Context: an optimization exercise on an open-source flow, tuned for small area, a short achievable clock period and few clock cycles. The choices shown serve that exercise and are no tape-out recipe.
The RTL was checked by simulation tests, not by an equivalence proof against the original design.
Not every run is shown, and edits may drop behaviour that the tests do not exercise.
Power and IR-drop figures of this design are not reliable: the tool's default activity estimate is inflated in some of its runs.

### I/O nets highlighted, run 1

(2 px per um)
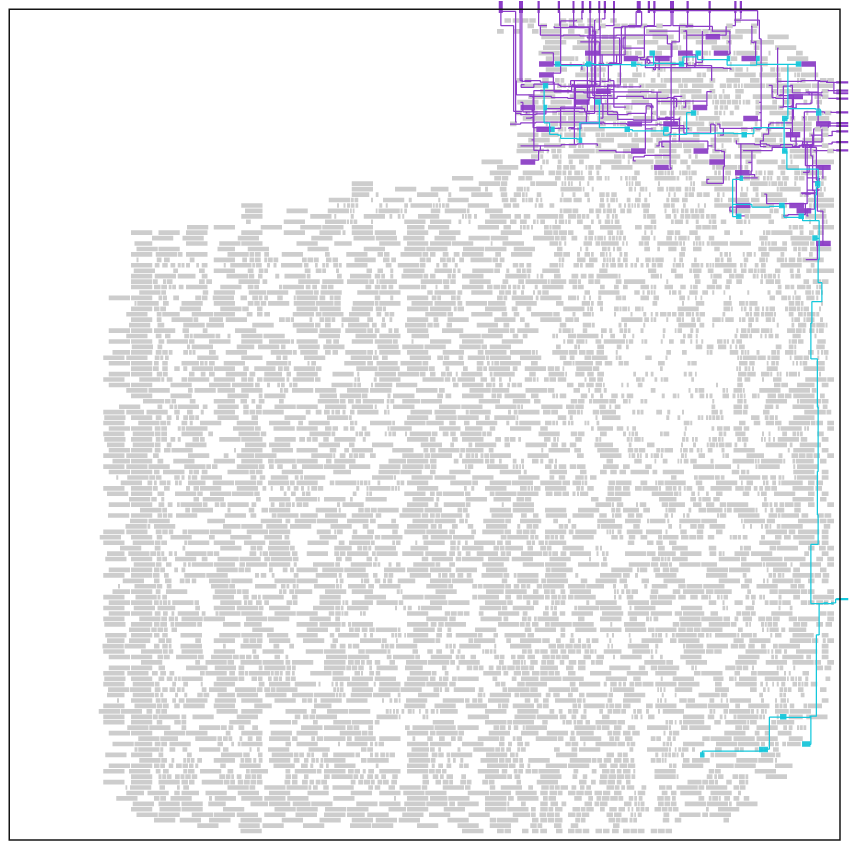
### IR drop map, run 1

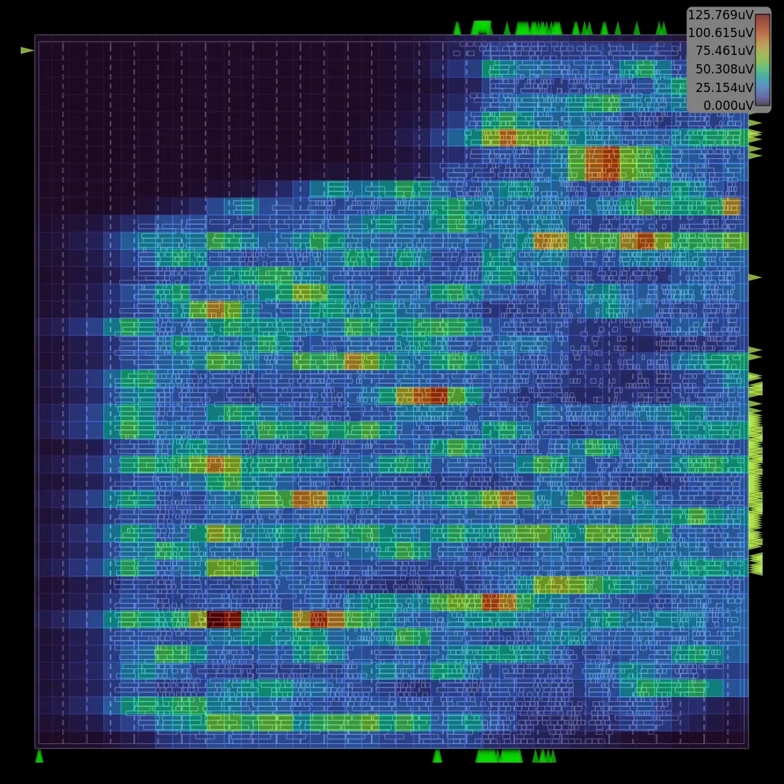
### Placed cells, one colour a class, run 1

(1 px per um) Fill, decap, tap and diode cells in grey.
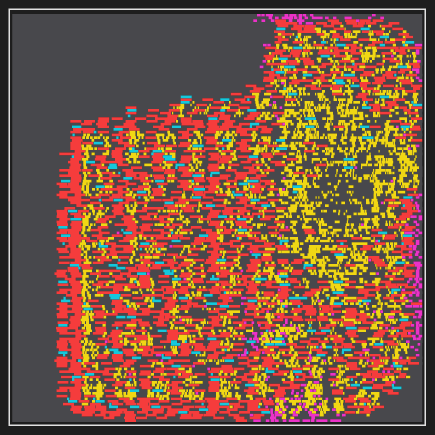
===== config.mk =====
export PLATFORM = sky130hd
export DESIGN_NAME = PDU_kernel
export DESIGN_NICKNAME = PDU_kernel
export VERILOG_FILES = /design/flow/design.v
export SDC_FILE = /design/flow/constraint.sdc
export NUM_CORES = 4
export LEC_CHECK = 0
export CAP_MARGIN = 20
export CORE_MARGIN = 2
export CORE_UTILIZATION = 40
export SLEW_MARGIN = 20

===== constraint.sdc =====
create_clock -name core_clock -period 12.0 [get_ports {sys_clk}]
set_input_delay 2.4000 -clock core_clock [delete_from_list [all_inputs] [get_ports {sys_clk}]]
set_output_delay 2.4000 -clock core_clock [all_outputs]
set_load 0.01 [all_outputs]

===== design.v =====
module PDU_kernel (
    input                   [ 0 : 0]            sys_clk,
    input                   [ 0 : 0]            sys_rst,
    output                  [31 : 0]            imem_addr,
    input                   [31 : 0]            imem_rdata,
    output                  [31 : 0]            dmem_addr,
    output                  [31 : 0]            dmem_wdata,
    output                  [ 0 : 0]            dmem_we,
    input                   [31 : 0]            dmem_rdata
);
    reg  [31:0] f_pc;
    reg         btb_v;
    reg  [31:0] btb_pc;
    reg  [31:0] btb_tgt;
    reg         d_v;
    reg         d_pred;
    reg  [31:0] d_pc;
    reg         e_v;
    reg         e_pred;
    reg  [31:0] e_pc;
    reg  [31:0] e_rs1;
    reg  [31:0] e_rs2;
    reg  [31:0] e_imm;
    reg         e_src0_pc, e_src0_rs1, e_src1_imm, e_cmp_imm, e_sub;
    reg         e_s_add, e_s_slt, e_s_sltu, e_s_xor, e_s_or, e_s_and, e_s_sh, e_s_link;
    reg         e_sh_left, e_sh_arith;
    reg         e_br, e_jmp;
    reg  [ 2:0] e_f3;
    reg         e_ld, e_st, e_wen;
    reg  [ 4:0] e_rd;
    reg         e_f1m, e_f1w, e_f2m, e_f2w;
    reg         m_we, m_ld, m_wen;
    reg  [ 4:0] m_rd;
    reg  [31:0] m_res;
    reg  [31:0] m_sdata;
    reg         w_ld, w_wen;
    reg  [ 4:0] w_rd;
    reg  [31:0] w_res;
    wire [31:0] w_data = w_ld ? dmem_rdata : w_res;
    reg  [31:0] rf [1:31];
    genvar gi;
    generate
        for (gi = 1; gi < 32; gi = gi + 1) begin : g_rf
            always @(posedge sys_clk)
                if (w_wen && w_rd == gi)
                    rf[gi] <= w_data;
        end
    endgenerate
    wire        btb_hit = btb_v && (btb_pc == f_pc);
    assign imem_addr = f_pc;
    wire [31:0] inst = imem_rdata;
    wire [ 4:0] opc  = inst[6:2];
    wire [ 2:0] f3   = inst[14:12];
    wire [ 4:0] rs1  = inst[19:15];
    wire [ 4:0] rs2  = inst[24:20];
    wire [ 4:0] rd   = inst[11:7];
    wire is_op    = opc == 5'b01100;
    wire is_opi   = opc == 5'b00100;
    wire is_ld    = opc == 5'b00000;
    wire is_st    = opc == 5'b01000;
    wire is_br    = opc == 5'b11000;
    wire is_lui   = opc == 5'b01101;
    wire is_auipc = opc == 5'b00101;
    wire is_jal   = opc == 5'b11011;
    wire is_jalr  = opc == 5'b11001;
    wire use1 = is_op | is_opi | is_ld | is_st | is_br | is_jalr;
    wire use2 = is_op | is_st | is_br;
    wire wen  = (is_op | is_opi | is_ld | is_lui | is_auipc | is_jal | is_jalr) & (|rd);
    wire alu  = is_op | is_opi;
    reg  [31:0] imm;
    always @(*) begin
        imm = {{20{inst[31]}}, inst[31:20]};
        if (is_br)
            imm = {{20{inst[31]}}, inst[7], inst[30:25], inst[11:8], 1'b0};
        if (is_st)
            imm = {{20{inst[31]}}, inst[31:25], inst[11:7]};
        if (is_lui || is_auipc)
            imm = {inst[31:12], 12'h0};
        if (is_jal)
            imm = {{12{inst[31]}}, inst[19:12], inst[20], inst[30:21], 1'b0};
    end
    wire [31:0] rd1 = (w_wen && w_rd == rs1) ? w_data : ((|rs1) ? rf[rs1] : 32'h0);
    wire [31:0] rd2 = (w_wen && w_rd == rs2) ? w_data : ((|rs2) ? rf[rs2] : 32'h0);
    wire haz = d_v && (
        (e_v && e_ld && e_wen && ((use1 && e_rd == rs1) || (use2 && e_rd == rs2))) ||
        (m_ld && m_wen && ((use1 && m_rd == rs1) || (use2 && m_rd == rs2))));
    wire [31:0] a = e_f1m ? m_res : (e_f1w ? w_res : e_rs1);
    wire [31:0] b = e_f2m ? m_res : (e_f2w ? w_res : e_rs2);
    wire [31:0] src0 = ({32{e_src0_pc}} & e_pc) | ({32{e_src0_rs1}} & a);
    wire [31:0] src1 = e_src1_imm ? e_imm : b;
    wire [31:0] sum  = src0 + (src1 ^ {32{e_sub}}) + {31'b0, e_sub};
    wire [31:0] cmp_b = e_cmp_imm ? e_imm : b;
    wire        eq    = a == cmp_b;
    wire        ltu   = a < cmp_b;
    wire        lt    = (a[31] ^ cmp_b[31]) ? a[31] : ltu;
    reg  [31:0] sh_in, sh_res;
    integer k;
    always @(*)
        for (k = 0; k < 32; k = k + 1)
            sh_in[k] = e_sh_left ? a[31-k] : a[k];
    wire [32:0] sh_ext = {e_sh_arith & a[31], sh_in};
    wire [32:0] sh_out = $signed(sh_ext) >>> src1[4:0];
    always @(*)
        for (k = 0; k < 32; k = k + 1)
            sh_res[k] = e_sh_left ? sh_out[31-k] : sh_out[k];
    wire [31:0] link = e_pc + 32'h4;
    wire [31:0] res =
        ({32{e_s_add}}  & sum) |
        ({32{e_s_slt}}  & {31'b0, lt}) |
        ({32{e_s_sltu}} & {31'b0, ltu}) |
        ({32{e_s_xor}}  & (a ^ src1)) |
        ({32{e_s_or}}   & (a | src1)) |
        ({32{e_s_and}}  & (a & src1)) |
        ({32{e_s_sh}}   & sh_res) |
        ({32{e_s_link}} & link);
    wire cond = e_f3[2] ? ((e_f3[1] ? ltu : lt) ^ e_f3[0]) : (~e_f3[1] & (eq ^ e_f3[0]));
    wire taken = e_jmp | (e_br & cond);
    wire redirect = e_v && (taken ? !(e_br && e_pred) : e_pred);
    wire [31:0] redirect_pc = taken ? sum : link;
    wire replay = haz && !redirect;
    always @(posedge sys_clk) begin
        if (sys_rst) begin
            f_pc  <= 32'h0;
            btb_v <= 1'b0;
            d_v   <= 1'b0;
            e_v   <= 1'b0;
            e_wen <= 1'b0;
            e_ld  <= 1'b0;
            m_we  <= 1'b0;
            m_ld  <= 1'b0;
            m_wen <= 1'b0;
            w_wen <= 1'b0;
            w_ld  <= 1'b0;
        end else begin
            if (redirect)
                f_pc <= redirect_pc;
            else if (replay)
                f_pc <= d_pc;
            else if (btb_hit)
                f_pc <= btb_tgt;
            else
                f_pc <= f_pc + 32'h4;
            if (e_v && e_br && taken && !e_pred && e_imm[31]) begin
                btb_v   <= 1'b1;
                btb_pc  <= e_pc;
                btb_tgt <= sum;
            end
            d_v    <= !(redirect || replay);
            d_pred <= btb_hit;
            d_pc   <= f_pc;
            e_v        <= d_v && !redirect && !haz;
            e_wen      <= d_v && !redirect && !haz && wen;
            e_ld       <= is_ld;
            e_st       <= is_st;
            e_br       <= is_br;
            e_jmp      <= is_jal | is_jalr;
            e_pred     <= d_pred;
            e_pc       <= d_pc;
            e_rs1      <= rd1;
            e_rs2      <= rd2;
            e_imm      <= imm;
            e_rd       <= rd;
            e_f3       <= f3;
            e_src0_pc  <= is_auipc | is_jal | is_br;
            e_src0_rs1 <= is_op | is_opi | is_ld | is_st | is_jalr;
            e_src1_imm <= !is_op;
            e_cmp_imm  <= is_opi;
            e_sub      <= is_op && f3 == 3'b000 && inst[30];
            e_s_add    <= alu ? (f3 == 3'b000) : !(is_jal | is_jalr);
            e_s_slt    <= alu && f3 == 3'b010;
            e_s_sltu   <= alu && f3 == 3'b011;
            e_s_xor    <= alu && f3 == 3'b100;
            e_s_or     <= alu && f3 == 3'b110;
            e_s_and    <= alu && f3 == 3'b111;
            e_s_sh     <= alu && (f3 == 3'b001 || f3 == 3'b101);
            e_s_link   <= is_jal | is_jalr;
            e_sh_left  <= f3 == 3'b001;
            e_sh_arith <= inst[30] && !f3[1] && f3[0] && f3[2];
            e_f1m      <= e_wen && e_rd == rs1;
            e_f1w      <= m_wen && m_rd == rs1;
            e_f2m      <= e_wen && e_rd == rs2;
            e_f2w      <= m_wen && m_rd == rs2;
            m_we    <= e_v && e_st;
            m_ld    <= e_v && e_ld;
            m_wen   <= e_wen;
            m_rd    <= e_rd;
            m_res   <= res;
            m_sdata <= b;
            w_ld  <= m_ld;
            w_wen <= m_wen;
            w_rd  <= m_rd;
            w_res <= m_res;
        end
    end
    assign dmem_addr  = m_res;
    assign dmem_wdata = m_sdata;
    assign dmem_we    = m_we;
endmodule

===== run.sh =====
#!/bin/bash
# synth_recipe.tcl (not shown) runs the flow's synth.tcl, then flattens the netlist and writes it again
# the make line also repeats each setting of config.mk as NAME=value (left out here)
make -C /OpenROAD-flow-scripts/flow DESIGN_CONFIG=/design/flow/config.mk WORK_HOME=/design/flow/orfs CLKGATE_MAP_FILE= SYNTH_SCRIPT=/design/flow/synth_recipe.tcl finish

==> impl_summary.txt, run 1 <==
----------------------------------------------------
[Route]
  Iteration count of the initial detailed-routing pass ... 12
  Violation count after the first detailed-route iteration ... 12255
  Overall routed net length ... about 320 mm
  DRC violations left ... 0
  Vias/cell ... 7.38
  Average routed wire per standard cell ... 41.4 um
  Detailed-route via count ... 56352
  Number of nets with antenna violations after detailed routing ... 0

[Cells and area]
  Number of filler instances in the final layout ... ~15000
  Share of cells above drive strength 1 ... 0.113
  Area of the multi-input gates ... 0.0248 mm2
  Final net count ... 5517
  Area growth, synth to finish ... 14.4%
  Sequential cell area ... ~0.041 mm2
  Final Non-Filler Cells ... 7640

[Setup path]
  Crit path required time ... 12500 ps
  Highest-delay cell along the critical path ... sky130_fd_sc_hd__o21ai_0
  Critical path endpoint category ... register
  Arr. time, crit path ... 7970 ps
  Worst Setup Path Type ... register to register
  Kind of launch point of the worst setup path ... register
  Largest stage delay on the critical path ... 730 ps
  Dominant delay contributor by cell family on the critical path ... compound AO/OA/AOI/OAI gates
  Most Frequent Cell on Critical Path ... sky130_fd_sc_hd__o21ai_0
  Flop2flop setup slack ... approximately 4500 ps
  Critical path cell sequence ... buf_4, mux2_4, mux2_4, o21ai_4, inv_4, xor2_1, inv_1, fa_1, nor2b_1, o31a_1, o21ai_0, o21ai_0, o21ai_0, o31ai_1, a21oi_1, xnor2_1, a221oi_1, o21ai_0
  Maximum fanout count along the critical path ... 39
  Buf/Inv on CP ... 3

[Synthesis]
  Share of synthesized flip-flops with an asynchronous set or reset ... 0
  Most frequent cells after synthesis ... sky130_fd_sc_hd__edfxtp_1, sky130_fd_sc_hd__a22oi_1, sky130_fd_sc_hd__nand2_1
  Synthesized area per cell ... 13.0 um2
  Area fraction in compound gates after synthesis ... 0.178
  Netlist area before placement ... 0.0674 mm2
  Synth Area in XOR/XNOR ... 0.0236
  Area share of the largest cell type after synthesis ... 0.602
  Biggest area contributors in the synthesized netlist ... sky130_fd_sc_hd__edfxtp_1, sky130_fd_sc_hd__a22oi_1, sky130_fd_sc_hd__a221oi_1
  Mux contribution to synthesized area ... 0.0557
  Number of storage elements in the synthesis netlist ... 1395
  Total nets after synthesis ... approximately 5400
  Yosys warns ... 34
  Synth cell types ... 85
  Main combinational cell family by area after synthesis ... compound AO/OA/AOI/OAI gates
  Sequential-to-total area share from yosys stat ... 0.615
  Number of flops mapped to enable cells by yosys ... roughly 1400
  Post-Synthesis Cells ... 5206
  Simple-gate area share of the yosys netlist ... 0.0758
  Largest area contributor in the netlist ... sky130_fd_sc_hd__edfxtp_1
  Primary FF master, synth ... sky130_fd_sc_hd__edfxtp_1
  Share of synthesized cell area in full adder, half adder and majority cells ... 0.0240
  Most repeated cell in the gate-level netlist after synthesis ... sky130_fd_sc_hd__edfxtp_1

[Global route]
  Via count of the first global-routing pass ... 52161
  Global-route wire length before repair ... 426 mm
  Initial antenna violation count ... 11
  GR Util All Layers ... 0.354
  Largest net degree at the start of global routing ... 119
  GR Overflow Total ... 0

[Clock network]
  Clock sinks ... between 1000 and 1500
  Clock transition at the registers of the reported paths ... 60 ps
  Buffer depth of the longest clock path ... 3
  Number of buffers created by CTS ... 147
  Number of setup buffers added after CTS ... 0
  CTS tree ... yes
  Clock insertion delay at the later pin of the skew report ... 830 ps
  CTS root buffer ... sky130_fd_sc_hd__clkbuf_16
  H-tree Lvls ... 4
  Number of gates resized after cts ... 0
  Hold bufs inserted after CTS ... 0

[STA]
  Setup slack after layout ... between 4000 and 5000 ps
  Number of failing setup endpoints in the final timing report ... 0
  Number of hold-slack violations in the final timing report ... 0
  Fin crit share ... 0.623
  Slew @ Worst Pin ... 1210 ps
  Worst slew margin relative to its limit ... 0.185
  Max Transition Viols Final ... 0
  Total Neg Setup Slack ... 0 ps
  Clk_skew ... 58.8 ps
  Setup repair after global routing missed its margin ... false
  Fin Hold WS ... 449 ps
  Max Freq ... ~130 MHz
  Minimum clock period after layout ... 7480 ps

[Placement]
  HPWL after detailed placement ... 187 mm
  Number of instances in the placed design ... 7377
  Count of port buffers added during placement ... 160
  Routability Congestion ... 0.990
  Worst slack at placement ... 4790 ps
  Cell area after placement ... 0.0724 mm2

[Die]
  Die area ... 0.172 mm2
  Width of the die ... 415 um
  Number of placed I/O pins ... approximately 160
  Die height ... about 410 um
  Initial core utilization ... 0.403

[Min path]
  Type of the tightest min-delay check ... register to register

[Outcome]
  Status ... no timing/DRC/antenna violations

[Flow run]
  Number of violations of the max-capacitance limit ... 0

----------------------------------------------------
Testbench counts for the RTL of run 1, summed over its fixed seeds: cycles 103,759.
Notes on 'I/O nets highlighted' above:
| colour | port | bits | direction | end cells | buffers | wire |
|---|---|---|---|---|---|---|
| cyan | sys_rst | 1 | input | 32 | 2 | 914 um |
| purple | imem_addr | 32 | output | 32 | 32 | 3550 um |

Notes on 'IR drop map' above:

Notes on 'Placed cells, one colour a class' above:
| colour | class | cells | share of their area |
|---|---|---|---|
| magenta | other buffers and delay cells | 329 | 3.9% |
| cyan | clock drivers and dummy loads | 262 | 6.4% |
| yellow | all other logic | 3449 | 34% |
| red | flip-flops | 1395 | 56% |
Final Cell Area: 0.0772 mm2
site row count: 150
final core area utilization: 0.461
sequential fraction of total cell area: 0.538
CORE AREA: 0.167 mm2

## run 1: metal layers
metal | track usage | wire, um
met2 | 0.514 | 131000
met1 | 0.432 | 107000
met5 | 0.0136 | 370
met3 | 0.143 | 50200
met4 | 0.237 | 27300
## run 1: registers in the layout, summed over array words and instances, names as in the netlist, 32 cells and up
signal / count
m_res: 32
w_res: 32
e_rs2: 32
f_pc: 32
e_rs1: 32
d_pc: 32
m_sdata: 32
btb_pc: 32
btb_tgt: 32
e_pc: 32
e_imm: 32
rf: 992
## run 1: final timing paths
check / to / depth (start not counted) / from
setup / recovery: m_res[30] / 18 / e_f2w
hold / removal: e_pc[29] / 0 / d_pc[29]
setup reg to reg: m_res[30] / 18 / e_f2w
hold reg to reg: e_pc[29] / 0 / d_pc[29]
## run 1: cells in the final DEF, fill, tap and decap left out, types with 41 or more instances in the layout
cell type / count
sky130_fd_sc_hd__a211oi_1: 57
sky130_fd_sc_hd__a21oi_1: 230
sky130_fd_sc_hd__a221oi_1: 281
sky130_fd_sc_hd__a222oi_1: 64
sky130_fd_sc_hd__a22o_1: 261
sky130_fd_sc_hd__a22oi_1: 336
sky130_fd_sc_hd__buf_4: 168
sky130_fd_sc_hd__clkbuf_16: 147
sky130_fd_sc_hd__clkdlybuf4s50_1: 158
sky130_fd_sc_hd__dfxtp_1: 41
sky130_fd_sc_hd__edfxtp_1: 1353
sky130_fd_sc_hd__ha_1: 128
sky130_fd_sc_hd__inv_1: 116
sky130_fd_sc_hd__mux2_2: 66
sky130_fd_sc_hd__mux2i_1: 217
sky130_fd_sc_hd__nand2_1: 333
sky130_fd_sc_hd__nand3_1: 108
sky130_fd_sc_hd__nand4_1: 156
sky130_fd_sc_hd__nor2_1: 130
sky130_fd_sc_hd__nor2_4: 92
sky130_fd_sc_hd__nor3_1: 91
sky130_fd_sc_hd__o21ai_0: 206
sky130_fd_sc_hd__xnor2_1: 103
sky130_fd_sc_hd__xor2_1: 79
## run 1: cells by family (layout without fill, tap and decap cells)
group,count (synthesis),count (layout)
AO/OA/AOI/OAI,1625,1625
flip-flops,1395,1395
AND/OR/NAND/NOR,1069,1069
buffers and inverters,484,713
multiplexers,322,322
XOR/XNOR,182,182
adder cells (fa/ha/maj),129,129
other,0,1
## run 1: layout make-up
class	count	share of cell area
repair buffers	329	0.0372
clock inverters	89	0.0119
diodes	1	0.0000324
flip-flops and latches	1395	0.538
clock buffers	173	0.0495
inverters	122	0.00610
well taps	2204	0.0357
multi-input cells	3327	0.322
==> run 2: changes to the inputs <==
--- a/design.v
+++ b/design.v
@@ -89,5 +89,6 @@
     wire [31:0] src0 = ({32{e_src0_pc}} & e_pc) | ({32{e_src0_rs1}} & a);
     wire [31:0] src1 = e_src1_imm ? e_imm : b;
-    wire [31:0] sum  = src0 + (src1 ^ {32{e_sub}}) + {31'b0, e_sub};
+    wire [32:0] sum_x = {src0, 1'b1} + {src1 ^ {32{e_sub}}, e_sub};
+    wire [31:0] sum   = sum_x[32:1];
     wire [31:0] cmp_b = e_cmp_imm ? e_imm : b;
     wire        eq    = a == cmp_b;
@@ -126,5 +127,4 @@
             e_v   <= 1'b0;
             e_wen <= 1'b0;
-            e_ld  <= 1'b0;
             m_we  <= 1'b0;
             m_ld  <= 1'b0;
@@ -141,14 +141,24 @@
             else
                 f_pc <= f_pc + 32'h4;
-            if (e_v && e_br && taken && !e_pred && e_imm[31]) begin
-                btb_v   <= 1'b1;
-                btb_pc  <= e_pc;
-                btb_tgt <= sum;
-            end
-            d_v    <= !(redirect || replay);
+            if (e_v && e_br && taken && !e_pred && e_imm[31])
+                btb_v <= 1'b1;
+            d_v   <= !(redirect || replay);
+            e_v   <= d_v && !redirect && !haz;
+            e_wen <= d_v && !redirect && !haz && wen;
+            m_we  <= e_v && e_st;
+            m_ld  <= e_v && e_ld;
+            m_wen <= e_wen;
+            w_ld  <= m_ld;
+            w_wen <= m_wen;
+        end
+    end
+    always @(posedge sys_clk)
+        if (e_v && e_br && taken && !e_pred && e_imm[31]) begin
+            btb_pc  <= e_pc;
+            btb_tgt <= sum;
+        end
+    always @(posedge sys_clk) begin
             d_pred <= btb_hit;
             d_pc   <= f_pc;
-            e_v        <= d_v && !redirect && !haz;
-            e_wen      <= d_v && !redirect && !haz && wen;
             e_ld       <= is_ld;
             e_st       <= is_st;
@@ -181,15 +191,9 @@
             e_f2m      <= e_wen && e_rd == rs2;
             e_f2w      <= m_wen && m_rd == rs2;
-            m_we    <= e_v && e_st;
-            m_ld    <= e_v && e_ld;
-            m_wen   <= e_wen;
             m_rd    <= e_rd;
             m_res   <= res;
             m_sdata <= b;
-            w_ld  <= m_ld;
-            w_wen <= m_wen;
             w_rd  <= m_rd;
             w_res <= m_res;
-        end
     end
     assign dmem_addr  = m_res;
--- a/config.mk
+++ b/config.mk
@@ -9,3 +9,4 @@
 export CORE_MARGIN = 2
 export CORE_UTILIZATION = 40
+export SETUP_SLACK_MARGIN = 5
 export SLEW_MARGIN = 20
==> impl_summary.txt, run 2 <==
----------------------------------------------------
[STA]
  Clk_skew ... 39.5 ps (-19.3 ps)
  Setup repair after global routing missed its margin ... false
  Fin crit share ... 0.557 (-0.0662)
  Total Neg Setup Slack ... 0 ps (unchanged)
  Max Transition Viols Final ... 0 (unchanged)

[Route]
  Violation count after the first detailed-route iteration ... 11927 (-2.7%)
  WL met1 ... 102 mm (-4.6%)
  Overall routed net length ... 301 mm (-4.7%)
  Detailed-route via count ... 54161 (-3.9%)
  Average routed wire per standard cell ... 39.7 um (-4.2%)

[Synthesis]
  Synth Area in XOR/XNOR ... 0.0245 (+0.000832)
  Mux contribution to synthesized area ... 0.0528 (-0.00287)
  Main combinational cell family by area after synthesis ... compound AO/OA/AOI/OAI gates
  Area fraction in compound gates after synthesis ... 0.191 (+0.0131)
  Yosys warns ... 34 (unchanged)
  Share of synthesized flip-flops with an asynchronous set or reset ... 0 (unchanged)
  Post-Synthesis Cells ... 5202 (-0.077%)
  Largest area contributor in the netlist ... sky130_fd_sc_hd__edfxtp_1
  Biggest area contributors in the synthesized netlist ... sky130_fd_sc_hd__edfxtp_1, sky130_fd_sc_hd__dfxtp_1, sky130_fd_sc_hd__a22oi_1

[Setup path]
  Crit path required time ... 12390 ps (-110 ps)
  Endpoint of the worst setup timing path ... btb_pc[25]
  Critical path endpoint category ... register
  Kind of launch point of the worst setup path ... register
  Arr. time, crit path ... 7070 ps (-900 ps)
  Timing startpoint of the critical path ... e_f2w
  Maximum fanout count along the critical path ... 65 (+67%)

[Clock network]
  Buffer depth of the longest clock path ... 3 (unchanged)
  Clock transition at the registers of the reported paths ... 60 ps (about the same)
  Number of setup buffers added after CTS ... 0 (unchanged)

[Global route]
  Via count of the first global-routing pass ... 50949 (-2.3%)
  Global-route wire length before repair ... 408 mm (-4.4%)
  GR Util All Layers ... 0.356 (+0.00132)

[Die]
  Number of placed I/O pins ... 163 (unchanged)
  Die area ... 0.165 mm2 (-4.2%)

[Cells and area]
  Number of filler instances in the final layout ... 14370 (-2.4%)
  Share of cells above drive strength 1 ... 0.117 (+0.00393)
  Register with the highest flop count ... rf

[Placement]
  HPWL after detailed placement ... 179 mm (-4.4%)
  Routability Congestion ... 1.03 (+4.5%)

[Outcome]
  Status ... no timing/DRC/antenna violations

[Flow run]
  Number of violations of the max-capacitance limit ... 0 (unchanged)

----------------------------------------------------
Testbench counts for the RTL of run 2, summed over its fixed seeds: cycles 103,759.
==> run 2: cell count changes in the layout (fill, tap and decap cells not counted), moves of 23 or more <==
cell	change
sky130_fd_sc_hd__a21oi_1	-36
sky130_fd_sc_hd__nand2_1	-23
sky130_fd_sc_hd__o21ai_0	-34
sky130_fd_sc_hd__o22ai_1	+34
sky130_fd_sc_hd__a22oi_1	+25
sky130_fd_sc_hd__mux2i_1	-25
sky130_fd_sc_hd__edfxtp_1	-297
sky130_fd_sc_hd__dfxtp_1	+291
==> run 2: metrics by stage <==
step                      hold slack (ps)  utilization  worst slack (ps)  area, um2  instances
after floorplan                       310            -              5820      64600       5202
after global placement                316        0.433              5430      69500       7329
after detailed placement              318        0.433              5400      69500       7329
after CTS                             339        0.463              5460      74300       7588
after global routing                  346        0.464              5200      74400       7592
final                                 337        0.464              5320      74400       7601
==> run 2: area by class of cell <==
| class | instances | area (um2) | area share |
|---|---|---|---|
| timing repair buffer | 331 | 2880 | 0.0387 |
| antenna | 9 | 22.5 | 0.000303 |
| tap | 2160 | 2700 | 0.0363 |
| sequential | 1395 | 38500 | 0.518 |
| multi-input combinational | 3330 | 25000 | 0.337 |
| clock buffer | 178 | 3850 | 0.0518 |
| clock inverter | 81 | 956 | 0.0128 |
| inverter | 117 | 439 | 0.00590 |
==> run 2: cells by family (layout without fill, tap and decap cells) <==
kind of cell | count (synthesis) | in the layout
compound gates | 1647 | 1647
flops | 1395 | 1395
simple gates | 1088 | 1088
buf+inv | 477 | 707
mux | 288 | 288
xor+xnor | 178 | 178
fa+ha+maj | 129 | 129
other cells | 0 | 9
==> run 2: layer usage <==
metal / vias to the layer above / GRT usage
li1: 21180 / -
met4: 14 / 0.240
met5: - / 0.00178
met1: 26101 / 0.424
met2: 5354 / 0.528
met3: 1512 / 0.142
==> run 2: critical path: stages (launching register included) <==
cell	delay [ps]
sky130_fd_sc_hd__dfxtp_2	310
sky130_fd_sc_hd__buf_4	470
sky130_fd_sc_hd__mux2i_1	150
sky130_fd_sc_hd__o21ai_0	850
sky130_fd_sc_hd__mux2i_1	200
sky130_fd_sc_hd__ha_1	700
sky130_fd_sc_hd__nand4_2	300
sky130_fd_sc_hd__or4_1	780
sky130_fd_sc_hd__or3_1	430
sky130_fd_sc_hd__a21oi_2	190
sky130_fd_sc_hd__o22ai_1	130
sky130_fd_sc_hd__a221oi_4	200
sky130_fd_sc_hd__buf_4	430
sky130_fd_sc_hd__nor4b_4	270
sky130_fd_sc_hd__buf_4	730
==> run 2: worst min path at each step <==
stage,to,from,slack (ps),depth (start not counted)
after floorplan,e_pred,d_pred,310,0
after global placement,e_pred,d_pred,320,0
after detailed placement,e_pred,d_pred,320,0
after CTS,e_pc[2],d_pc[2],340,0
after global routing,e_pc[2],d_pc[2],350,0
final,e_pred,d_pred,340,0
### IR drop map, run 2

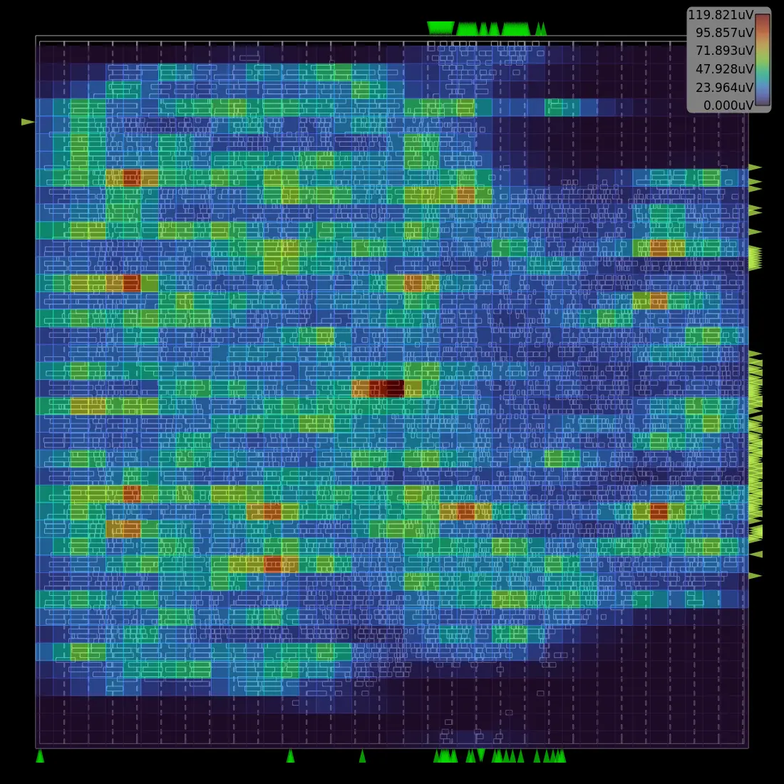

### Placed cells, one colour a class, run 2

(1 px per um) Fill, decap, tap and diode cells in grey.
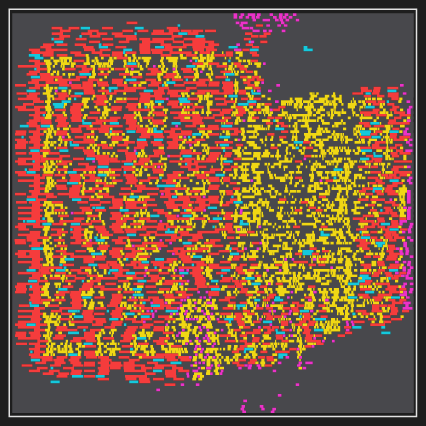
| colour | class | cells | share of their area |
|---|---|---|---|
| yellow | all other logic | 3447 | 36% |
| cyan | clock drivers and dummy loads | 259 | 6.7% |
| magenta | other buffers and delay cells | 331 | 4.0% |
| red | flip-flops | 1395 | 54% |

### I/O nets highlighted, run 2

(2 px per um)
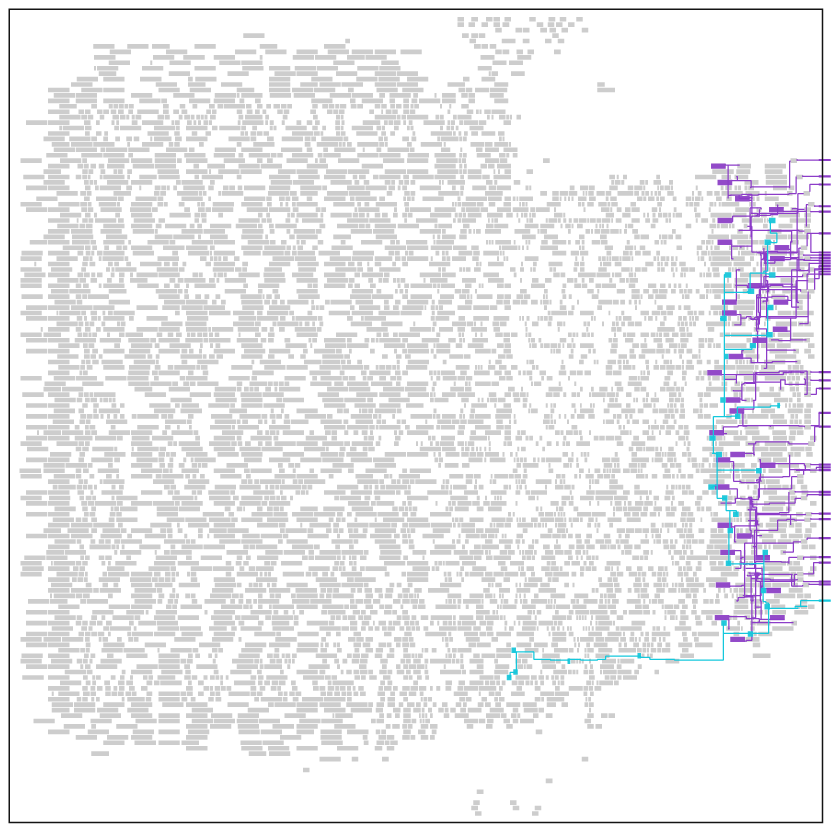
| colour | port | bits | direction | end cells | buffers | wire |
|---|---|---|---|---|---|---|
| purple | imem_addr | 32 | output | 32 | 32 | 2470 um |
| cyan | sys_rst | 1 | input | 31 | 2 | 628 um |

## Run 3: files that changed since run 2, shown whole
==> design.v <==
module PDU_kernel (
    input                   [ 0 : 0]            sys_clk,
    input                   [ 0 : 0]            sys_rst,
    output                  [31 : 0]            imem_addr,
    input                   [31 : 0]            imem_rdata,
    output                  [31 : 0]            dmem_addr,
    output                  [31 : 0]            dmem_wdata,
    output                  [ 0 : 0]            dmem_we,
    input                   [31 : 0]            dmem_rdata
);
    reg  [31:0] f_pc;
    reg         btb_v;
    reg  [31:0] btb_pc;
    reg  [31:0] btb_tgt;
    reg         d_v;
    reg         d_pred;
    reg  [31:0] d_pc;
    reg         e_v;
    reg         e_pred;
    reg  [31:0] e_pc;
    reg  [31:0] e_rs1;
    reg  [31:0] e_rs2;
    reg  [31:0] e_imm;
    reg         e_a_m, e_a_w, e_a_r;
    reg         e_b_m, e_b_w, e_b_r;
    reg         e_s1_m, e_s1_w, e_s1_r, e_s1_i;
    reg         e_sub;
    reg         e_s_add, e_s_slt, e_s_sltu, e_s_xor, e_s_or, e_s_and, e_s_sh;
    reg         e_s_link, e_s_tgt, e_s_imm;
    reg         e_sh_left, e_sh_arith;
    reg         e_br, e_jal, e_jalr, e_btb_new;
    reg  [ 2:0] e_f3;
    reg         e_ld, e_st, e_wen;
    reg  [ 4:0] e_rd;
    reg         m_we, m_ld, m_wen;
    reg  [ 4:0] m_rd;
    reg  [31:0] m_res;
    reg  [31:0] m_sdata;
    reg         w_ld, w_wen;
    reg  [ 4:0] w_rd;
    reg  [31:0] w_res;
    wire [31:0] w_data = w_ld ? dmem_rdata : w_res;
    reg  [31:0] rf [1:31];
    genvar gi;
    generate
        for (gi = 1; gi < 32; gi = gi + 1) begin : g_rf
            always @(posedge sys_clk)
                if (w_wen && w_rd == gi)
                    rf[gi] <= w_data;
        end
    endgenerate
    wire        btb_hit = btb_v && (btb_pc == f_pc);
    assign imem_addr = f_pc;
    wire [31:0] inst = imem_rdata;
    wire [ 4:0] opc  = inst[6:2];
    wire [ 2:0] f3   = inst[14:12];
    wire [ 4:0] rs1  = inst[19:15];
    wire [ 4:0] rs2  = inst[24:20];
    wire [ 4:0] rd   = inst[11:7];
    wire is_op    = opc == 5'b01100;
    wire is_opi   = opc == 5'b00100;
    wire is_ld    = opc == 5'b00000;
    wire is_st    = opc == 5'b01000;
    wire is_br    = opc == 5'b11000;
    wire is_lui   = opc == 5'b01101;
    wire is_auipc = opc == 5'b00101;
    wire is_jal   = opc == 5'b11011;
    wire is_jalr  = opc == 5'b11001;
    wire use1 = is_op | is_opi | is_ld | is_st | is_br | is_jalr;
    wire use2 = is_op | is_st | is_br;
    wire wen  = (is_op | is_opi | is_ld | is_lui | is_auipc | is_jal | is_jalr) & (|rd);
    wire alu  = is_op | is_opi;
    reg  [31:0] imm;
    always @(*) begin
        imm = {{20{inst[31]}}, inst[31:20]};
        if (is_br)
            imm = {{20{inst[31]}}, inst[7], inst[30:25], inst[11:8], 1'b0};
        if (is_st)
            imm = {{20{inst[31]}}, inst[31:25], inst[11:7]};
        if (is_lui || is_auipc)
            imm = {inst[31:12], 12'h0};
        if (is_jal)
            imm = {{12{inst[31]}}, inst[19:12], inst[20], inst[30:21], 1'b0};
    end
    wire [31:0] rd1 = (w_wen && w_rd == rs1) ? w_data : ((|rs1) ? rf[rs1] : 32'h0);
    wire [31:0] rd2 = (w_wen && w_rd == rs2) ? w_data : ((|rs2) ? rf[rs2] : 32'h0);
    wire f1m = e_wen && e_rd == rs1;
    wire f1w = m_wen && m_rd == rs1 && !f1m;
    wire f2m = e_wen && e_rd == rs2;
    wire f2w = m_wen && m_rd == rs2 && !f2m;
    wire haz = d_v && (
        (e_v && e_ld && e_wen && ((use1 && e_rd == rs1) || (use2 && e_rd == rs2))) ||
        (m_ld && m_wen && ((use1 && m_rd == rs1) || (use2 && m_rd == rs2))));
    wire [31:0] a  = ({32{e_a_m}} & m_res) | ({32{e_a_w}} & w_res) | ({32{e_a_r}} & e_rs1);
    wire [31:0] b  = ({32{e_b_m}} & m_res) | ({32{e_b_w}} & w_res) | ({32{e_b_r}} & e_rs2);
    wire [31:0] s1 = ({32{e_s1_m}} & m_res) | ({32{e_s1_w}} & w_res) | ({32{e_s1_r}} & e_rs2) |
                     ({32{e_s1_i}} & e_imm);
    wire [33:0] sum_x = {1'b0, a, 1'b1} + {1'b0, s1 ^ {32{e_sub}}, e_sub};
    wire [31:0] sum   = sum_x[32:1];
    wire        sltu  = !sum_x[33];
    wire        slt   = (a[31] ^ s1[31]) ? a[31] : sum[31];
    wire        eq    = a == b;
    wire        ltu   = a < b;
    wire        lt    = (a[31] ^ b[31]) ? a[31] : ltu;
    reg  [31:0] sh_in, sh_res;
    integer k;
    always @(*)
        for (k = 0; k < 32; k = k + 1)
            sh_in[k] = e_sh_left ? a[31-k] : a[k];
    wire [32:0] sh_ext = {e_sh_arith & a[31], sh_in};
    wire [32:0] sh_out = $signed(sh_ext) >>> s1[4:0];
    always @(*)
        for (k = 0; k < 32; k = k + 1)
            sh_res[k] = e_sh_left ? sh_out[31-k] : sh_out[k];
    wire [31:0] link = e_pc + 32'h4;
    wire [31:0] tgt  = e_pc + e_imm;
    wire [31:0] res =
        ({32{e_s_add}}  & sum) |
        ({32{e_s_slt}}  & {31'b0, slt}) |
        ({32{e_s_sltu}} & {31'b0, sltu}) |
        ({32{e_s_xor}}  & (a ^ s1)) |
        ({32{e_s_or}}   & (a | s1)) |
        ({32{e_s_and}}  & (a & s1)) |
        ({32{e_s_sh}}   & sh_res) |
        ({32{e_s_link}} & link) |
        ({32{e_s_tgt}}  & tgt) |
        ({32{e_s_imm}}  & e_imm);
    wire cond = e_f3[2] ? ((e_f3[1] ? ltu : lt) ^ e_f3[0]) : (~e_f3[1] & (eq ^ e_f3[0]));
    wire        redir_t  = e_v && !(e_br && e_pred);       
    wire        redir_nt = e_v && e_pred;                  
    wire        taken    = e_jal | e_jalr | (e_br & cond);
    wire        redirect = taken ? redir_t : redir_nt;
    wire [31:0] tgt_t    = e_jalr ? sum : tgt;
    wire replay = haz && !redirect;
    wire [31:0] seq_pc = haz ? d_pc : (btb_hit ? btb_tgt : f_pc + 32'h4);
    wire [31:0] pc_t   = redir_t  ? tgt_t : seq_pc;
    wire [31:0] pc_nt  = redir_nt ? link  : seq_pc;
    wire [31:0] f_next = taken ? pc_t : pc_nt;
    always @(posedge sys_clk) begin
        if (sys_rst) begin
            f_pc  <= 32'h0;
            btb_v <= 1'b0;
            d_v   <= 1'b0;
            e_v   <= 1'b0;
            e_wen <= 1'b0;
            m_we  <= 1'b0;
            m_ld  <= 1'b0;
            m_wen <= 1'b0;
            w_wen <= 1'b0;
            w_ld  <= 1'b0;
        end else begin
            f_pc  <= f_next;
            if (e_v && e_btb_new)
                btb_v <= 1'b1;
            d_v   <= !(redirect || haz);
            e_v   <= d_v && !redirect && !haz;
            e_wen <= d_v && !redirect && !haz && wen;
            m_we  <= e_v && e_st;
            m_ld  <= e_v && e_ld;
            m_wen <= e_wen;
            w_ld  <= m_ld;
            w_wen <= m_wen;
        end
    end
    always @(posedge sys_clk)
        if (e_v && e_btb_new) begin
            btb_pc  <= e_pc;
            btb_tgt <= tgt;
        end
    always @(posedge sys_clk) begin
        d_pred <= btb_hit;
        d_pc   <= f_pc;
        e_ld       <= is_ld;
        e_st       <= is_st;
        e_br       <= is_br;
        e_jal      <= is_jal;
        e_jalr     <= is_jalr;
        e_btb_new  <= is_br && inst[31] && !d_pred;
        e_pred     <= d_pred;
        e_pc       <= d_pc;
        e_rs1      <= rd1;
        e_rs2      <= rd2;
        e_imm      <= imm;
        e_rd       <= rd;
        e_f3       <= f3;
        e_a_m      <= f1m;
        e_a_w      <= f1w;
        e_a_r      <= !f1m && !f1w;
        e_b_m      <= f2m;
        e_b_w      <= f2w;
        e_b_r      <= !f2m && !f2w;
        e_s1_m     <= is_op && f2m;
        e_s1_w     <= is_op && f2w;
        e_s1_r     <= is_op && !f2m && !f2w;
        e_s1_i     <= !is_op;
        e_sub      <= alu && (f3 == 3'b010 || f3 == 3'b011 || (is_op && f3 == 3'b000 && inst[30]));
        e_s_add    <= (alu && f3 == 3'b000) || is_ld || is_st;
        e_s_slt    <= alu && f3 == 3'b010;
        e_s_sltu   <= alu && f3 == 3'b011;
        e_s_xor    <= alu && f3 == 3'b100;
        e_s_or     <= alu && f3 == 3'b110;
        e_s_and    <= alu && f3 == 3'b111;
        e_s_sh     <= alu && (f3 == 3'b001 || f3 == 3'b101);
        e_s_link   <= is_jal | is_jalr;
        e_s_tgt    <= is_auipc;
        e_s_imm    <= is_lui;
        e_sh_left  <= f3 == 3'b001;
        e_sh_arith <= inst[30] && f3 == 3'b101;
        m_rd    <= e_rd;
        m_res   <= res;
        m_sdata <= b;
        w_rd  <= m_rd;
        w_res <= m_res;
    end
    assign dmem_addr  = m_res;
    assign dmem_wdata = m_sdata;
    assign dmem_we    = m_we;
endmodule
==> config.mk <==
export PLATFORM = sky130hd
export DESIGN_NAME = PDU_kernel
export DESIGN_NICKNAME = PDU_kernel
export VERILOG_FILES = /design/flow/design.v
export SDC_FILE = /design/flow/constraint.sdc
export NUM_CORES = 4
export LEC_CHECK = 0
export CAP_MARGIN = 20
export CORE_MARGIN = 2
export CORE_UTILIZATION = 55
export CTS_BUF_LIST = sky130_fd_sc_hd__clkbuf_8
export SETUP_SLACK_MARGIN = 5
export SLEW_MARGIN = 20
==> impl_summary.txt, run 3 <==
----------------------------------------------------
[Synthesis]
  Largest area contributor in the netlist ... sky130_fd_sc_hd__edfxtp_1
  Share of synthesized flip-flops with an asynchronous set or reset ... 0 (unchanged)
  Biggest area contributors in the synthesized netlist ... sky130_fd_sc_hd__edfxtp_1, sky130_fd_sc_hd__dfxtp_1, sky130_fd_sc_hd__a22oi_1
  Yosys warns ... 34 (unchanged)
  Post-Synthesis Cells ... 5517 (+6.1%)

[Setup path]
  Maximum fanout count along the critical path ... 17 (-74%)
  Arr. time, crit path ... 7030 ps (-40 ps)
  Critical path endpoint category ... register
  Kind of launch point of the worst setup path ... input pin
  Crit path required time ... 12900 ps (+510 ps)

[Global route]
  GR Util All Layers ... 0.513 (+0.157)
  Via count of the first global-routing pass ... 54760 (+7.5%)
  Global-route wire length before repair ... 433 mm (+6.2%)

[Placement]
  Cell area after placement ... 0.0704 mm2 (+1.3%)
  HPWL after detailed placement ... 190 mm (+6.2%)
  Routability Congestion ... 1.03 (-0.52%)
  Worst slack at placement ... 5310 ps (-89.6 ps)

[Route]
  Average routed wire per standard cell ... 42.9 um (+8.1%)
  Detailed-route via count ... 59477 (+9.8%)
  Number of nets with antenna violations after detailed routing ... 0
  Overall routed net length ... 323 mm (+7.1%)
  Violation count after the first detailed-route iteration ... 14316 (+20%)

[Cells and area]
  Sequential cell area ... 0.0386 mm2 (+0.35%)
  Register with the highest flop count ... rf
  Final Cell Area ... 0.0749 mm2 (+0.68%)
  Area of the multi-input gates ... 0.0261 mm2 (+4.2%)
  Share of cells above drive strength 1 ... 0.113 (-0.00352)
  Number of filler instances in the final layout ... 9451 (-34%)

[STA]
  Total Neg Setup Slack ... 0 ps (unchanged)
  Clk_skew ... 66.3 ps (+26.8 ps)
  Fin crit share ... 0.511 (-0.0461)
  Setup repair after global routing missed its margin ... false
  Setup slack after layout ... 5870 ps (+554 ps)
  Max Transition Viols Final ... 0 (unchanged)

[Clock network]
  Clock insertion delay at the later pin of the skew report ... 1000 ps
  Number of setup buffers added after CTS ... 0 (unchanged)
  Clock transition at the registers of the reported paths ... 60 ps (about the same)
  Buffer depth of the longest clock path ... 3 (unchanged)

[Outcome]
  Status ... no timing/DRC/antenna violations

[Die]
  Die area ... 0.123 mm2 (-25%)
  Number of placed I/O pins ... 163 (unchanged)
  Die height ... 351 um

[Flow run]
  Number of violations of the max-capacitance limit ... 0 (unchanged)

----------------------------------------------------
Testbench counts for the RTL of run 3, summed over its fixed seeds: cycles 103,759.
==> run 3: metal layers <==
layer,global-route usage,vias up,routed length (um)
met1,0.604,28085,103000
met3,0.231,2048,54500
met5,0.00510,-,80
li1,-,22680,-
met2,0.720,6660,129000
met4,0.418,4,35500
==> run 3: area by class of cell <==
cell class | instances | area share
Tap cell | 1612 | 0.0269
Antenna cell | 26 | 0.000869
Clock inverter | 169 | 0.0155
Multi-Input combinational cell | 3561 | 0.348
Sequential cell | 1402 | 0.516
Timing Repair Buffer | 348 | 0.0403
Clock buffer | 237 | 0.0435
Inverter | 176 | 0.00882
==> run 3: cells by family after synthesis <==
group | after synthesis | synth area share
AO/OA/AOI/OAI | 1822 | 0.209
XOR/XNOR | 204 | 0.0270
adder cells (fa/ha/maj) | 162 | 0.0308
buffers and inverters | 554 | 0.0317
flip-flops | 1402 | 0.585
multiplexers | 162 | 0.0295
AND/OR/NAND/NOR | 1211 | 0.0879
==> run 3: final timing paths <==
path,from,end,cells past startpoint
worst min register to register,d_pc[4],e_pc[4],0
worst max-delay path,imem_rdata[19],e_rs1[0],11
worst min-delay path,d_pc[4],e_pc[4],0
worst max register to register,e_a_m,f_pc[27],13
==> run 3: through the flow <==
| stage | util | std cells | hold slack [ps] |
|---|---|---|---|
| CTS | 0.626 | 7504 | 350 |
| detailed placement | 0.589 | 7098 | 336 |
| floorplan | - | 5517 | 326 |
| global route | 0.626 | 7508 | 351 |
| finish | 0.627 | 7531 | 346 |
| global placement | 0.589 | 7093 | 333 |
==> run 3: critical path, stage by stage <==
cell,delay [ps]
sky130_fd_sc_hd__clkdlybuf4s50_1,780
sky130_fd_sc_hd__nand2_1,620
sky130_fd_sc_hd__nor2_4,1090
sky130_fd_sc_hd__buf_4,560
sky130_fd_sc_hd__a22o_1,200
sky130_fd_sc_hd__a221oi_1,50
sky130_fd_sc_hd__nand3_1,130
sky130_fd_sc_hd__nor3_1,80
sky130_fd_sc_hd__a21oi_1,610
sky130_fd_sc_hd__nand2_1,340
sky130_fd_sc_hd__o21ai_0,140
### I/O nets highlighted, run 3

(2 px per um)
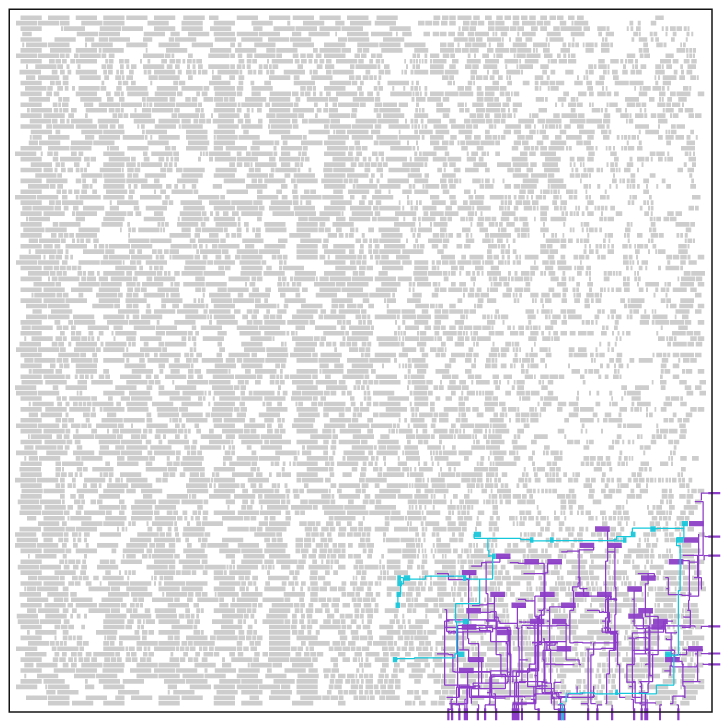
| colour | port | bits | direction | end cells | buffers | wire |
|---|---|---|---|---|---|---|
| cyan | sys_rst | 1 | input | 20 | 2 | 462 um |
| purple | imem_addr | 32 | output | 32 | 32 | 3160 um |

### Placed cells, one colour a class, run 3

(1 px per um) Fill, decap, tap and diode cells in grey.
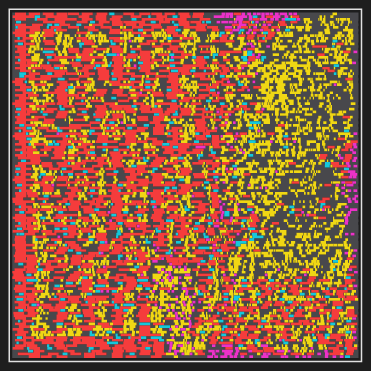
| colour | class | cells | share of their area |
|---|---|---|---|
| magenta | other buffers and delay cells | 348 | 4.1% |
| red | flip-flops | 1402 | 53% |
| cyan | clock drivers and dummy loads | 406 | 6.1% |
| yellow | all other logic | 3737 | 37% |

### IR drop map, run 3

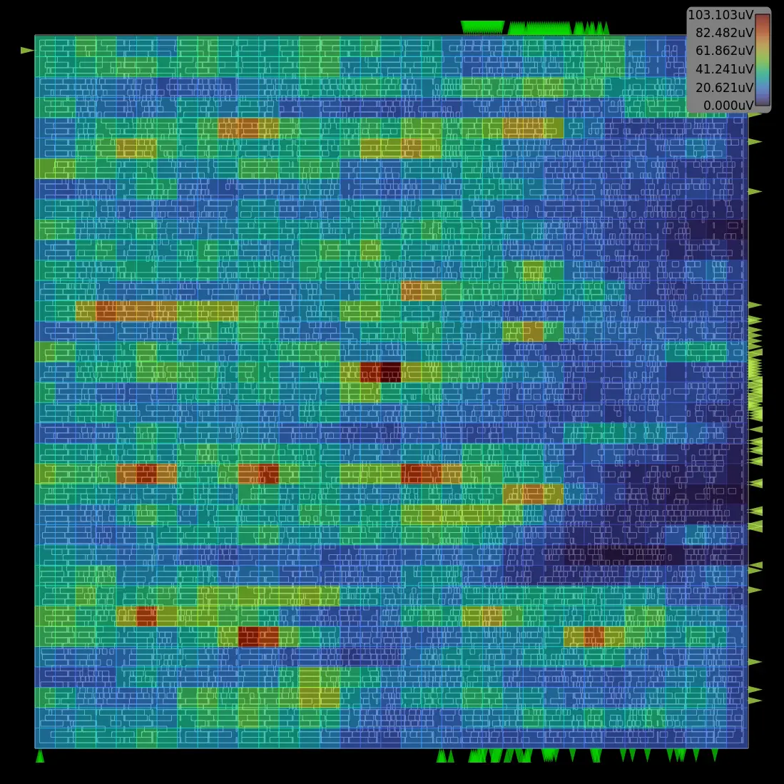

==> run 4: changes to the inputs <==
--- a/config.mk
+++ b/config.mk
@@ -8,6 +8,5 @@
 export CAP_MARGIN = 20
 export CORE_MARGIN = 2
-export CORE_UTILIZATION = 55
-export CTS_BUF_LIST = sky130_fd_sc_hd__clkbuf_8
+export CORE_UTILIZATION = 40
 export SETUP_SLACK_MARGIN = 5
 export SLEW_MARGIN = 20
==> impl_summary.txt, run 4 <==
----------------------------------------------------
[Route]
  Number of nets with antenna violations after detailed routing ... 0 (unchanged)
  Iteration count of the initial detailed-routing pass ... 13
  Violation count after the first detailed-route iteration ... 13488 (-5.8%)
  Overall routed net length ... 337 mm (+4.5%)
  Average routed wire per standard cell ... 42.4 um (-1.1%)
  Detailed-route via count ... 58389 (-1.8%)
  DRC violations left ... 0

[Setup path]
  Critical path endpoint category ... register
  Worst Setup Path Type ... input pin to register
  Crit path required time ... 12740 ps (-160 ps)
  Largest stage delay on the critical path ... 1080 ps (about the same)
  Arr. time, crit path ... 7050 ps (+20 ps)
  Dominant delay contributor by cell family on the critical path ... simple AND/OR/NAND/NOR gates
  Highest-delay cell along the critical path ... sky130_fd_sc_hd__nor2_4
  Buf/Inv on CP ... 2 (unchanged)
  Critical path cell sequence ... clkdlybuf4s50_1, nand2b_1, nor2_4, buf_4, a22o_1, a221oi_1, nand4_1, nor3_1, a21oi_1, nand2_1, o21ai_0
  Maximum fanout count along the critical path ... 20 (+3)
  Kind of launch point of the worst setup path ... input pin
  Flop2flop setup slack ... 6510 ps

[Synthesis]
  Share of synthesized cell area in full adder, half adder and majority cells ... 0.0308 (unchanged)
  Area fraction in compound gates after synthesis ... 0.209 (unchanged)
  Biggest area contributors in the synthesized netlist ... sky130_fd_sc_hd__edfxtp_1, sky130_fd_sc_hd__dfxtp_1, sky130_fd_sc_hd__a22oi_1
  Area share of the largest cell type after synthesis ... 0.480
  Mux contribution to synthesized area ... 0.0295 (unchanged)
  Yosys warns ... 34 (unchanged)
  Main combinational cell family by area after synthesis ... compound AO/OA/AOI/OAI gates
  Sequential-to-total area share from yosys stat ... 0.585
  Number of flops mapped to enable cells by yosys ... ~1100
  Total nets after synthesis ... 5745
  Share of synthesized flip-flops with an asynchronous set or reset ... 0 (unchanged)
  Synthesized area per cell ... 12.0 um2
  Most frequent cells after synthesis ... sky130_fd_sc_hd__edfxtp_1, sky130_fd_sc_hd__a22oi_1, sky130_fd_sc_hd__nand2_1
  Primary FF master, synth ... sky130_fd_sc_hd__edfxtp_1
  Simple-gate area share of the yosys netlist ... 0.0879 (unchanged)
  Post-Synthesis Cells ... 5517 (unchanged)
  Number of storage elements in the synthesis netlist ... roughly 1400
  Synth cell types ... 82
  Largest area contributor in the netlist ... sky130_fd_sc_hd__edfxtp_1
  Synth Area in XOR/XNOR ... 0.0270 (unchanged)

[Clock network]
  CTS root buffer ... sky130_fd_sc_hd__clkbuf_16
  Number of buffers created by CTS ... 149
  Clock transition at the registers of the reported paths ... 60 ps (about the same)
  Number of gates resized after cts ... 0
  Clock insertion delay at the later pin of the skew report ... 850 ps (-150 ps)
  Buffer depth of the longest clock path ... 3 (unchanged)
  Clock sinks ... 1402
  H-tree Lvls ... 4
  Number of setup buffers added after CTS ... 0 (unchanged)
  CTS tree ... yes
  Hold bufs inserted after CTS ... 0

[Global route]
  Largest net degree at the start of global routing ... 66
  Global-route wire length before repair ... 451 mm (+4.3%)
  Via count of the first global-routing pass ... 54429 (-0.60%)
  GR Util All Layers ... 0.387 (-0.126)

[STA]
  Number of hold-slack violations in the final timing report ... 0
  Max Transition Viols Final ... 0 (unchanged)
  Fin Hold WS ... 346 ps (-0.545 ps)
  Clk_skew ... 60.2 ps (-6.06 ps)
  Worst slew margin relative to its limit ... 0.0994
  Total Neg Setup Slack ... 0 ps (unchanged)
  Setup slack after layout ... 5690 ps (-179 ps)
  Max Freq ... 159 MHz
  Number of failing setup endpoints in the final timing report ... 0
  Minimum clock period after layout ... 6310 ps
  Fin crit share ... 0.526 (+0.0149)
  Setup repair after global routing missed its margin ... false
  Slew @ Worst Pin ... 1340 ps

[Cells and area]
  Final Cell Area ... 0.0763 mm2 (+1.8%)
  Final net count ... 5869
  Share of cells above drive strength 1 ... 0.105 (-0.00802)
  Register with the highest flop count ... rf
  Number of filler instances in the final layout ... 14713 (+56%)
  Flip-flop count of the largest register after layout ... 992
  Most common library cell in the layout ignoring fill and taps ... sky130_fd_sc_hd__edfxtp_1
  Sequential cell area ... 0.0386 mm2 (about the same)
  Area of the multi-input gates ... 0.0261 mm2 (+0.16%)
  Leading cell types in the layout, fill and taps excluded ... sky130_fd_sc_hd__edfxtp_1, sky130_fd_sc_hd__a22oi_1, sky130_fd_sc_hd__nand2_1

[Die]
  Width of the die ... between 400 and 500 um
  Die area ... 0.169 mm2 (+37%)
  CORE AREA ... 0.165 mm2
  Die height ... 410 um (+17%)
  Initial core utilization ... 0.402

[Min path]
  Type of the tightest min-delay check ... register to register

[Flow run]
  Number of violations of the max-capacitance limit ... 0 (unchanged)

[Outcome]
  Status ... no timing/DRC/antenna violations

[Placement]
  Worst slack at placement ... 5360 ps (+42.9 ps)
  Cell area after placement ... 0.0712 mm2 (+1.1%)
  HPWL after detailed placement ... 196 mm (+2.9%)
  Routability Congestion ... 1.04 (+1.1%)

----------------------------------------------------
==> run 4: cell counts after synthesis <==
Identical to the previous run, type by type.
==> run 4: per-stage QoR <==
| stage | utilization | std cells |
|---|---|---|
| final | 0.463 | 7962 |
| after global routing | 0.463 | 7951 |
| after CTS | 0.463 | 7950 |
| after detailed placement | 0.432 | 7678 |
| after global placement | 0.432 | 7676 |
| after floorplan | - | 5517 |
==> run 4: area by class of cell <==
| class | instances | area share |
|---|---|---|
| Tap cell | 2189 | 0.0359 |
| Sequential cell | 1402 | 0.507 |
| Clock inverter | 85 | 0.0128 |
| Multi-Input combinational cell | 3561 | 0.343 |
| Timing Repair Buffer | 351 | 0.0399 |
| Inverter | 176 | 0.00866 |
| Antenna cell | 11 | 0.000361 |
| Clock buffer | 187 | 0.0532 |
==> run 4: path summary, 6_finish.rpt <==
check,end,startpoint,cells after the start
setup / recovery,e_rs1[21],imem_rdata[18],11
hold / removal,e_pc[25],d_pc[25],0
setup reg to reg,m_res[26],e_a_m,12
hold reg to reg,e_pc[25],d_pc[25],0
==> run 4: cells by family after synthesis <==
| kind of cell | Yosys count |
|---|---|
| flip-flops | 1402 |
| buffers and inverters | 554 |
| AO/OA/AOI/OAI | 1822 |
| XOR/XNOR | 204 |
| multiplexers | 162 |
| AND/OR/NAND/NOR | 1211 |
| adder cells (fa/ha/maj) | 162 |
==> run 4: routing by layer <==
layer | wire length (um) | share of wire | GRT usage
met1 | 112000 | 0.33 | 0.453
met2 | 141000 | 0.42 | 0.566
met3 | 50900 | 0.15 | 0.158
met4 | 33400 | 0.099 | 0.295
met5 | 375 | 0.0011 | 0.00431
### I/O nets highlighted, run 4

(2 px per um)
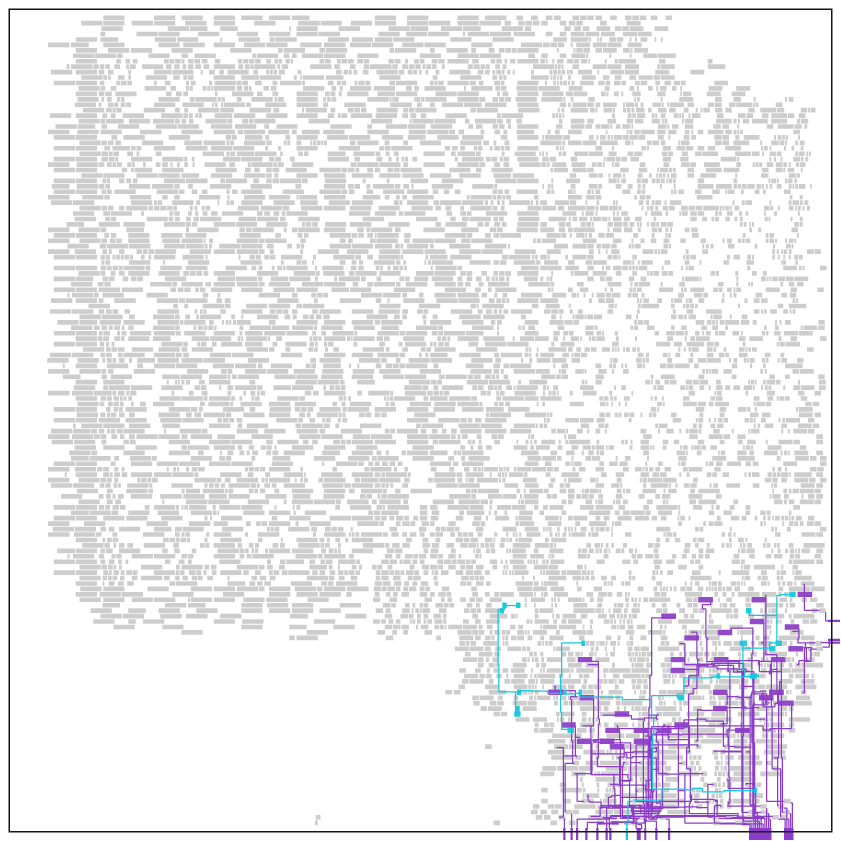
| colour | port | bits | direction | end cells | buffers | wire |
|---|---|---|---|---|---|---|
| purple | imem_addr | 32 | output | 32 | 32 | 4040 um |
| cyan | sys_rst | 1 | input | 20 | 2 | 506 um |
number of placed I/O pins: 163
count of port buffers added during placement: 160

### IR drop map, run 4

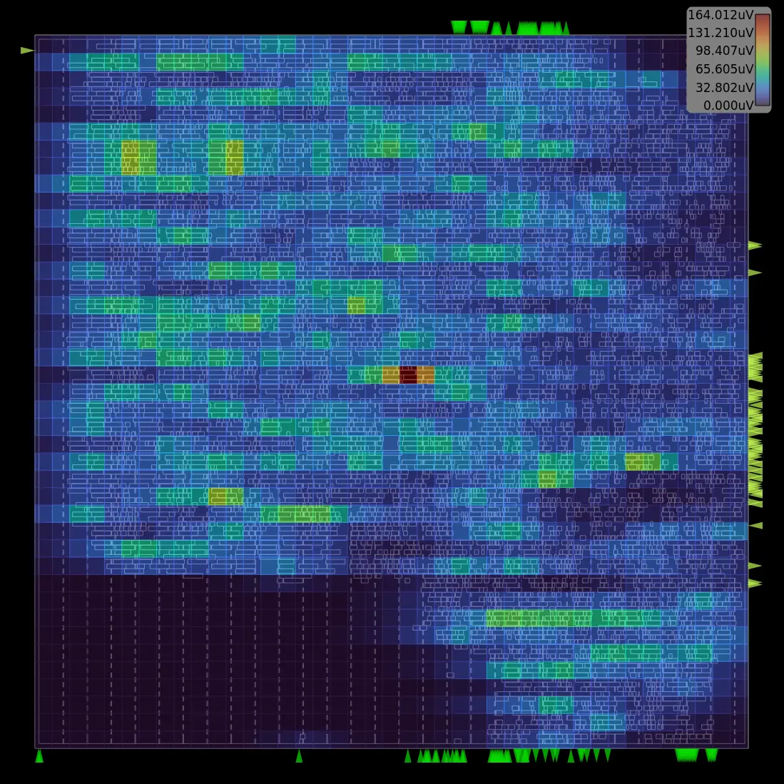

### Placed cells, one colour a class, run 4

(1 px per um) Fill, decap, tap and diode cells in grey.
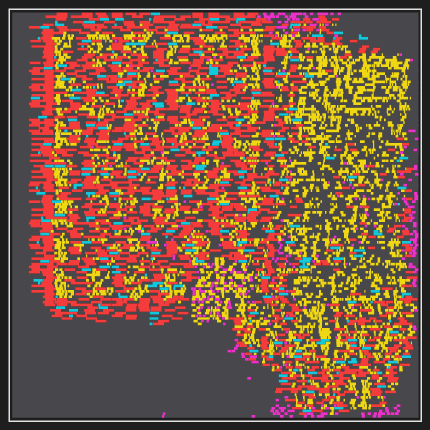
| colour | class | cells | share of their area |
|---|---|---|---|
| cyan | clock drivers and dummy loads | 272 | 6.8% |
| red | flip-flops | 1402 | 53% |
| magenta | other buffers and delay cells | 351 | 4.1% |
| yellow | all other logic | 3737 | 36% |

==> run 5: changes to the inputs <==
--- a/config.mk
+++ b/config.mk
@@ -6,7 +6,7 @@
 export NUM_CORES = 4
 export LEC_CHECK = 0
-export CAP_MARGIN = 20
+export CAP_MARGIN = 50
 export CORE_MARGIN = 2
 export CORE_UTILIZATION = 40
 export SETUP_SLACK_MARGIN = 5
-export SLEW_MARGIN = 20
+export SLEW_MARGIN = 70
==> impl_summary.txt, run 5 <==
----------------------------------------------------
[Setup path]
  Depth of the worst register-to-register path ... 16 (+4)
  Worst Setup Path Type ... register to register
  Crit path required time ... 12720 ps (-20 ps)
  Arr. time, crit path ... 6580 ps (-470 ps)
  Highest-delay cell along the critical path ... sky130_fd_sc_hd__clkdlybuf4s50_1
  Endpoint of the worst setup timing path ... f_pc[14]
  R2r startpoint ... e_a_m
  Flop2flop setup slack ... 6140 ps (-370 ps)
  Timing startpoint of the critical path ... e_a_m
  Reg2Reg Capture Point ... f_pc[14]

[Clock network]
  Buffer depth of the longest clock path ... 3 (unchanged)
  Clock insertion delay at the later pin of the skew report ... 860 ps (about the same)
  Number of buffers created by CTS ... 149 (unchanged)
  H-tree Lvls ... 4 (unchanged)
  Clock sinks ... 1402 (unchanged)
  Number of gates resized after cts ... 0 (unchanged)
  Hold bufs inserted after CTS ... 0 (unchanged)
  CTS tree ... yes

[Global route]
  GR Util All Layers ... 0.395 (+0.00833)
  Via count of the first global-routing pass ... 56308 (+3.5%)
  Largest net degree at the start of global routing ... 65 (-1.5%)

[Die]
  Die area ... 0.169 mm2 (unchanged)
  Width of the die ... 410 um (unchanged)
  Die height ... 410 um (unchanged)

[Route]
  Routed wl met2 ... 143 mm (+1.9%)
  Number of nets with antenna violations after detailed routing ... 0 (unchanged)
  WL met1 ... 113 mm (+0.54%)
  Iteration count of the initial detailed-routing pass ... 13 (unchanged)
  Topmost layer with routed signal wires ... met5
  Violation count after the first detailed-route iteration ... 14095 (+4.5%)
  Routed length on met3 ... 50.7 mm (-0.46%)
  Overall routed net length ... 344 mm (+1.9%)
  DRC violations left ... 0 (unchanged)

[Synthesis]
  Simple-gate area share of the yosys netlist ... 0.0879 (unchanged)
  Area fraction in compound gates after synthesis ... 0.209 (unchanged)
  Biggest area contributors in the synthesized netlist ... sky130_fd_sc_hd__edfxtp_1, sky130_fd_sc_hd__dfxtp_1, sky130_fd_sc_hd__a22oi_1
  Total nets after synthesis ... 5745 (unchanged)
  Post-Synthesis Cells ... 5517 (unchanged)
  Sequential-to-total area share from yosys stat ... 0.585 (unchanged)
  Main combinational cell family by area after synthesis ... compound AO/OA/AOI/OAI gates
  Area share of the largest cell type after synthesis ... 0.480 (unchanged)
  Yosys warns ... 34 (unchanged)
  Number of storage elements in the synthesis netlist ... 1402 (unchanged)
  Number of flops mapped to enable cells by yosys ... 1056 (unchanged)

[Placement]
  HPWL after detailed placement ... 228 mm (+16%)
  Number of instances in the placed design ... 7942 (+3.4%)
  Routability Congestion ... 1.04 (unchanged)

[Cells and area]
  Register with the highest flop count ... rf
  Flip-flop count of the largest register after layout ... 992 (unchanged)
  Final Non-Filler Cells ... 8256 (+3.7%)
  Final net count ... 6159 (+4.9%)
  Share of cells above drive strength 1 ... 0.179 (+0.0737)
  Most common library cell in the layout ignoring fill and taps ... sky130_fd_sc_hd__edfxtp_1

[Outcome]
  Status ... no timing/DRC/antenna violations

[STA]
  Fin crit share ... 0.488 (-0.0372)
  Slew @ Worst Pin ... 536 ps (-805 ps)
  Number of hold-slack violations in the final timing report ... 0 (unchanged)
  Clk_skew ... 72.6 ps (+12.4 ps)
  Max Freq ... 171 MHz (+7.6%)
  Minimum clock period after layout ... 5860 ps (-446 ps)
  Number of failing setup endpoints in the final timing report ... 0 (unchanged)

[Flow run]
  Number of violations of the max-capacitance limit ... 0 (unchanged)

[Min path]
  Hold Startpoint ... d_pc[2]

----------------------------------------------------
-- run 5: cell counts after synthesis --
No cell type changed its count.
-- run 5: cell type report --
type	instances	area, um2
diodes	12	30.0
flip-flops and latches	1402	38700
multi-input cells	3561	27800
clock buffers	199	4140
fillers	14195	82400
clock inverters	76	976
repair buffers	641	7120
inverters	176	722
well taps	2189	2740
-- run 5: worst min-delay path by stage --
stage                     slack [ps]  cells past startpoint  endpoint
after CTS                        340                      0   e_pc[2]
after global placement           330                      0  e_pc[15]
after global routing             350                      0  e_pc[27]
after detailed placement         340                      0  e_pc[24]
after floorplan                  330                      0  e_pc[31]
final                            340                      0   e_pc[2]
-- run 5: kinds of logic (layout without fill, tap and decap cells) --
| family | count (synthesis) | after routing |
|---|---|---|
| other | 0 | 12 |
| buffers and inverters | 554 | 1092 |
| AOI/OAI and AO/OA | 1822 | 1822 |
| DFF | 1402 | 1402 |
| muxes | 162 | 162 |
| xor gates and xnor gates | 204 | 204 |
| and+or+nand+nor | 1211 | 1211 |
| adders and majority gates | 162 | 162 |
-- run 5: layer usage --
metal,vias to the layer above,global-route usage
met1,29146,0.455
met4,12,0.318
li1,23089,-
met2,6165,0.578
met3,1954,0.160
met5,-,0.0149
-- run 5: critical path: cells and delay by family (launching register included) --
kind	cells	cell delay [ps]
AO/OA/AOI/OAI	3	1270
AND/OR/NAND/NOR	6	1680
flip-flops	1	300
buffers and inverters	5	1830
XOR/XNOR	1	310
adder cells (fa/ha/maj)	1	340
-- run 5: through the flow --
step	utilization	cell area, um2	hold WS [ps]	setup WS [ps]
after detailed placement	0.464	76400	336	6320
after CTS	0.496	81600	345	6650
after global placement	0.432	71100	334	5380
final	0.500	82300	343	6140
after floorplan	-	66100	326	7310
after global routing	0.500	82200	352	6100
### IR drop map, run 5

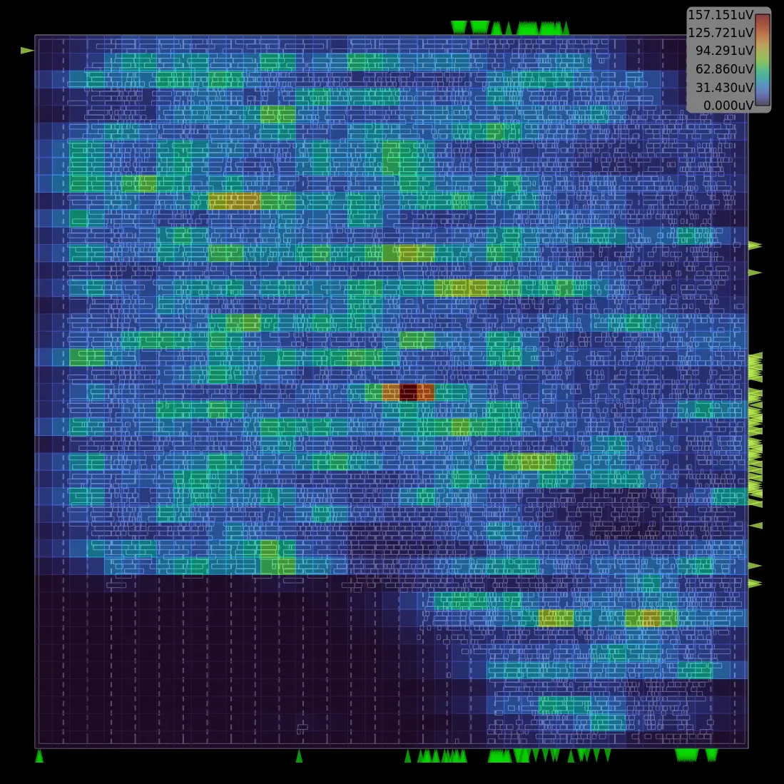

### Placed cells, one colour a class, run 5

(1 px per um) Fill, decap, tap and diode cells in grey.
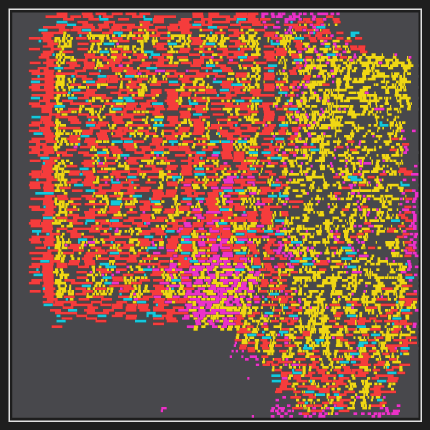
| colour | class | cells | share of their area |
|---|---|---|---|
| red | flip-flops | 1402 | 49% |
| cyan | clock drivers and dummy loads | 275 | 6.4% |
| yellow | all other logic | 3737 | 36% |
| magenta | other buffers and delay cells | 641 | 9.0% |

### I/O nets highlighted, run 5

(2 px per um)
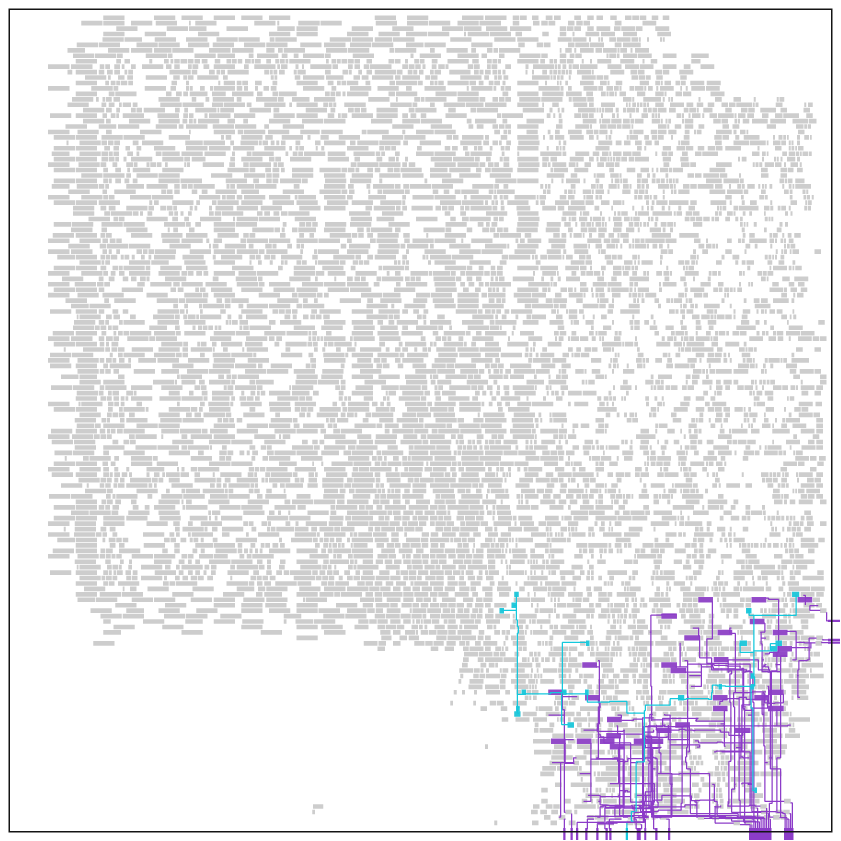
| colour | port | bits | direction | end cells | buffers | wire |
|---|---|---|---|---|---|---|
| purple | imem_addr | 32 | output | 32 | 32 | 3990 um |
| cyan | sys_rst | 1 | input | 20 | 2 | 496 um |

--- run 6 (changed files replaced; the others as in run 5) ---
==> design.v <==
module PDU_kernel (
    input                   [ 0 : 0]            sys_clk,
    input                   [ 0 : 0]            sys_rst,
    output                  [31 : 0]            imem_addr,
    input                   [31 : 0]            imem_rdata,
    output                  [31 : 0]            dmem_addr,
    output                  [31 : 0]            dmem_wdata,
    output                  [ 0 : 0]            dmem_we,
    input                   [31 : 0]            dmem_rdata
);
    reg  [31:0] f_pc;
    reg         btb_v;
    reg  [31:0] btb_pc;
    reg  [31:0] btb_tgt;
    reg         i_v;
    reg         i_pred;
    reg  [31:0] i_pc;
    reg         d_v;
    reg         d_pred;
    reg  [31:0] d_pc;
    reg  [31:0] d_inst;
    reg         e_v;
    reg         e_pred;
    reg  [31:0] e_pc;
    reg  [31:0] e_rs1;
    reg  [31:0] e_rs2;
    reg  [31:0] e_imm;
    reg         e_a_m, e_a_w, e_a_r;
    reg         e_b_m, e_b_w, e_b_r;
    reg         e_s1_m, e_s1_w, e_s1_r, e_s1_i;
    reg         e_ca_m, e_ca_w, e_ca_r;
    reg         e_cb_m, e_cb_w, e_cb_r;
    reg         e_sa_m, e_sa_w, e_sa_r;
    reg         e_sn_m, e_sn_w, e_sn_r, e_sn_i;
    reg         e_sub;
    reg         e_s_add, e_s_slt, e_s_sltu, e_s_xor, e_s_or, e_s_and, e_s_sh;
    reg         e_s_link, e_s_tgt, e_s_imm;
    reg         e_sh_left, e_sh_arith;
    reg         e_br, e_jal, e_jalr, e_btb_new;
    reg  [ 2:0] e_f3;
    reg         e_ld, e_st, e_wen;
    reg  [ 4:0] e_rd;
    reg         m_we, m_ld, m_wen;
    reg  [ 4:0] m_rd;
    reg  [31:0] m_res;
    reg  [31:0] m_sdata;
    reg         w_ld, w_wen;
    reg  [ 4:0] w_rd;
    reg  [31:0] w_res;
    wire [31:0] w_data = w_ld ? dmem_rdata : w_res;
    reg  [31:0] rf [1:31];
    genvar gi;
    generate
        for (gi = 1; gi < 32; gi = gi + 1) begin : g_rf
            always @(posedge sys_clk)
                if (w_wen && w_rd == gi)
                    rf[gi] <= w_data;
        end
    endgenerate
    wire        btb_hit = btb_v && (btb_pc == f_pc);
    assign imem_addr = f_pc;
    wire [31:0] inst = d_inst;
    wire [ 4:0] opc  = inst[6:2];
    wire [ 2:0] f3   = inst[14:12];
    wire [ 4:0] rs1  = inst[19:15];
    wire [ 4:0] rs2  = inst[24:20];
    wire [ 4:0] rd   = inst[11:7];
    wire is_op    = opc == 5'b01100;
    wire is_opi   = opc == 5'b00100;
    wire is_ld    = opc == 5'b00000;
    wire is_st    = opc == 5'b01000;
    wire is_br    = opc == 5'b11000;
    wire is_lui   = opc == 5'b01101;
    wire is_auipc = opc == 5'b00101;
    wire is_jal   = opc == 5'b11011;
    wire is_jalr  = opc == 5'b11001;
    wire use1 = is_op | is_opi | is_ld | is_st | is_br | is_jalr;
    wire use2 = is_op | is_st | is_br;
    wire wen  = (is_op | is_opi | is_ld | is_lui | is_auipc | is_jal | is_jalr) & (|rd);
    wire alu  = is_op | is_opi;
    wire shift = alu && f3[1:0] == 2'b01;
    reg  [31:0] imm;
    always @(*) begin
        imm = {{20{inst[31]}}, inst[31:20]};
        if (is_br)
            imm = {{20{inst[31]}}, inst[7], inst[30:25], inst[11:8], 1'b0};
        if (is_st)
            imm = {{20{inst[31]}}, inst[31:25], inst[11:7]};
        if (is_lui || is_auipc)
            imm = {inst[31:12], 12'h0};
        if (is_jal)
            imm = {{12{inst[31]}}, inst[19:12], inst[20], inst[30:21], 1'b0};
    end
    wire [31:0] dimm = is_jal ? {{12{inst[31]}}, inst[19:12], inst[20], inst[30:21], 1'b0}
                              : {{20{inst[31]}}, inst[7], inst[30:25], inst[11:8], 1'b0};
    wire [31:0] dtgt = d_pc + dimm;
    wire        dpred = is_jal || (is_br && inst[31] && !d_pred);
    wire [31:0] rd1 = (w_wen && w_rd == rs1) ? w_data : ((|rs1) ? rf[rs1] : 32'h0);
    wire [31:0] rd2 = (w_wen && w_rd == rs2) ? w_data : ((|rs2) ? rf[rs2] : 32'h0);
    wire f1m = e_wen && e_rd == rs1;
    wire f1w = m_wen && m_rd == rs1 && !f1m;
    wire f2m = e_wen && e_rd == rs2;
    wire f2w = m_wen && m_rd == rs2 && !f2m;
    wire haz = d_v && (
        (e_v && e_ld && e_wen && ((use1 && e_rd == rs1) || (use2 && e_rd == rs2))) ||
        (m_ld && m_wen && ((use1 && m_rd == rs1) || (use2 && m_rd == rs2))));
    wire [31:0] a  = ({32{e_a_m}} & m_res) | ({32{e_a_w}} & w_res) | ({32{e_a_r}} & e_rs1);
    wire [31:0] b  = ({32{e_b_m}} & m_res) | ({32{e_b_w}} & w_res) | ({32{e_b_r}} & e_rs2);
    wire [31:0] s1 = ({32{e_s1_m}} & m_res) | ({32{e_s1_w}} & w_res) | ({32{e_s1_r}} & e_rs2) |
                     ({32{e_s1_i}} & e_imm);
    wire [33:0] sum_x = {1'b0, a, 1'b1} + {1'b0, s1 ^ {32{e_sub}}, e_sub};
    wire [31:0] sum   = sum_x[32:1];
    wire        sltu  = !sum_x[33];
    wire        slt   = (a[31] ^ s1[31]) ? a[31] : sum[31];
    wire [31:0] ca = ({32{e_ca_m}} & m_res) | ({32{e_ca_w}} & w_res) | ({32{e_ca_r}} & e_rs1);
    wire [31:0] cb = ({32{e_cb_m}} & m_res) | ({32{e_cb_w}} & w_res) | ({32{e_cb_r}} & e_rs2);
    wire        eq    = ca == cb;
    wire        ltu   = ca < cb;
    wire        lt    = (ca[31] ^ cb[31]) ? ca[31] : ltu;
    wire [31:0] sa = ({32{e_sa_m}} & m_res) | ({32{e_sa_w}} & w_res) | ({32{e_sa_r}} & e_rs1);
    wire [ 4:0] sn = ({5{e_sn_m}} & m_res[4:0]) | ({5{e_sn_w}} & w_res[4:0]) |
                     ({5{e_sn_r}} & e_rs2[4:0]) | ({5{e_sn_i}} & e_imm[4:0]);
    reg  [31:0] sh_in, sh_res;
    integer k;
    always @(*)
        for (k = 0; k < 32; k = k + 1)
            sh_in[k] = e_sh_left ? sa[31-k] : sa[k];
    wire [32:0] sh_ext = {e_sh_arith & sa[31], sh_in};
    wire [32:0] sh_out = $signed(sh_ext) >>> sn;
    always @(*)
        for (k = 0; k < 32; k = k + 1)
            sh_res[k] = e_sh_left ? sh_out[31-k] : sh_out[k];
    wire [31:0] link = e_pc + 32'h4;
    wire [31:0] tgt  = e_pc + e_imm;
    wire [31:0] res =
        ({32{e_s_add}}  & sum) |
        ({32{e_s_slt}}  & {31'b0, slt}) |
        ({32{e_s_sltu}} & {31'b0, sltu}) |
        ({32{e_s_xor}}  & (a ^ s1)) |
        ({32{e_s_or}}   & (a | s1)) |
        ({32{e_s_and}}  & (a & s1)) |
        ({32{e_s_sh}}   & sh_res) |
        ({32{e_s_link}} & link) |
        ({32{e_s_tgt}}  & tgt) |
        ({32{e_s_imm}}  & e_imm);
    wire cond = e_f3[2] ? ((e_f3[1] ? ltu : lt) ^ e_f3[0]) : (~e_f3[1] & (eq ^ e_f3[0]));
    wire        redir_t  = e_v && !e_pred;                 
    wire        redir_nt = e_v && e_pred;                  
    wire        dred     = d_v && dpred;
    wire        taken    = e_jal | e_jalr | (e_br & cond);
    wire        redirect = taken ? redir_t : redir_nt;
    wire [31:0] tgt_t    = e_jalr ? sum : tgt;
    wire stall   = haz && !redirect;
    wire refetch = haz && i_v;
    wire [31:0] seq_pc = refetch ? i_pc : ((dred && !haz) ? dtgt : (btb_hit ? btb_tgt : f_pc + 32'h4));
    wire [31:0] pc_t   = redir_t  ? tgt_t : seq_pc;
    wire [31:0] pc_nt  = redir_nt ? link  : seq_pc;
    wire [31:0] f_next = taken ? pc_t : pc_nt;
    always @(posedge sys_clk) begin
        if (sys_rst) begin
            f_pc  <= 32'h0;
            btb_v <= 1'b0;
            i_v   <= 1'b0;
            d_v   <= 1'b0;
            e_v   <= 1'b0;
            e_wen <= 1'b0;
            m_we  <= 1'b0;
            m_ld  <= 1'b0;
            m_wen <= 1'b0;
            w_wen <= 1'b0;
            w_ld  <= 1'b0;
        end else begin
            f_pc  <= f_next;
            if (e_v && e_btb_new)
                btb_v <= 1'b1;
            i_v   <= !(redirect || refetch || (dred && !haz));
            if (!stall)
                d_v <= i_v && !redirect && !dred;
            if (redirect)
                d_v <= 1'b0;
            e_v   <= d_v && !redirect && !haz;
            e_wen <= d_v && !redirect && !haz && wen;
            m_we  <= e_v && e_st;
            m_ld  <= e_v && e_ld;
            m_wen <= e_wen;
            w_ld  <= m_ld;
            w_wen <= m_wen;
        end
    end
    always @(posedge sys_clk)
        if (e_v && e_btb_new) begin
            btb_pc  <= e_pc;
            btb_tgt <= tgt;
        end
    always @(posedge sys_clk) begin
        i_pred <= btb_hit;
        i_pc   <= f_pc;
        if (!haz) begin
            d_pred <= i_pred;
            d_pc   <= i_pc;
            d_inst <= imem_rdata;
        end
        e_ld       <= is_ld;
        e_st       <= is_st;
        e_br       <= is_br;
        e_jal      <= is_jal;
        e_jalr     <= is_jalr;
        e_btb_new  <= is_br && inst[31] && !d_pred;
        e_pred     <= d_pred || dpred;
        e_pc       <= d_pc;
        e_rs1      <= rd1;
        e_rs2      <= rd2;
        e_imm      <= imm;
        e_rd       <= rd;
        e_f3       <= f3;
        e_a_m      <= f1m;
        e_a_w      <= f1w;
        e_a_r      <= !f1m && !f1w;
        e_b_m      <= is_st && f2m;
        e_b_w      <= is_st && f2w;
        e_b_r      <= is_st && !f2m && !f2w;
        e_s1_m     <= is_op && f2m;
        e_s1_w     <= is_op && f2w;
        e_s1_r     <= is_op && !f2m && !f2w;
        e_s1_i     <= !is_op;
        e_ca_m     <= is_br && f1m;
        e_ca_w     <= is_br && f1w;
        e_ca_r     <= is_br && !f1m && !f1w;
        e_cb_m     <= is_br && f2m;
        e_cb_w     <= is_br && f2w;
        e_cb_r     <= is_br && !f2m && !f2w;
        e_sa_m     <= shift && f1m;
        e_sa_w     <= shift && f1w;
        e_sa_r     <= shift && !f1m && !f1w;
        e_sn_m     <= shift && is_op && f2m;
        e_sn_w     <= shift && is_op && f2w;
        e_sn_r     <= shift && is_op && !f2m && !f2w;
        e_sn_i     <= shift && !is_op;
        e_sub      <= alu && (f3 == 3'b010 || f3 == 3'b011 || (is_op && f3 == 3'b000 && inst[30]));
        e_s_add    <= (alu && f3 == 3'b000) || is_ld || is_st;
        e_s_slt    <= alu && f3 == 3'b010;
        e_s_sltu   <= alu && f3 == 3'b011;
        e_s_xor    <= alu && f3 == 3'b100;
        e_s_or     <= alu && f3 == 3'b110;
        e_s_and    <= alu && f3 == 3'b111;
        e_s_sh     <= shift;
        e_s_link   <= is_jal | is_jalr;
        e_s_tgt    <= is_auipc;
        e_s_imm    <= is_lui;
        e_sh_left  <= f3 == 3'b001;
        e_sh_arith <= inst[30] && f3 == 3'b101;
        m_rd    <= e_rd;
        m_res   <= res;
        m_sdata <= b;
        w_rd  <= m_rd;
        w_res <= m_res;
    end
    assign dmem_addr  = m_res;
    assign dmem_wdata = m_sdata;
    assign dmem_we    = m_we;
endmodule
==> config.mk <==
export PLATFORM = sky130hd
export DESIGN_NAME = PDU_kernel
export DESIGN_NICKNAME = PDU_kernel
export VERILOG_FILES = /design/flow/design.v
export SDC_FILE = /design/flow/constraint.sdc
export NUM_CORES = 4
export LEC_CHECK = 0
export CAP_MARGIN = 20
export CORE_MARGIN = 2
export CORE_UTILIZATION = 40
export SETUP_SLACK_MARGIN = 5
export SLEW_MARGIN = 20
==> impl_summary.txt, run 6 <==
----------------------------------------------------
[Global route]
  Via count of the first global-routing pass ... 58086 (+3.2%)
  GR Util All Layers ... 0.375 (-0.0208)
  Largest net degree at the start of global routing ... 66 (+1.5%)

[Setup path]
  Buf/Inv on CP ... 1 (-4)
  Depth of the worst register-to-register path ... 17 (+1)
  Worst Setup Path Type ... register to register
  Arr. time, crit path ... 6170 ps (-410 ps)
  Highest-delay cell along the critical path ... sky130_fd_sc_hd__and2_1
  Crit path required time ... 12720 ps (about the same)
  Dominant delay contributor by cell family on the critical path ... simple AND/OR/NAND/NOR gates
  Levels on crit path ... 17 (+1)

[STA]
  Max Freq ... 183 MHz (+7.5%)
  Total Neg Setup Slack ... 0 ps
  Slew @ Worst Pin ... 1340 ps (+800 ps)
  Fin Hold WS ... 373 ps (+29.5 ps)
  Clk_skew ... 78.5 ps (+5.87 ps)
  Minimum clock period after layout ... 5450 ps (-410 ps)
  Setup repair after global routing missed its margin ... false
  Setup slack after layout ... 6550 ps (+410 ps)
  Fin crit share ... 0.454 (-0.0342)
  Number of failing setup endpoints in the final timing report ... 0 (unchanged)
  Number of hold-slack violations in the final timing report ... 0 (unchanged)

[Clock network]
  H-tree Lvls ... 4 (unchanged)
  Number of gates resized after cts ... 0 (unchanged)
  Clock insertion delay at the later pin of the skew report ... 870 ps (about the same)
  Buffer depth of the longest clock path ... 3 (unchanged)
  Clock sinks ... 1479 (+5.5%)
  Hold bufs inserted after CTS ... 0 (unchanged)
  Number of buffers created by CTS ... 161 (+8.1%)

[Route]
  Average routed wire per standard cell ... just over 40 um
  Overall routed net length ... 351 mm (+2.1%)
  Iteration count of the initial detailed-routing pass ... 11 (-2)
  Violation count after the first detailed-route iteration ... 14015 (-0.57%)
  DRC violations left ... 0 (unchanged)
  Number of nets with antenna violations after detailed routing ... 0 (unchanged)

[Synthesis]
  Biggest area contributors in the synthesized netlist ... sky130_fd_sc_hd__edfxtp_1, sky130_fd_sc_hd__dfxtp_1, sky130_fd_sc_hd__a22oi_1
  Number of storage elements in the synthesis netlist ... 1479 (+5.5%)
  Number of flops mapped to enable cells by yosys ... 1119 (+6.0%)
  Total nets after synthesis ... 6239 (+8.6%)
  Post-Synthesis Cells ... 5980 (+8.4%)
  Yosys warns ... 34 (unchanged)
  Sequential-to-total area share from yosys stat ... 0.575 (-0.00959)
  Area share of the largest cell type after synthesis ... 0.473 (-0.00633)

[Die]
  Site row count ... 154
  Die area ... 0.181 mm2 (+7.3%)
  Die height ... 425 um (+3.6%)
  Width of the die ... 425 um (+3.6%)

[Placement]
  Routability Congestion ... 1.03 (-0.97%)
  HPWL after detailed placement ... 219 mm (-4.1%)
  Number of instances in the placed design ... 8242 (+3.8%)
  Worst slack at placement ... 6720 ps (+393 ps)

[Cells and area]
  Register with the highest flop count ... rf
  Final net count ... 6328 (+2.7%)
  Number of filler instances in the final layout ... 15848 (+12%)
  Most common library cell in the layout ignoring fill and taps ... sky130_fd_sc_hd__edfxtp_1
  Final Non-Filler Cells ... 8551 (+3.6%)
  Flip-flop count of the largest register after layout ... 992 (unchanged)

[Outcome]
  Status ... no timing/DRC/antenna violations

[Min path]
  Cells on Worst Hold Path ... 0 (unchanged)

[Flow run]
  Number of violations of the max-capacitance limit ... 0 (unchanged)

----------------------------------------------------
Testbench counts for the RTL of run 6, summed over its fixed seeds: cycles 106,985.
[run 6: changes by cell type after synthesis, sizes merged, moves of 31 or more]
cell    delta
a222oi   +100
edfxtp    +63
nand2     +57
xor2      +41
a21oi     +37
a21o      +32
inv       +31
[run 6: path summary, 6_finish.rpt]
path	start	endpoint	slack, ps
worst min register to register	d_pc[23]	e_pc[23]	370
worst max register to register	d_inst[5]	f_pc[29]	6550
worst max-delay path	d_inst[5]	f_pc[29]	6550
worst min-delay path	d_pc[23]	e_pc[23]	370
[run 6: metal layers]
metal	GRT usage	vias up	routed length (um)
li1	-	24297	-
met1	0.445	30146	117000
met2	0.547	6322	146000
met3	0.150	1829	54300
met4	0.273	35	33300
met5	0.0159	-	548
[run 6: cell families after synthesis]
group | Yosys count | synth area share
compound gates | 2026 | 0.219
xor+xnor | 227 | 0.0281
fa+ha+maj | 193 | 0.0342
mux | 165 | 0.0241
flops | 1479 | 0.575
buf+inv | 626 | 0.0343
simple gates | 1264 | 0.0857
[run 6: metrics by stage]
stage,utilization,cell area [um2]
2_1_floorplan,-,71000
3_3_place_gp,0.431,75900
3_5_place_dp,0.431,75900
4_1_cts,0.461,81200
5_1_grt,0.461,81300
6_report,0.461,81300
[run 6: cell type report]
| class | count | area, um2 | area share |
|---|---|---|---|
| sequential | 1479 | 40800 | 0.502 |
| timing repair buffer | 345 | 2980 | 0.0367 |
| inverter | 207 | 777 | 0.00956 |
| clock inverter | 93 | 1040 | 0.0128 |
| antenna | 10 | 25.0 | 0.000308 |
| tap | 2340 | 2930 | 0.0360 |
| multi-input combinational | 3875 | 28500 | 0.350 |
| clock buffer | 202 | 4270 | 0.0526 |
### Placed cells, one colour a class, run 6

(1 px per um) Fill, decap, tap and diode cells in grey.
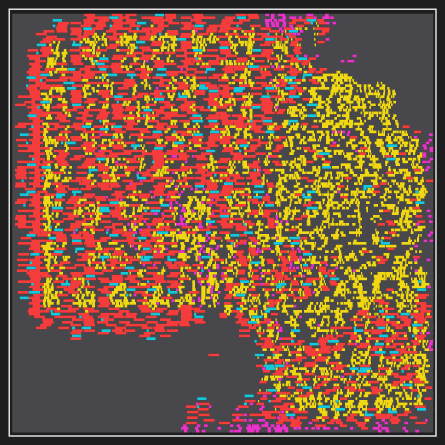
| colour | class | cells | share of their area |
|---|---|---|---|
| cyan | clock drivers and dummy loads | 295 | 6.8% |
| magenta | other buffers and delay cells | 345 | 3.8% |
| red | flip-flops | 1479 | 52% |
| yellow | all other logic | 4082 | 37% |

### I/O nets highlighted, run 6

(2 px per um)
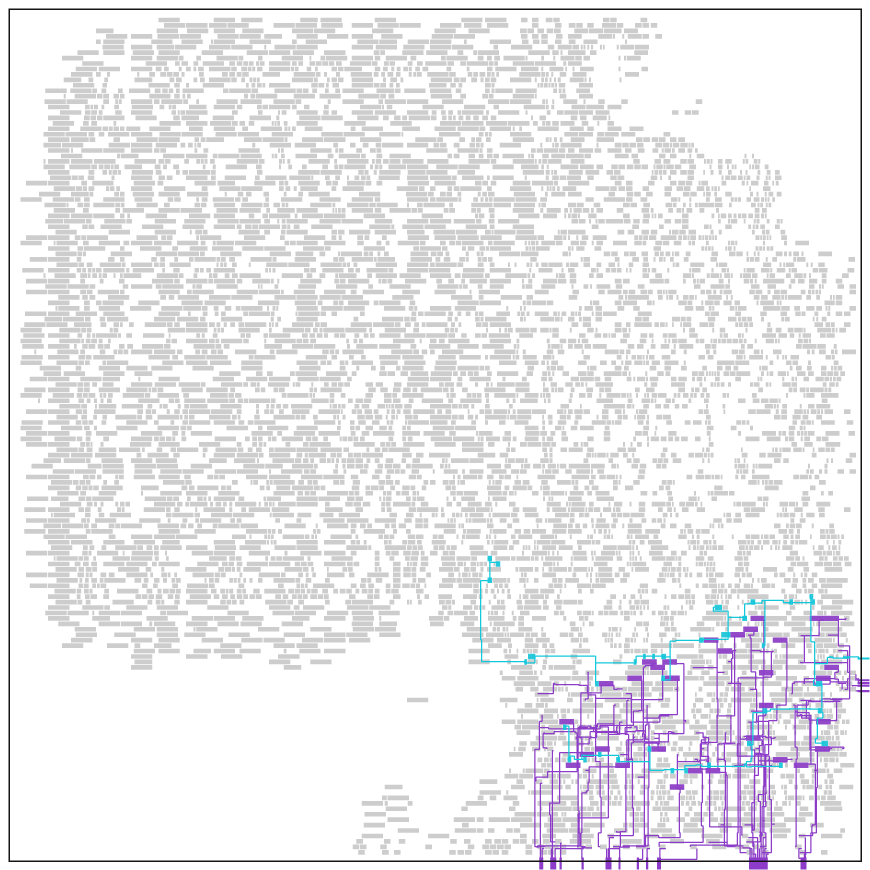
| colour | port | bits | direction | end cells | buffers | wire |
|---|---|---|---|---|---|---|
| purple | imem_addr | 32 | output | 32 | 32 | 3930 um |
| cyan | sys_rst | 1 | input | 35 | 2 | 677 um |

### IR drop map, run 6

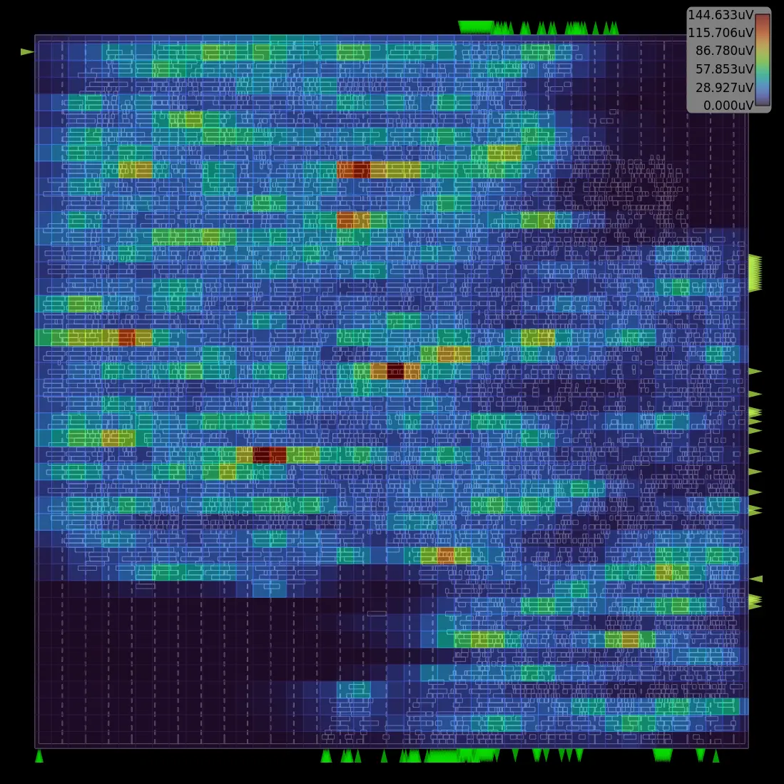

==> run 7: changes to the inputs <==
--- a/design.v
+++ b/design.v
@@ -20,4 +20,6 @@
     reg  [31:0] d_pc;
     reg  [31:0] d_inst;
+    reg         d_jal;       
+    reg         d_bbr;       
     reg         e_v;
     reg         e_pred;
@@ -38,4 +40,5 @@
     reg         e_sh_left, e_sh_arith;
     reg         e_br, e_jal, e_jalr, e_btb_new;
+    reg         e_br_eq, e_br_lt, e_cmp_sgn;
     reg  [ 2:0] e_f3;
     reg         e_ld, e_st, e_wen;
@@ -92,8 +95,8 @@
             imm = {{12{inst[31]}}, inst[19:12], inst[20], inst[30:21], 1'b0};
     end
-    wire [31:0] dimm = is_jal ? {{12{inst[31]}}, inst[19:12], inst[20], inst[30:21], 1'b0}
-                              : {{20{inst[31]}}, inst[7], inst[30:25], inst[11:8], 1'b0};
+    wire [31:0] dimm = d_jal ? {{12{inst[31]}}, inst[19:12], inst[20], inst[30:21], 1'b0}
+                             : {{20{inst[31]}}, inst[7], inst[30:25], inst[11:8], 1'b0};
     wire [31:0] dtgt = d_pc + dimm;
-    wire        dpred = is_jal || (is_br && inst[31] && !d_pred);
+    wire        dpred = d_jal || (d_bbr && !d_pred);
     wire [31:0] rd1 = (w_wen && w_rd == rs1) ? w_data : ((|rs1) ? rf[rs1] : 32'h0);
     wire [31:0] rd2 = (w_wen && w_rd == rs2) ? w_data : ((|rs2) ? rf[rs2] : 32'h0);
@@ -115,7 +118,33 @@
     wire [31:0] ca = ({32{e_ca_m}} & m_res) | ({32{e_ca_w}} & w_res) | ({32{e_ca_r}} & e_rs1);
     wire [31:0] cb = ({32{e_cb_m}} & m_res) | ({32{e_cb_w}} & w_res) | ({32{e_cb_r}} & e_rs2);
-    wire        eq    = ca == cb;
-    wire        ltu   = ca < cb;
-    wire        lt    = (ca[31] ^ cb[31]) ? ca[31] : ltu;
+    wire [31:0] cx = {ca[31] ^ e_cmp_sgn, ca[30:0]};
+    wire [31:0] cy = {cb[31] ^ e_cmp_sgn, cb[30:0]};
+    wire [31:0] cl0 = ~cx & cy;
+    wire [31:0] ce0 = ~(cx ^ cy);
+    wire [15:0] cl1, ce1;
+    wire [ 7:0] cl2, ce2;
+    wire [ 3:0] cl3, ce3;
+    wire [ 1:0] cl4, ce4;
+    genvar ci;
+    generate
+        for (ci = 0; ci < 16; ci = ci + 1) begin : g_c1
+            assign cl1[ci] = cl0[2*ci+1] | (ce0[2*ci+1] & cl0[2*ci]);
+            assign ce1[ci] = ce0[2*ci+1] & ce0[2*ci];
+        end
+        for (ci = 0; ci < 8; ci = ci + 1) begin : g_c2
+            assign cl2[ci] = cl1[2*ci+1] | (ce1[2*ci+1] & cl1[2*ci]);
+            assign ce2[ci] = ce1[2*ci+1] & ce1[2*ci];
+        end
+        for (ci = 0; ci < 4; ci = ci + 1) begin : g_c3
+            assign cl3[ci] = cl2[2*ci+1] | (ce2[2*ci+1] & cl2[2*ci]);
+            assign ce3[ci] = ce2[2*ci+1] & ce2[2*ci];
+        end
+        for (ci = 0; ci < 2; ci = ci + 1) begin : g_c4
+            assign cl4[ci] = cl3[2*ci+1] | (ce3[2*ci+1] & cl3[2*ci]);
+            assign ce4[ci] = ce3[2*ci+1] & ce3[2*ci];
+        end
+    endgenerate
+    wire        lt    = cl4[1] | (ce4[1] & cl4[0]);
+    wire        eq    = ce4[1] & ce4[0];
     wire [31:0] sa = ({32{e_sa_m}} & m_res) | ({32{e_sa_w}} & w_res) | ({32{e_sa_r}} & e_rs1);
     wire [ 4:0] sn = ({5{e_sn_m}} & m_res[4:0]) | ({5{e_sn_w}} & w_res[4:0]) |
@@ -144,14 +173,15 @@
         ({32{e_s_tgt}}  & tgt) |
         ({32{e_s_imm}}  & e_imm);
-    wire cond = e_f3[2] ? ((e_f3[1] ? ltu : lt) ^ e_f3[0]) : (~e_f3[1] & (eq ^ e_f3[0]));
+    wire cond = (e_br_eq & (eq ^ e_f3[0])) | (e_br_lt & (lt ^ e_f3[0]));
     wire        redir_t  = e_v && !e_pred;                 
     wire        redir_nt = e_v && e_pred;                  
     wire        dred     = d_v && dpred;
-    wire        taken    = e_jal | e_jalr | (e_br & cond);
+    wire        taken    = e_jal | e_jalr | cond;
     wire        redirect = taken ? redir_t : redir_nt;
     wire [31:0] tgt_t    = e_jalr ? sum : tgt;
     wire stall   = haz && !redirect;
     wire refetch = haz && i_v;
-    wire [31:0] seq_pc = refetch ? i_pc : ((dred && !haz) ? dtgt : (btb_hit ? btb_tgt : f_pc + 32'h4));
+    wire        dsel   = dred && !haz;
+    wire [31:0] seq_pc = dsel ? dtgt : (refetch ? i_pc : (btb_hit ? btb_tgt : f_pc + 32'h4));
     wire [31:0] pc_t   = redir_t  ? tgt_t : seq_pc;
     wire [31:0] pc_nt  = redir_nt ? link  : seq_pc;
@@ -200,8 +230,13 @@
             d_pc   <= i_pc;
             d_inst <= imem_rdata;
+            d_jal  <= imem_rdata[6:2] == 5'b11011;
+            d_bbr  <= imem_rdata[6:2] == 5'b11000 && imem_rdata[31];
         end
         e_ld       <= is_ld;
         e_st       <= is_st;
         e_br       <= is_br;
+        e_br_eq    <= is_br && f3[2:1] == 2'b00;
+        e_br_lt    <= is_br && f3[2];
+        e_cmp_sgn  <= !f3[1];
         e_jal      <= is_jal;
         e_jalr     <= is_jalr;
--- a/config.mk
+++ b/config.mk
@@ -8,5 +8,6 @@
 export CAP_MARGIN = 20
 export CORE_MARGIN = 2
-export CORE_UTILIZATION = 40
+export CORE_UTILIZATION = 50
+export CTS_BUF_LIST = sky130_fd_sc_hd__clkbuf_8
 export SETUP_SLACK_MARGIN = 5
 export SLEW_MARGIN = 20
==> impl_summary.txt, run 7 <==
----------------------------------------------------
[Outcome]
  Status ... no timing/DRC/antenna violations

[Synthesis]
  Area share of the largest cell type after synthesis ... 0.475 (+0.00183)
  Number of flops mapped to enable cells by yosys ... 1121 (+0.18%)
  Sequential-to-total area share from yosys stat ... 0.577 (+0.00205)
  Total nets after synthesis ... 6198 (-0.66%)
  Post-Synthesis Cells ... 5939 (-0.69%)
  Yosys warns ... 34 (unchanged)
  Number of storage elements in the synthesis netlist ... 1481 (+0.14%)

[Cells and area]
  Sequential cell area ... 0.0409 mm2 (+0.14%)
  Flip-flop count of the largest register after layout ... 992 (unchanged)
  Final net count ... 6345 (+0.27%)
  Most common library cell in the layout ignoring fill and taps ... sky130_fd_sc_hd__edfxtp_1
  Number of filler instances in the final layout ... 11828 (-25%)

[Clock network]
  Buffer depth of the longest clock path ... 3 (unchanged)
  Clock sinks ... 1481 (+0.14%)
  Hold bufs inserted after CTS ... 0 (unchanged)
  Number of buffers created by CTS ... 237 (+47%)
  Number of gates resized after cts ... 0 (unchanged)

[Route]
  Average routed wire per standard cell ... 42.1 um (+2.6%)
  Iteration count of the initial detailed-routing pass ... 14 (+3)
  DRC violations left ... 0 (unchanged)
  Overall routed net length ... 346 mm (-1.6%)

[Placement]
  Number of instances in the placed design ... 7736 (-6.1%)
  Worst slack at placement ... 6640 ps (-77.4 ps)
  HPWL after detailed placement ... 210 mm (-4.0%)
  Routability Congestion ... 1.02 (-1.4%)

[Die]
  Site row count ... 138 (-10%)
  Die area ... 0.145 mm2 (-20%)
  Width of the die ... 380 um (-11%)

[Global route]
  GR Util All Layers ... 0.462 (+0.0874)

[STA]
  Number of failing setup endpoints in the final timing report ... 0 (unchanged)
  Clk_skew ... 85.0 ps (+6.44 ps)
  Fin crit share ... 0.466 (+0.0116)
  Slew @ Worst Pin ... 1350 ps (+8.54 ps)
  Total Neg Setup Slack ... 0 ps (unchanged)
  Setup slack after layout ... 6410 ps (-140 ps)
  Minimum clock period after layout ... 5590 ps (+140 ps)
  Number of hold-slack violations in the final timing report ... 0 (unchanged)

[Setup path]
  Flop2flop setup slack ... 6410 ps (-140 ps)
  Arr. time, crit path ... 6550 ps (+380 ps)
  R2r startpoint ... m_res[31]
  Depth of the worst register-to-register path ... 13 (-4)
  Worst Setup Path Type ... register to register
  Reg2Reg Capture Point ... f_pc[31]

[Min path]
  Endpoint of the worst hold-timing path ... e_pc[0]
  Cells on Worst Hold Path ... 0 (unchanged)

[Flow run]
  Number of violations of the max-capacitance limit ... 0 (unchanged)

----------------------------------------------------
Testbench counts for the RTL of run 7, summed over its fixed seeds: cycles 106,985.
-- run 7: critical path, cell delays in order (launching register included) --
cell	delay [ps]
sky130_fd_sc_hd__dfxtp_1	730
sky130_fd_sc_hd__a222oi_1	240
sky130_fd_sc_hd__xor2_1	190
sky130_fd_sc_hd__ha_1	320
sky130_fd_sc_hd__nand2_1	100
sky130_fd_sc_hd__nor4_1	710
sky130_fd_sc_hd__nand4_1	540
sky130_fd_sc_hd__xnor2_1	260
sky130_fd_sc_hd__a221oi_1	390
sky130_fd_sc_hd__a31o_2	520
sky130_fd_sc_hd__nand2b_1	570
sky130_fd_sc_hd__nor4_1	670
sky130_fd_sc_hd__a221oi_1	110
sky130_fd_sc_hd__o2bb2ai_1	170
-- run 7: cells by family after synthesis --
group	count (synthesis)	share of synthesized area
XOR/XNOR	231	0.0286
AND/OR/NAND/NOR	1220	0.0832
multiplexers	181	0.0274
flip-flops	1481	0.577
AO/OA/AOI/OAI	1993	0.215
buffers and inverters	640	0.0344
adder cells (fa/ha/maj)	193	0.0343
-- run 7: worst max path at each step --
| stage | start | to | slack [ps] | depth (start not counted) |
|---|---|---|---|---|
| detailed placement | m_res[31] | f_pc[31] | 6640 | 13 |
| finish | m_res[31] | f_pc[31] | 6410 | 13 |
| floorplan | e_sub | f_pc[16] | 8400 | 14 |
| global placement | m_res[31] | f_pc[31] | 6730 | 13 |
| CTS | m_res[31] | f_pc[31] | 6650 | 13 |
| global route | e_ca_m | f_pc[31] | 6340 | 14 |
-- run 7: stage by stage --
stage | hold WS [ps]
finish | 369
CTS | 363
detailed placement | 363
global placement | 354
global route | 346
floorplan | 348
-- run 7: cell type report --
class | count | area share
Tap cell | 1890 | 0.0295
Antenna cell | 14 | 0.000437
Inverter | 223 | 0.0104
Clock buffer | 254 | 0.0436
Multi-Input combinational cell | 3818 | 0.353
Sequential cell | 1481 | 0.510
Clock inverter | 192 | 0.0183
Timing Repair Buffer | 325 | 0.0354
-- run 7: routing by layer --
metal | track usage | wire length (um) | vias up
met5 | 0.00761 | 154 | -
met4 | 0.376 | 36700 | 20
met3 | 0.175 | 50400 | 1939
met2 | 0.687 | 146000 | 6133
met1 | 0.531 | 112000 | 29924
li1 | - | - | 24352
### Placed cells, one colour a class, run 7

(1 px per um) Fill, decap, tap and diode cells in grey.
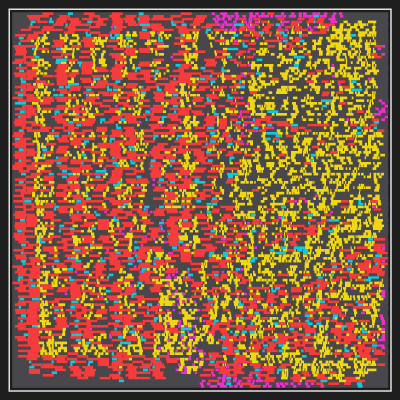
| colour | class | cells | share of their area |
|---|---|---|---|
| magenta | other buffers and delay cells | 325 | 3.7% |
| cyan | clock drivers and dummy loads | 446 | 6.4% |
| red | flip-flops | 1481 | 53% |
| yellow | all other logic | 4041 | 37% |

### IR drop map, run 7

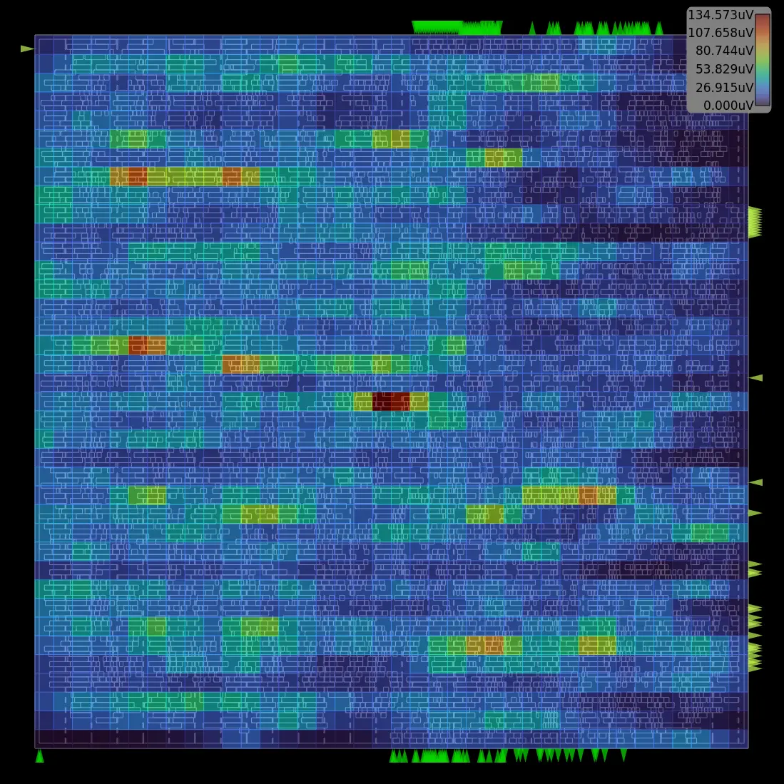

### I/O nets highlighted, run 7

(2 px per um)
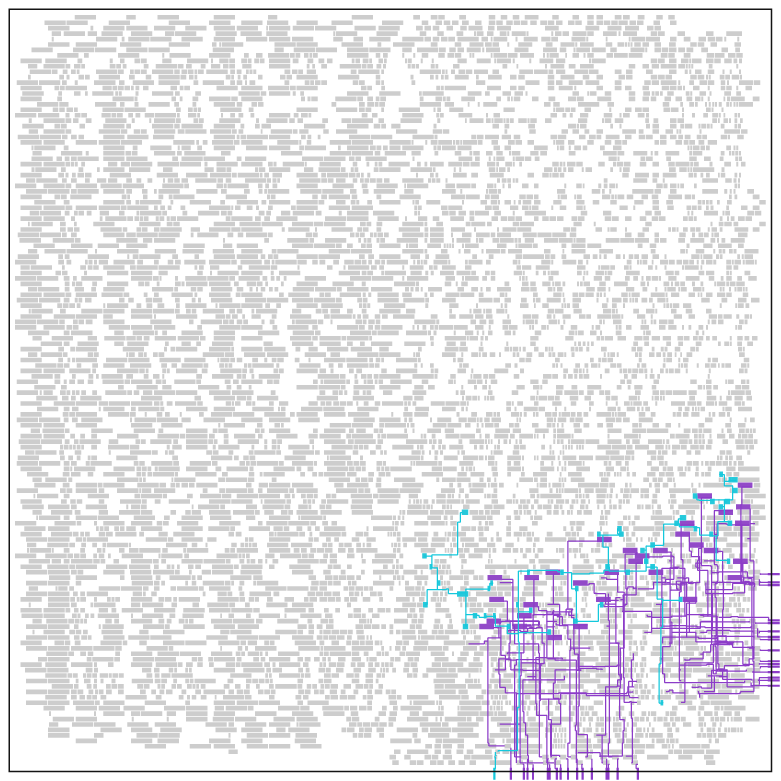
| colour | port | bits | direction | end cells | buffers | wire |
|---|---|---|---|---|---|---|
| cyan | sys_rst | 1 | input | 46 | 2 | 701 um |
| purple | imem_addr | 32 | output | 32 | 32 | 4210 um |

==> run 8: changes to the inputs <==
--- a/design.v
+++ b/design.v
@@ -10,4 +10,6 @@
 );
     reg  [31:0] f_pc;
+    reg         r_v;
+    reg  [31:0] r_pc;
     reg         btb_v;
     reg  [31:0] btb_pc;
@@ -174,20 +176,17 @@
         ({32{e_s_imm}}  & e_imm);
     wire cond = (e_br_eq & (eq ^ e_f3[0])) | (e_br_lt & (lt ^ e_f3[0]));
-    wire        redir_t  = e_v && !e_pred;                 
-    wire        redir_nt = e_v && e_pred;                  
+    wire        e_ok     = e_v && !r_v;
     wire        dred     = d_v && dpred;
     wire        taken    = e_jal | e_jalr | cond;
-    wire        redirect = taken ? redir_t : redir_nt;
+    wire        redirect = e_ok && (taken ? !e_pred : e_pred);
     wire [31:0] tgt_t    = e_jalr ? sum : tgt;
-    wire stall   = haz && !redirect;
     wire refetch = haz && i_v;
     wire        dsel   = dred && !haz;
     wire [31:0] seq_pc = dsel ? dtgt : (refetch ? i_pc : (btb_hit ? btb_tgt : f_pc + 32'h4));
-    wire [31:0] pc_t   = redir_t  ? tgt_t : seq_pc;
-    wire [31:0] pc_nt  = redir_nt ? link  : seq_pc;
-    wire [31:0] f_next = taken ? pc_t : pc_nt;
+    wire [31:0] f_next = r_v ? r_pc : seq_pc;
     always @(posedge sys_clk) begin
         if (sys_rst) begin
             f_pc  <= 32'h0;
+            r_v   <= 1'b0;
             btb_v <= 1'b0;
             i_v   <= 1'b0;
@@ -202,16 +201,17 @@
         end else begin
             f_pc  <= f_next;
-            if (e_v && e_btb_new)
+            r_v   <= redirect;
+            if (e_ok && e_btb_new)
                 btb_v <= 1'b1;
-            i_v   <= !(redirect || refetch || (dred && !haz));
-            if (!stall)
-                d_v <= i_v && !redirect && !dred;
-            if (redirect)
+            i_v   <= !(r_v || refetch || dsel);
+            if (!haz)
+                d_v <= i_v && !dred;
+            if (r_v)
                 d_v <= 1'b0;
-            e_v   <= d_v && !redirect && !haz;
-            e_wen <= d_v && !redirect && !haz && wen;
-            m_we  <= e_v && e_st;
-            m_ld  <= e_v && e_ld;
-            m_wen <= e_wen;
+            e_v   <= d_v && !r_v && !haz;
+            e_wen <= d_v && !r_v && !haz && wen;
+            m_we  <= e_ok && e_st;
+            m_ld  <= e_ok && e_ld;
+            m_wen <= e_wen && !r_v;
             w_ld  <= m_ld;
             w_wen <= m_wen;
@@ -219,9 +219,10 @@
     end
     always @(posedge sys_clk)
-        if (e_v && e_btb_new) begin
+        if (e_ok && e_btb_new) begin
             btb_pc  <= e_pc;
             btb_tgt <= tgt;
         end
     always @(posedge sys_clk) begin
+        r_pc   <= e_pred ? link : tgt_t;      
         i_pred <= btb_hit;
         i_pc   <= f_pc;
--- a/config.mk
+++ b/config.mk
@@ -9,5 +9,6 @@
 export CORE_MARGIN = 2
 export CORE_UTILIZATION = 50
-export CTS_BUF_LIST = sky130_fd_sc_hd__clkbuf_8
+export CTS_CLUSTER_DIAMETER = 80
+export CTS_CLUSTER_SIZE = 22
 export SETUP_SLACK_MARGIN = 5
 export SLEW_MARGIN = 20
==> impl_summary.txt, run 8 <==
----------------------------------------------------
[STA]
  Number of hold-slack violations in the final timing report ... 0 (unchanged)
  Setup slack after layout ... 7110 ps (+699 ps)
  Fin crit share ... 0.408 (-0.0582)

[Synthesis]
  Post-Synthesis Cells ... 5981 (+0.71%)

[Min path]
  Endpoint of the worst hold-timing path ... e_pc[8]

[Setup path]
  Timing startpoint of the critical path ... e_a_m

[Outcome]
  Status ... no timing/DRC/antenna violations

[Clock network]
  Clock sinks ... 1514 (+2.2%)

[Die]
  Die area ... 0.147 mm2 (+1.5%)

----------------------------------------------------
Testbench counts for the RTL of run 8, summed over its fixed seeds: cycles 109,990.
run 8: cell types whose count changed in the layout (fill, tap and decap cells not counted), sizes merged, moves of 19 or more:
cell    previous run  this run
clkbuf           254       117
mux2i            137       157
dfxtp            360       393
a22o             237       262
inv              290       236
a22oi            460       440
bufinv            20         1
o211ai            68        43
clkinv           100        13
nand2            358       337
run 8: metrics by stage:
stage,area (um2),util
3_3_place_gp,76400,0.534
3_5_place_dp,76400,0.534
4_1_cts,79200,0.554
5_1_grt,79300,0.554
2_1_floorplan,71900,-
6_report,79300,0.554
### I/O nets highlighted, run 8

(2 px per um)
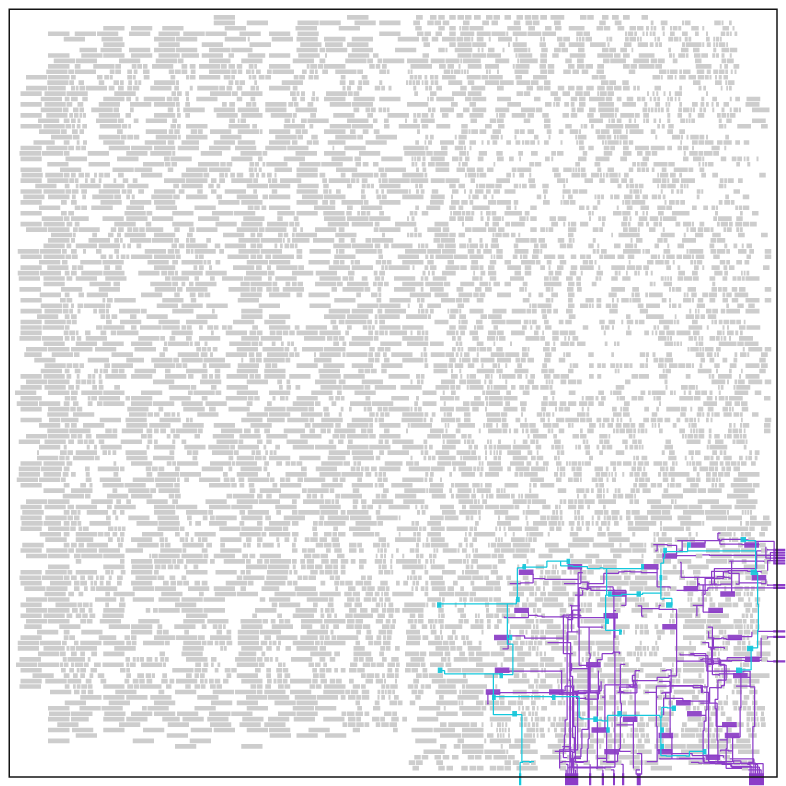
| colour | port | bits | direction | end cells | buffers | wire |
|---|---|---|---|---|---|---|
| purple | imem_addr | 32 | output | 32 | 32 | 3330 um |
| cyan | sys_rst | 1 | input | 30 | 2 | 685 um |

### Placed cells, one colour a class, run 8

(1 px per um) Fill, decap, tap and diode cells in grey.
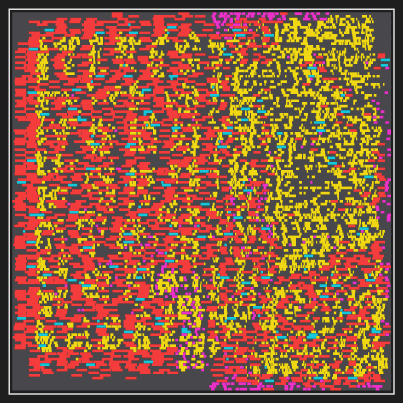
| colour | class | cells | share of their area |
|---|---|---|---|
| magenta | other buffers and delay cells | 342 | 3.9% |
| cyan | clock drivers and dummy loads | 151 | 3.7% |
| yellow | all other logic | 4060 | 38% |
| red | flip-flops | 1514 | 54% |
site row count: 139
final core area utilization: 0.554
Final Cell Area: 0.0793 mm2
CORE AREA: 0.143 mm2

### IR drop map, run 8

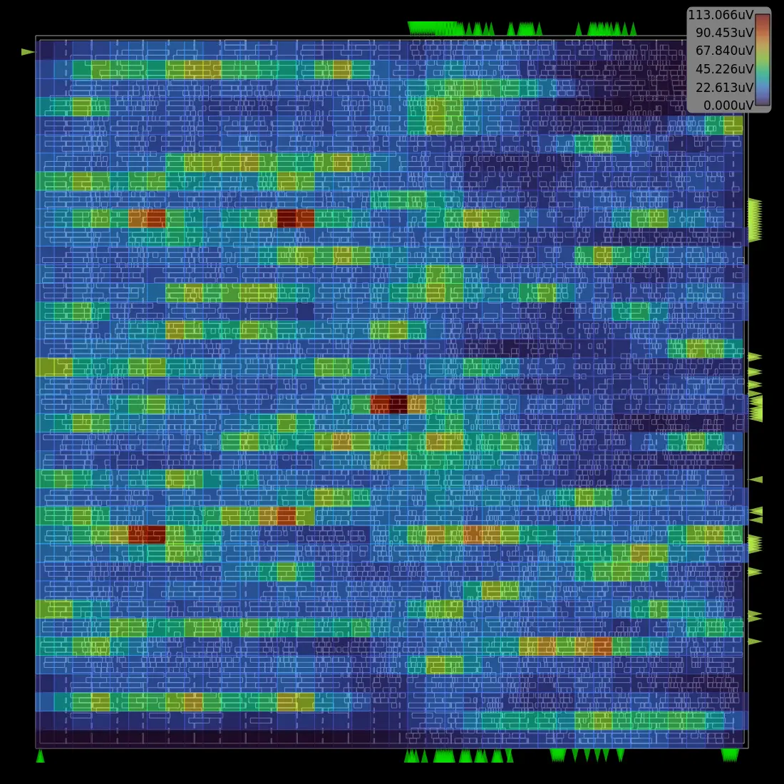

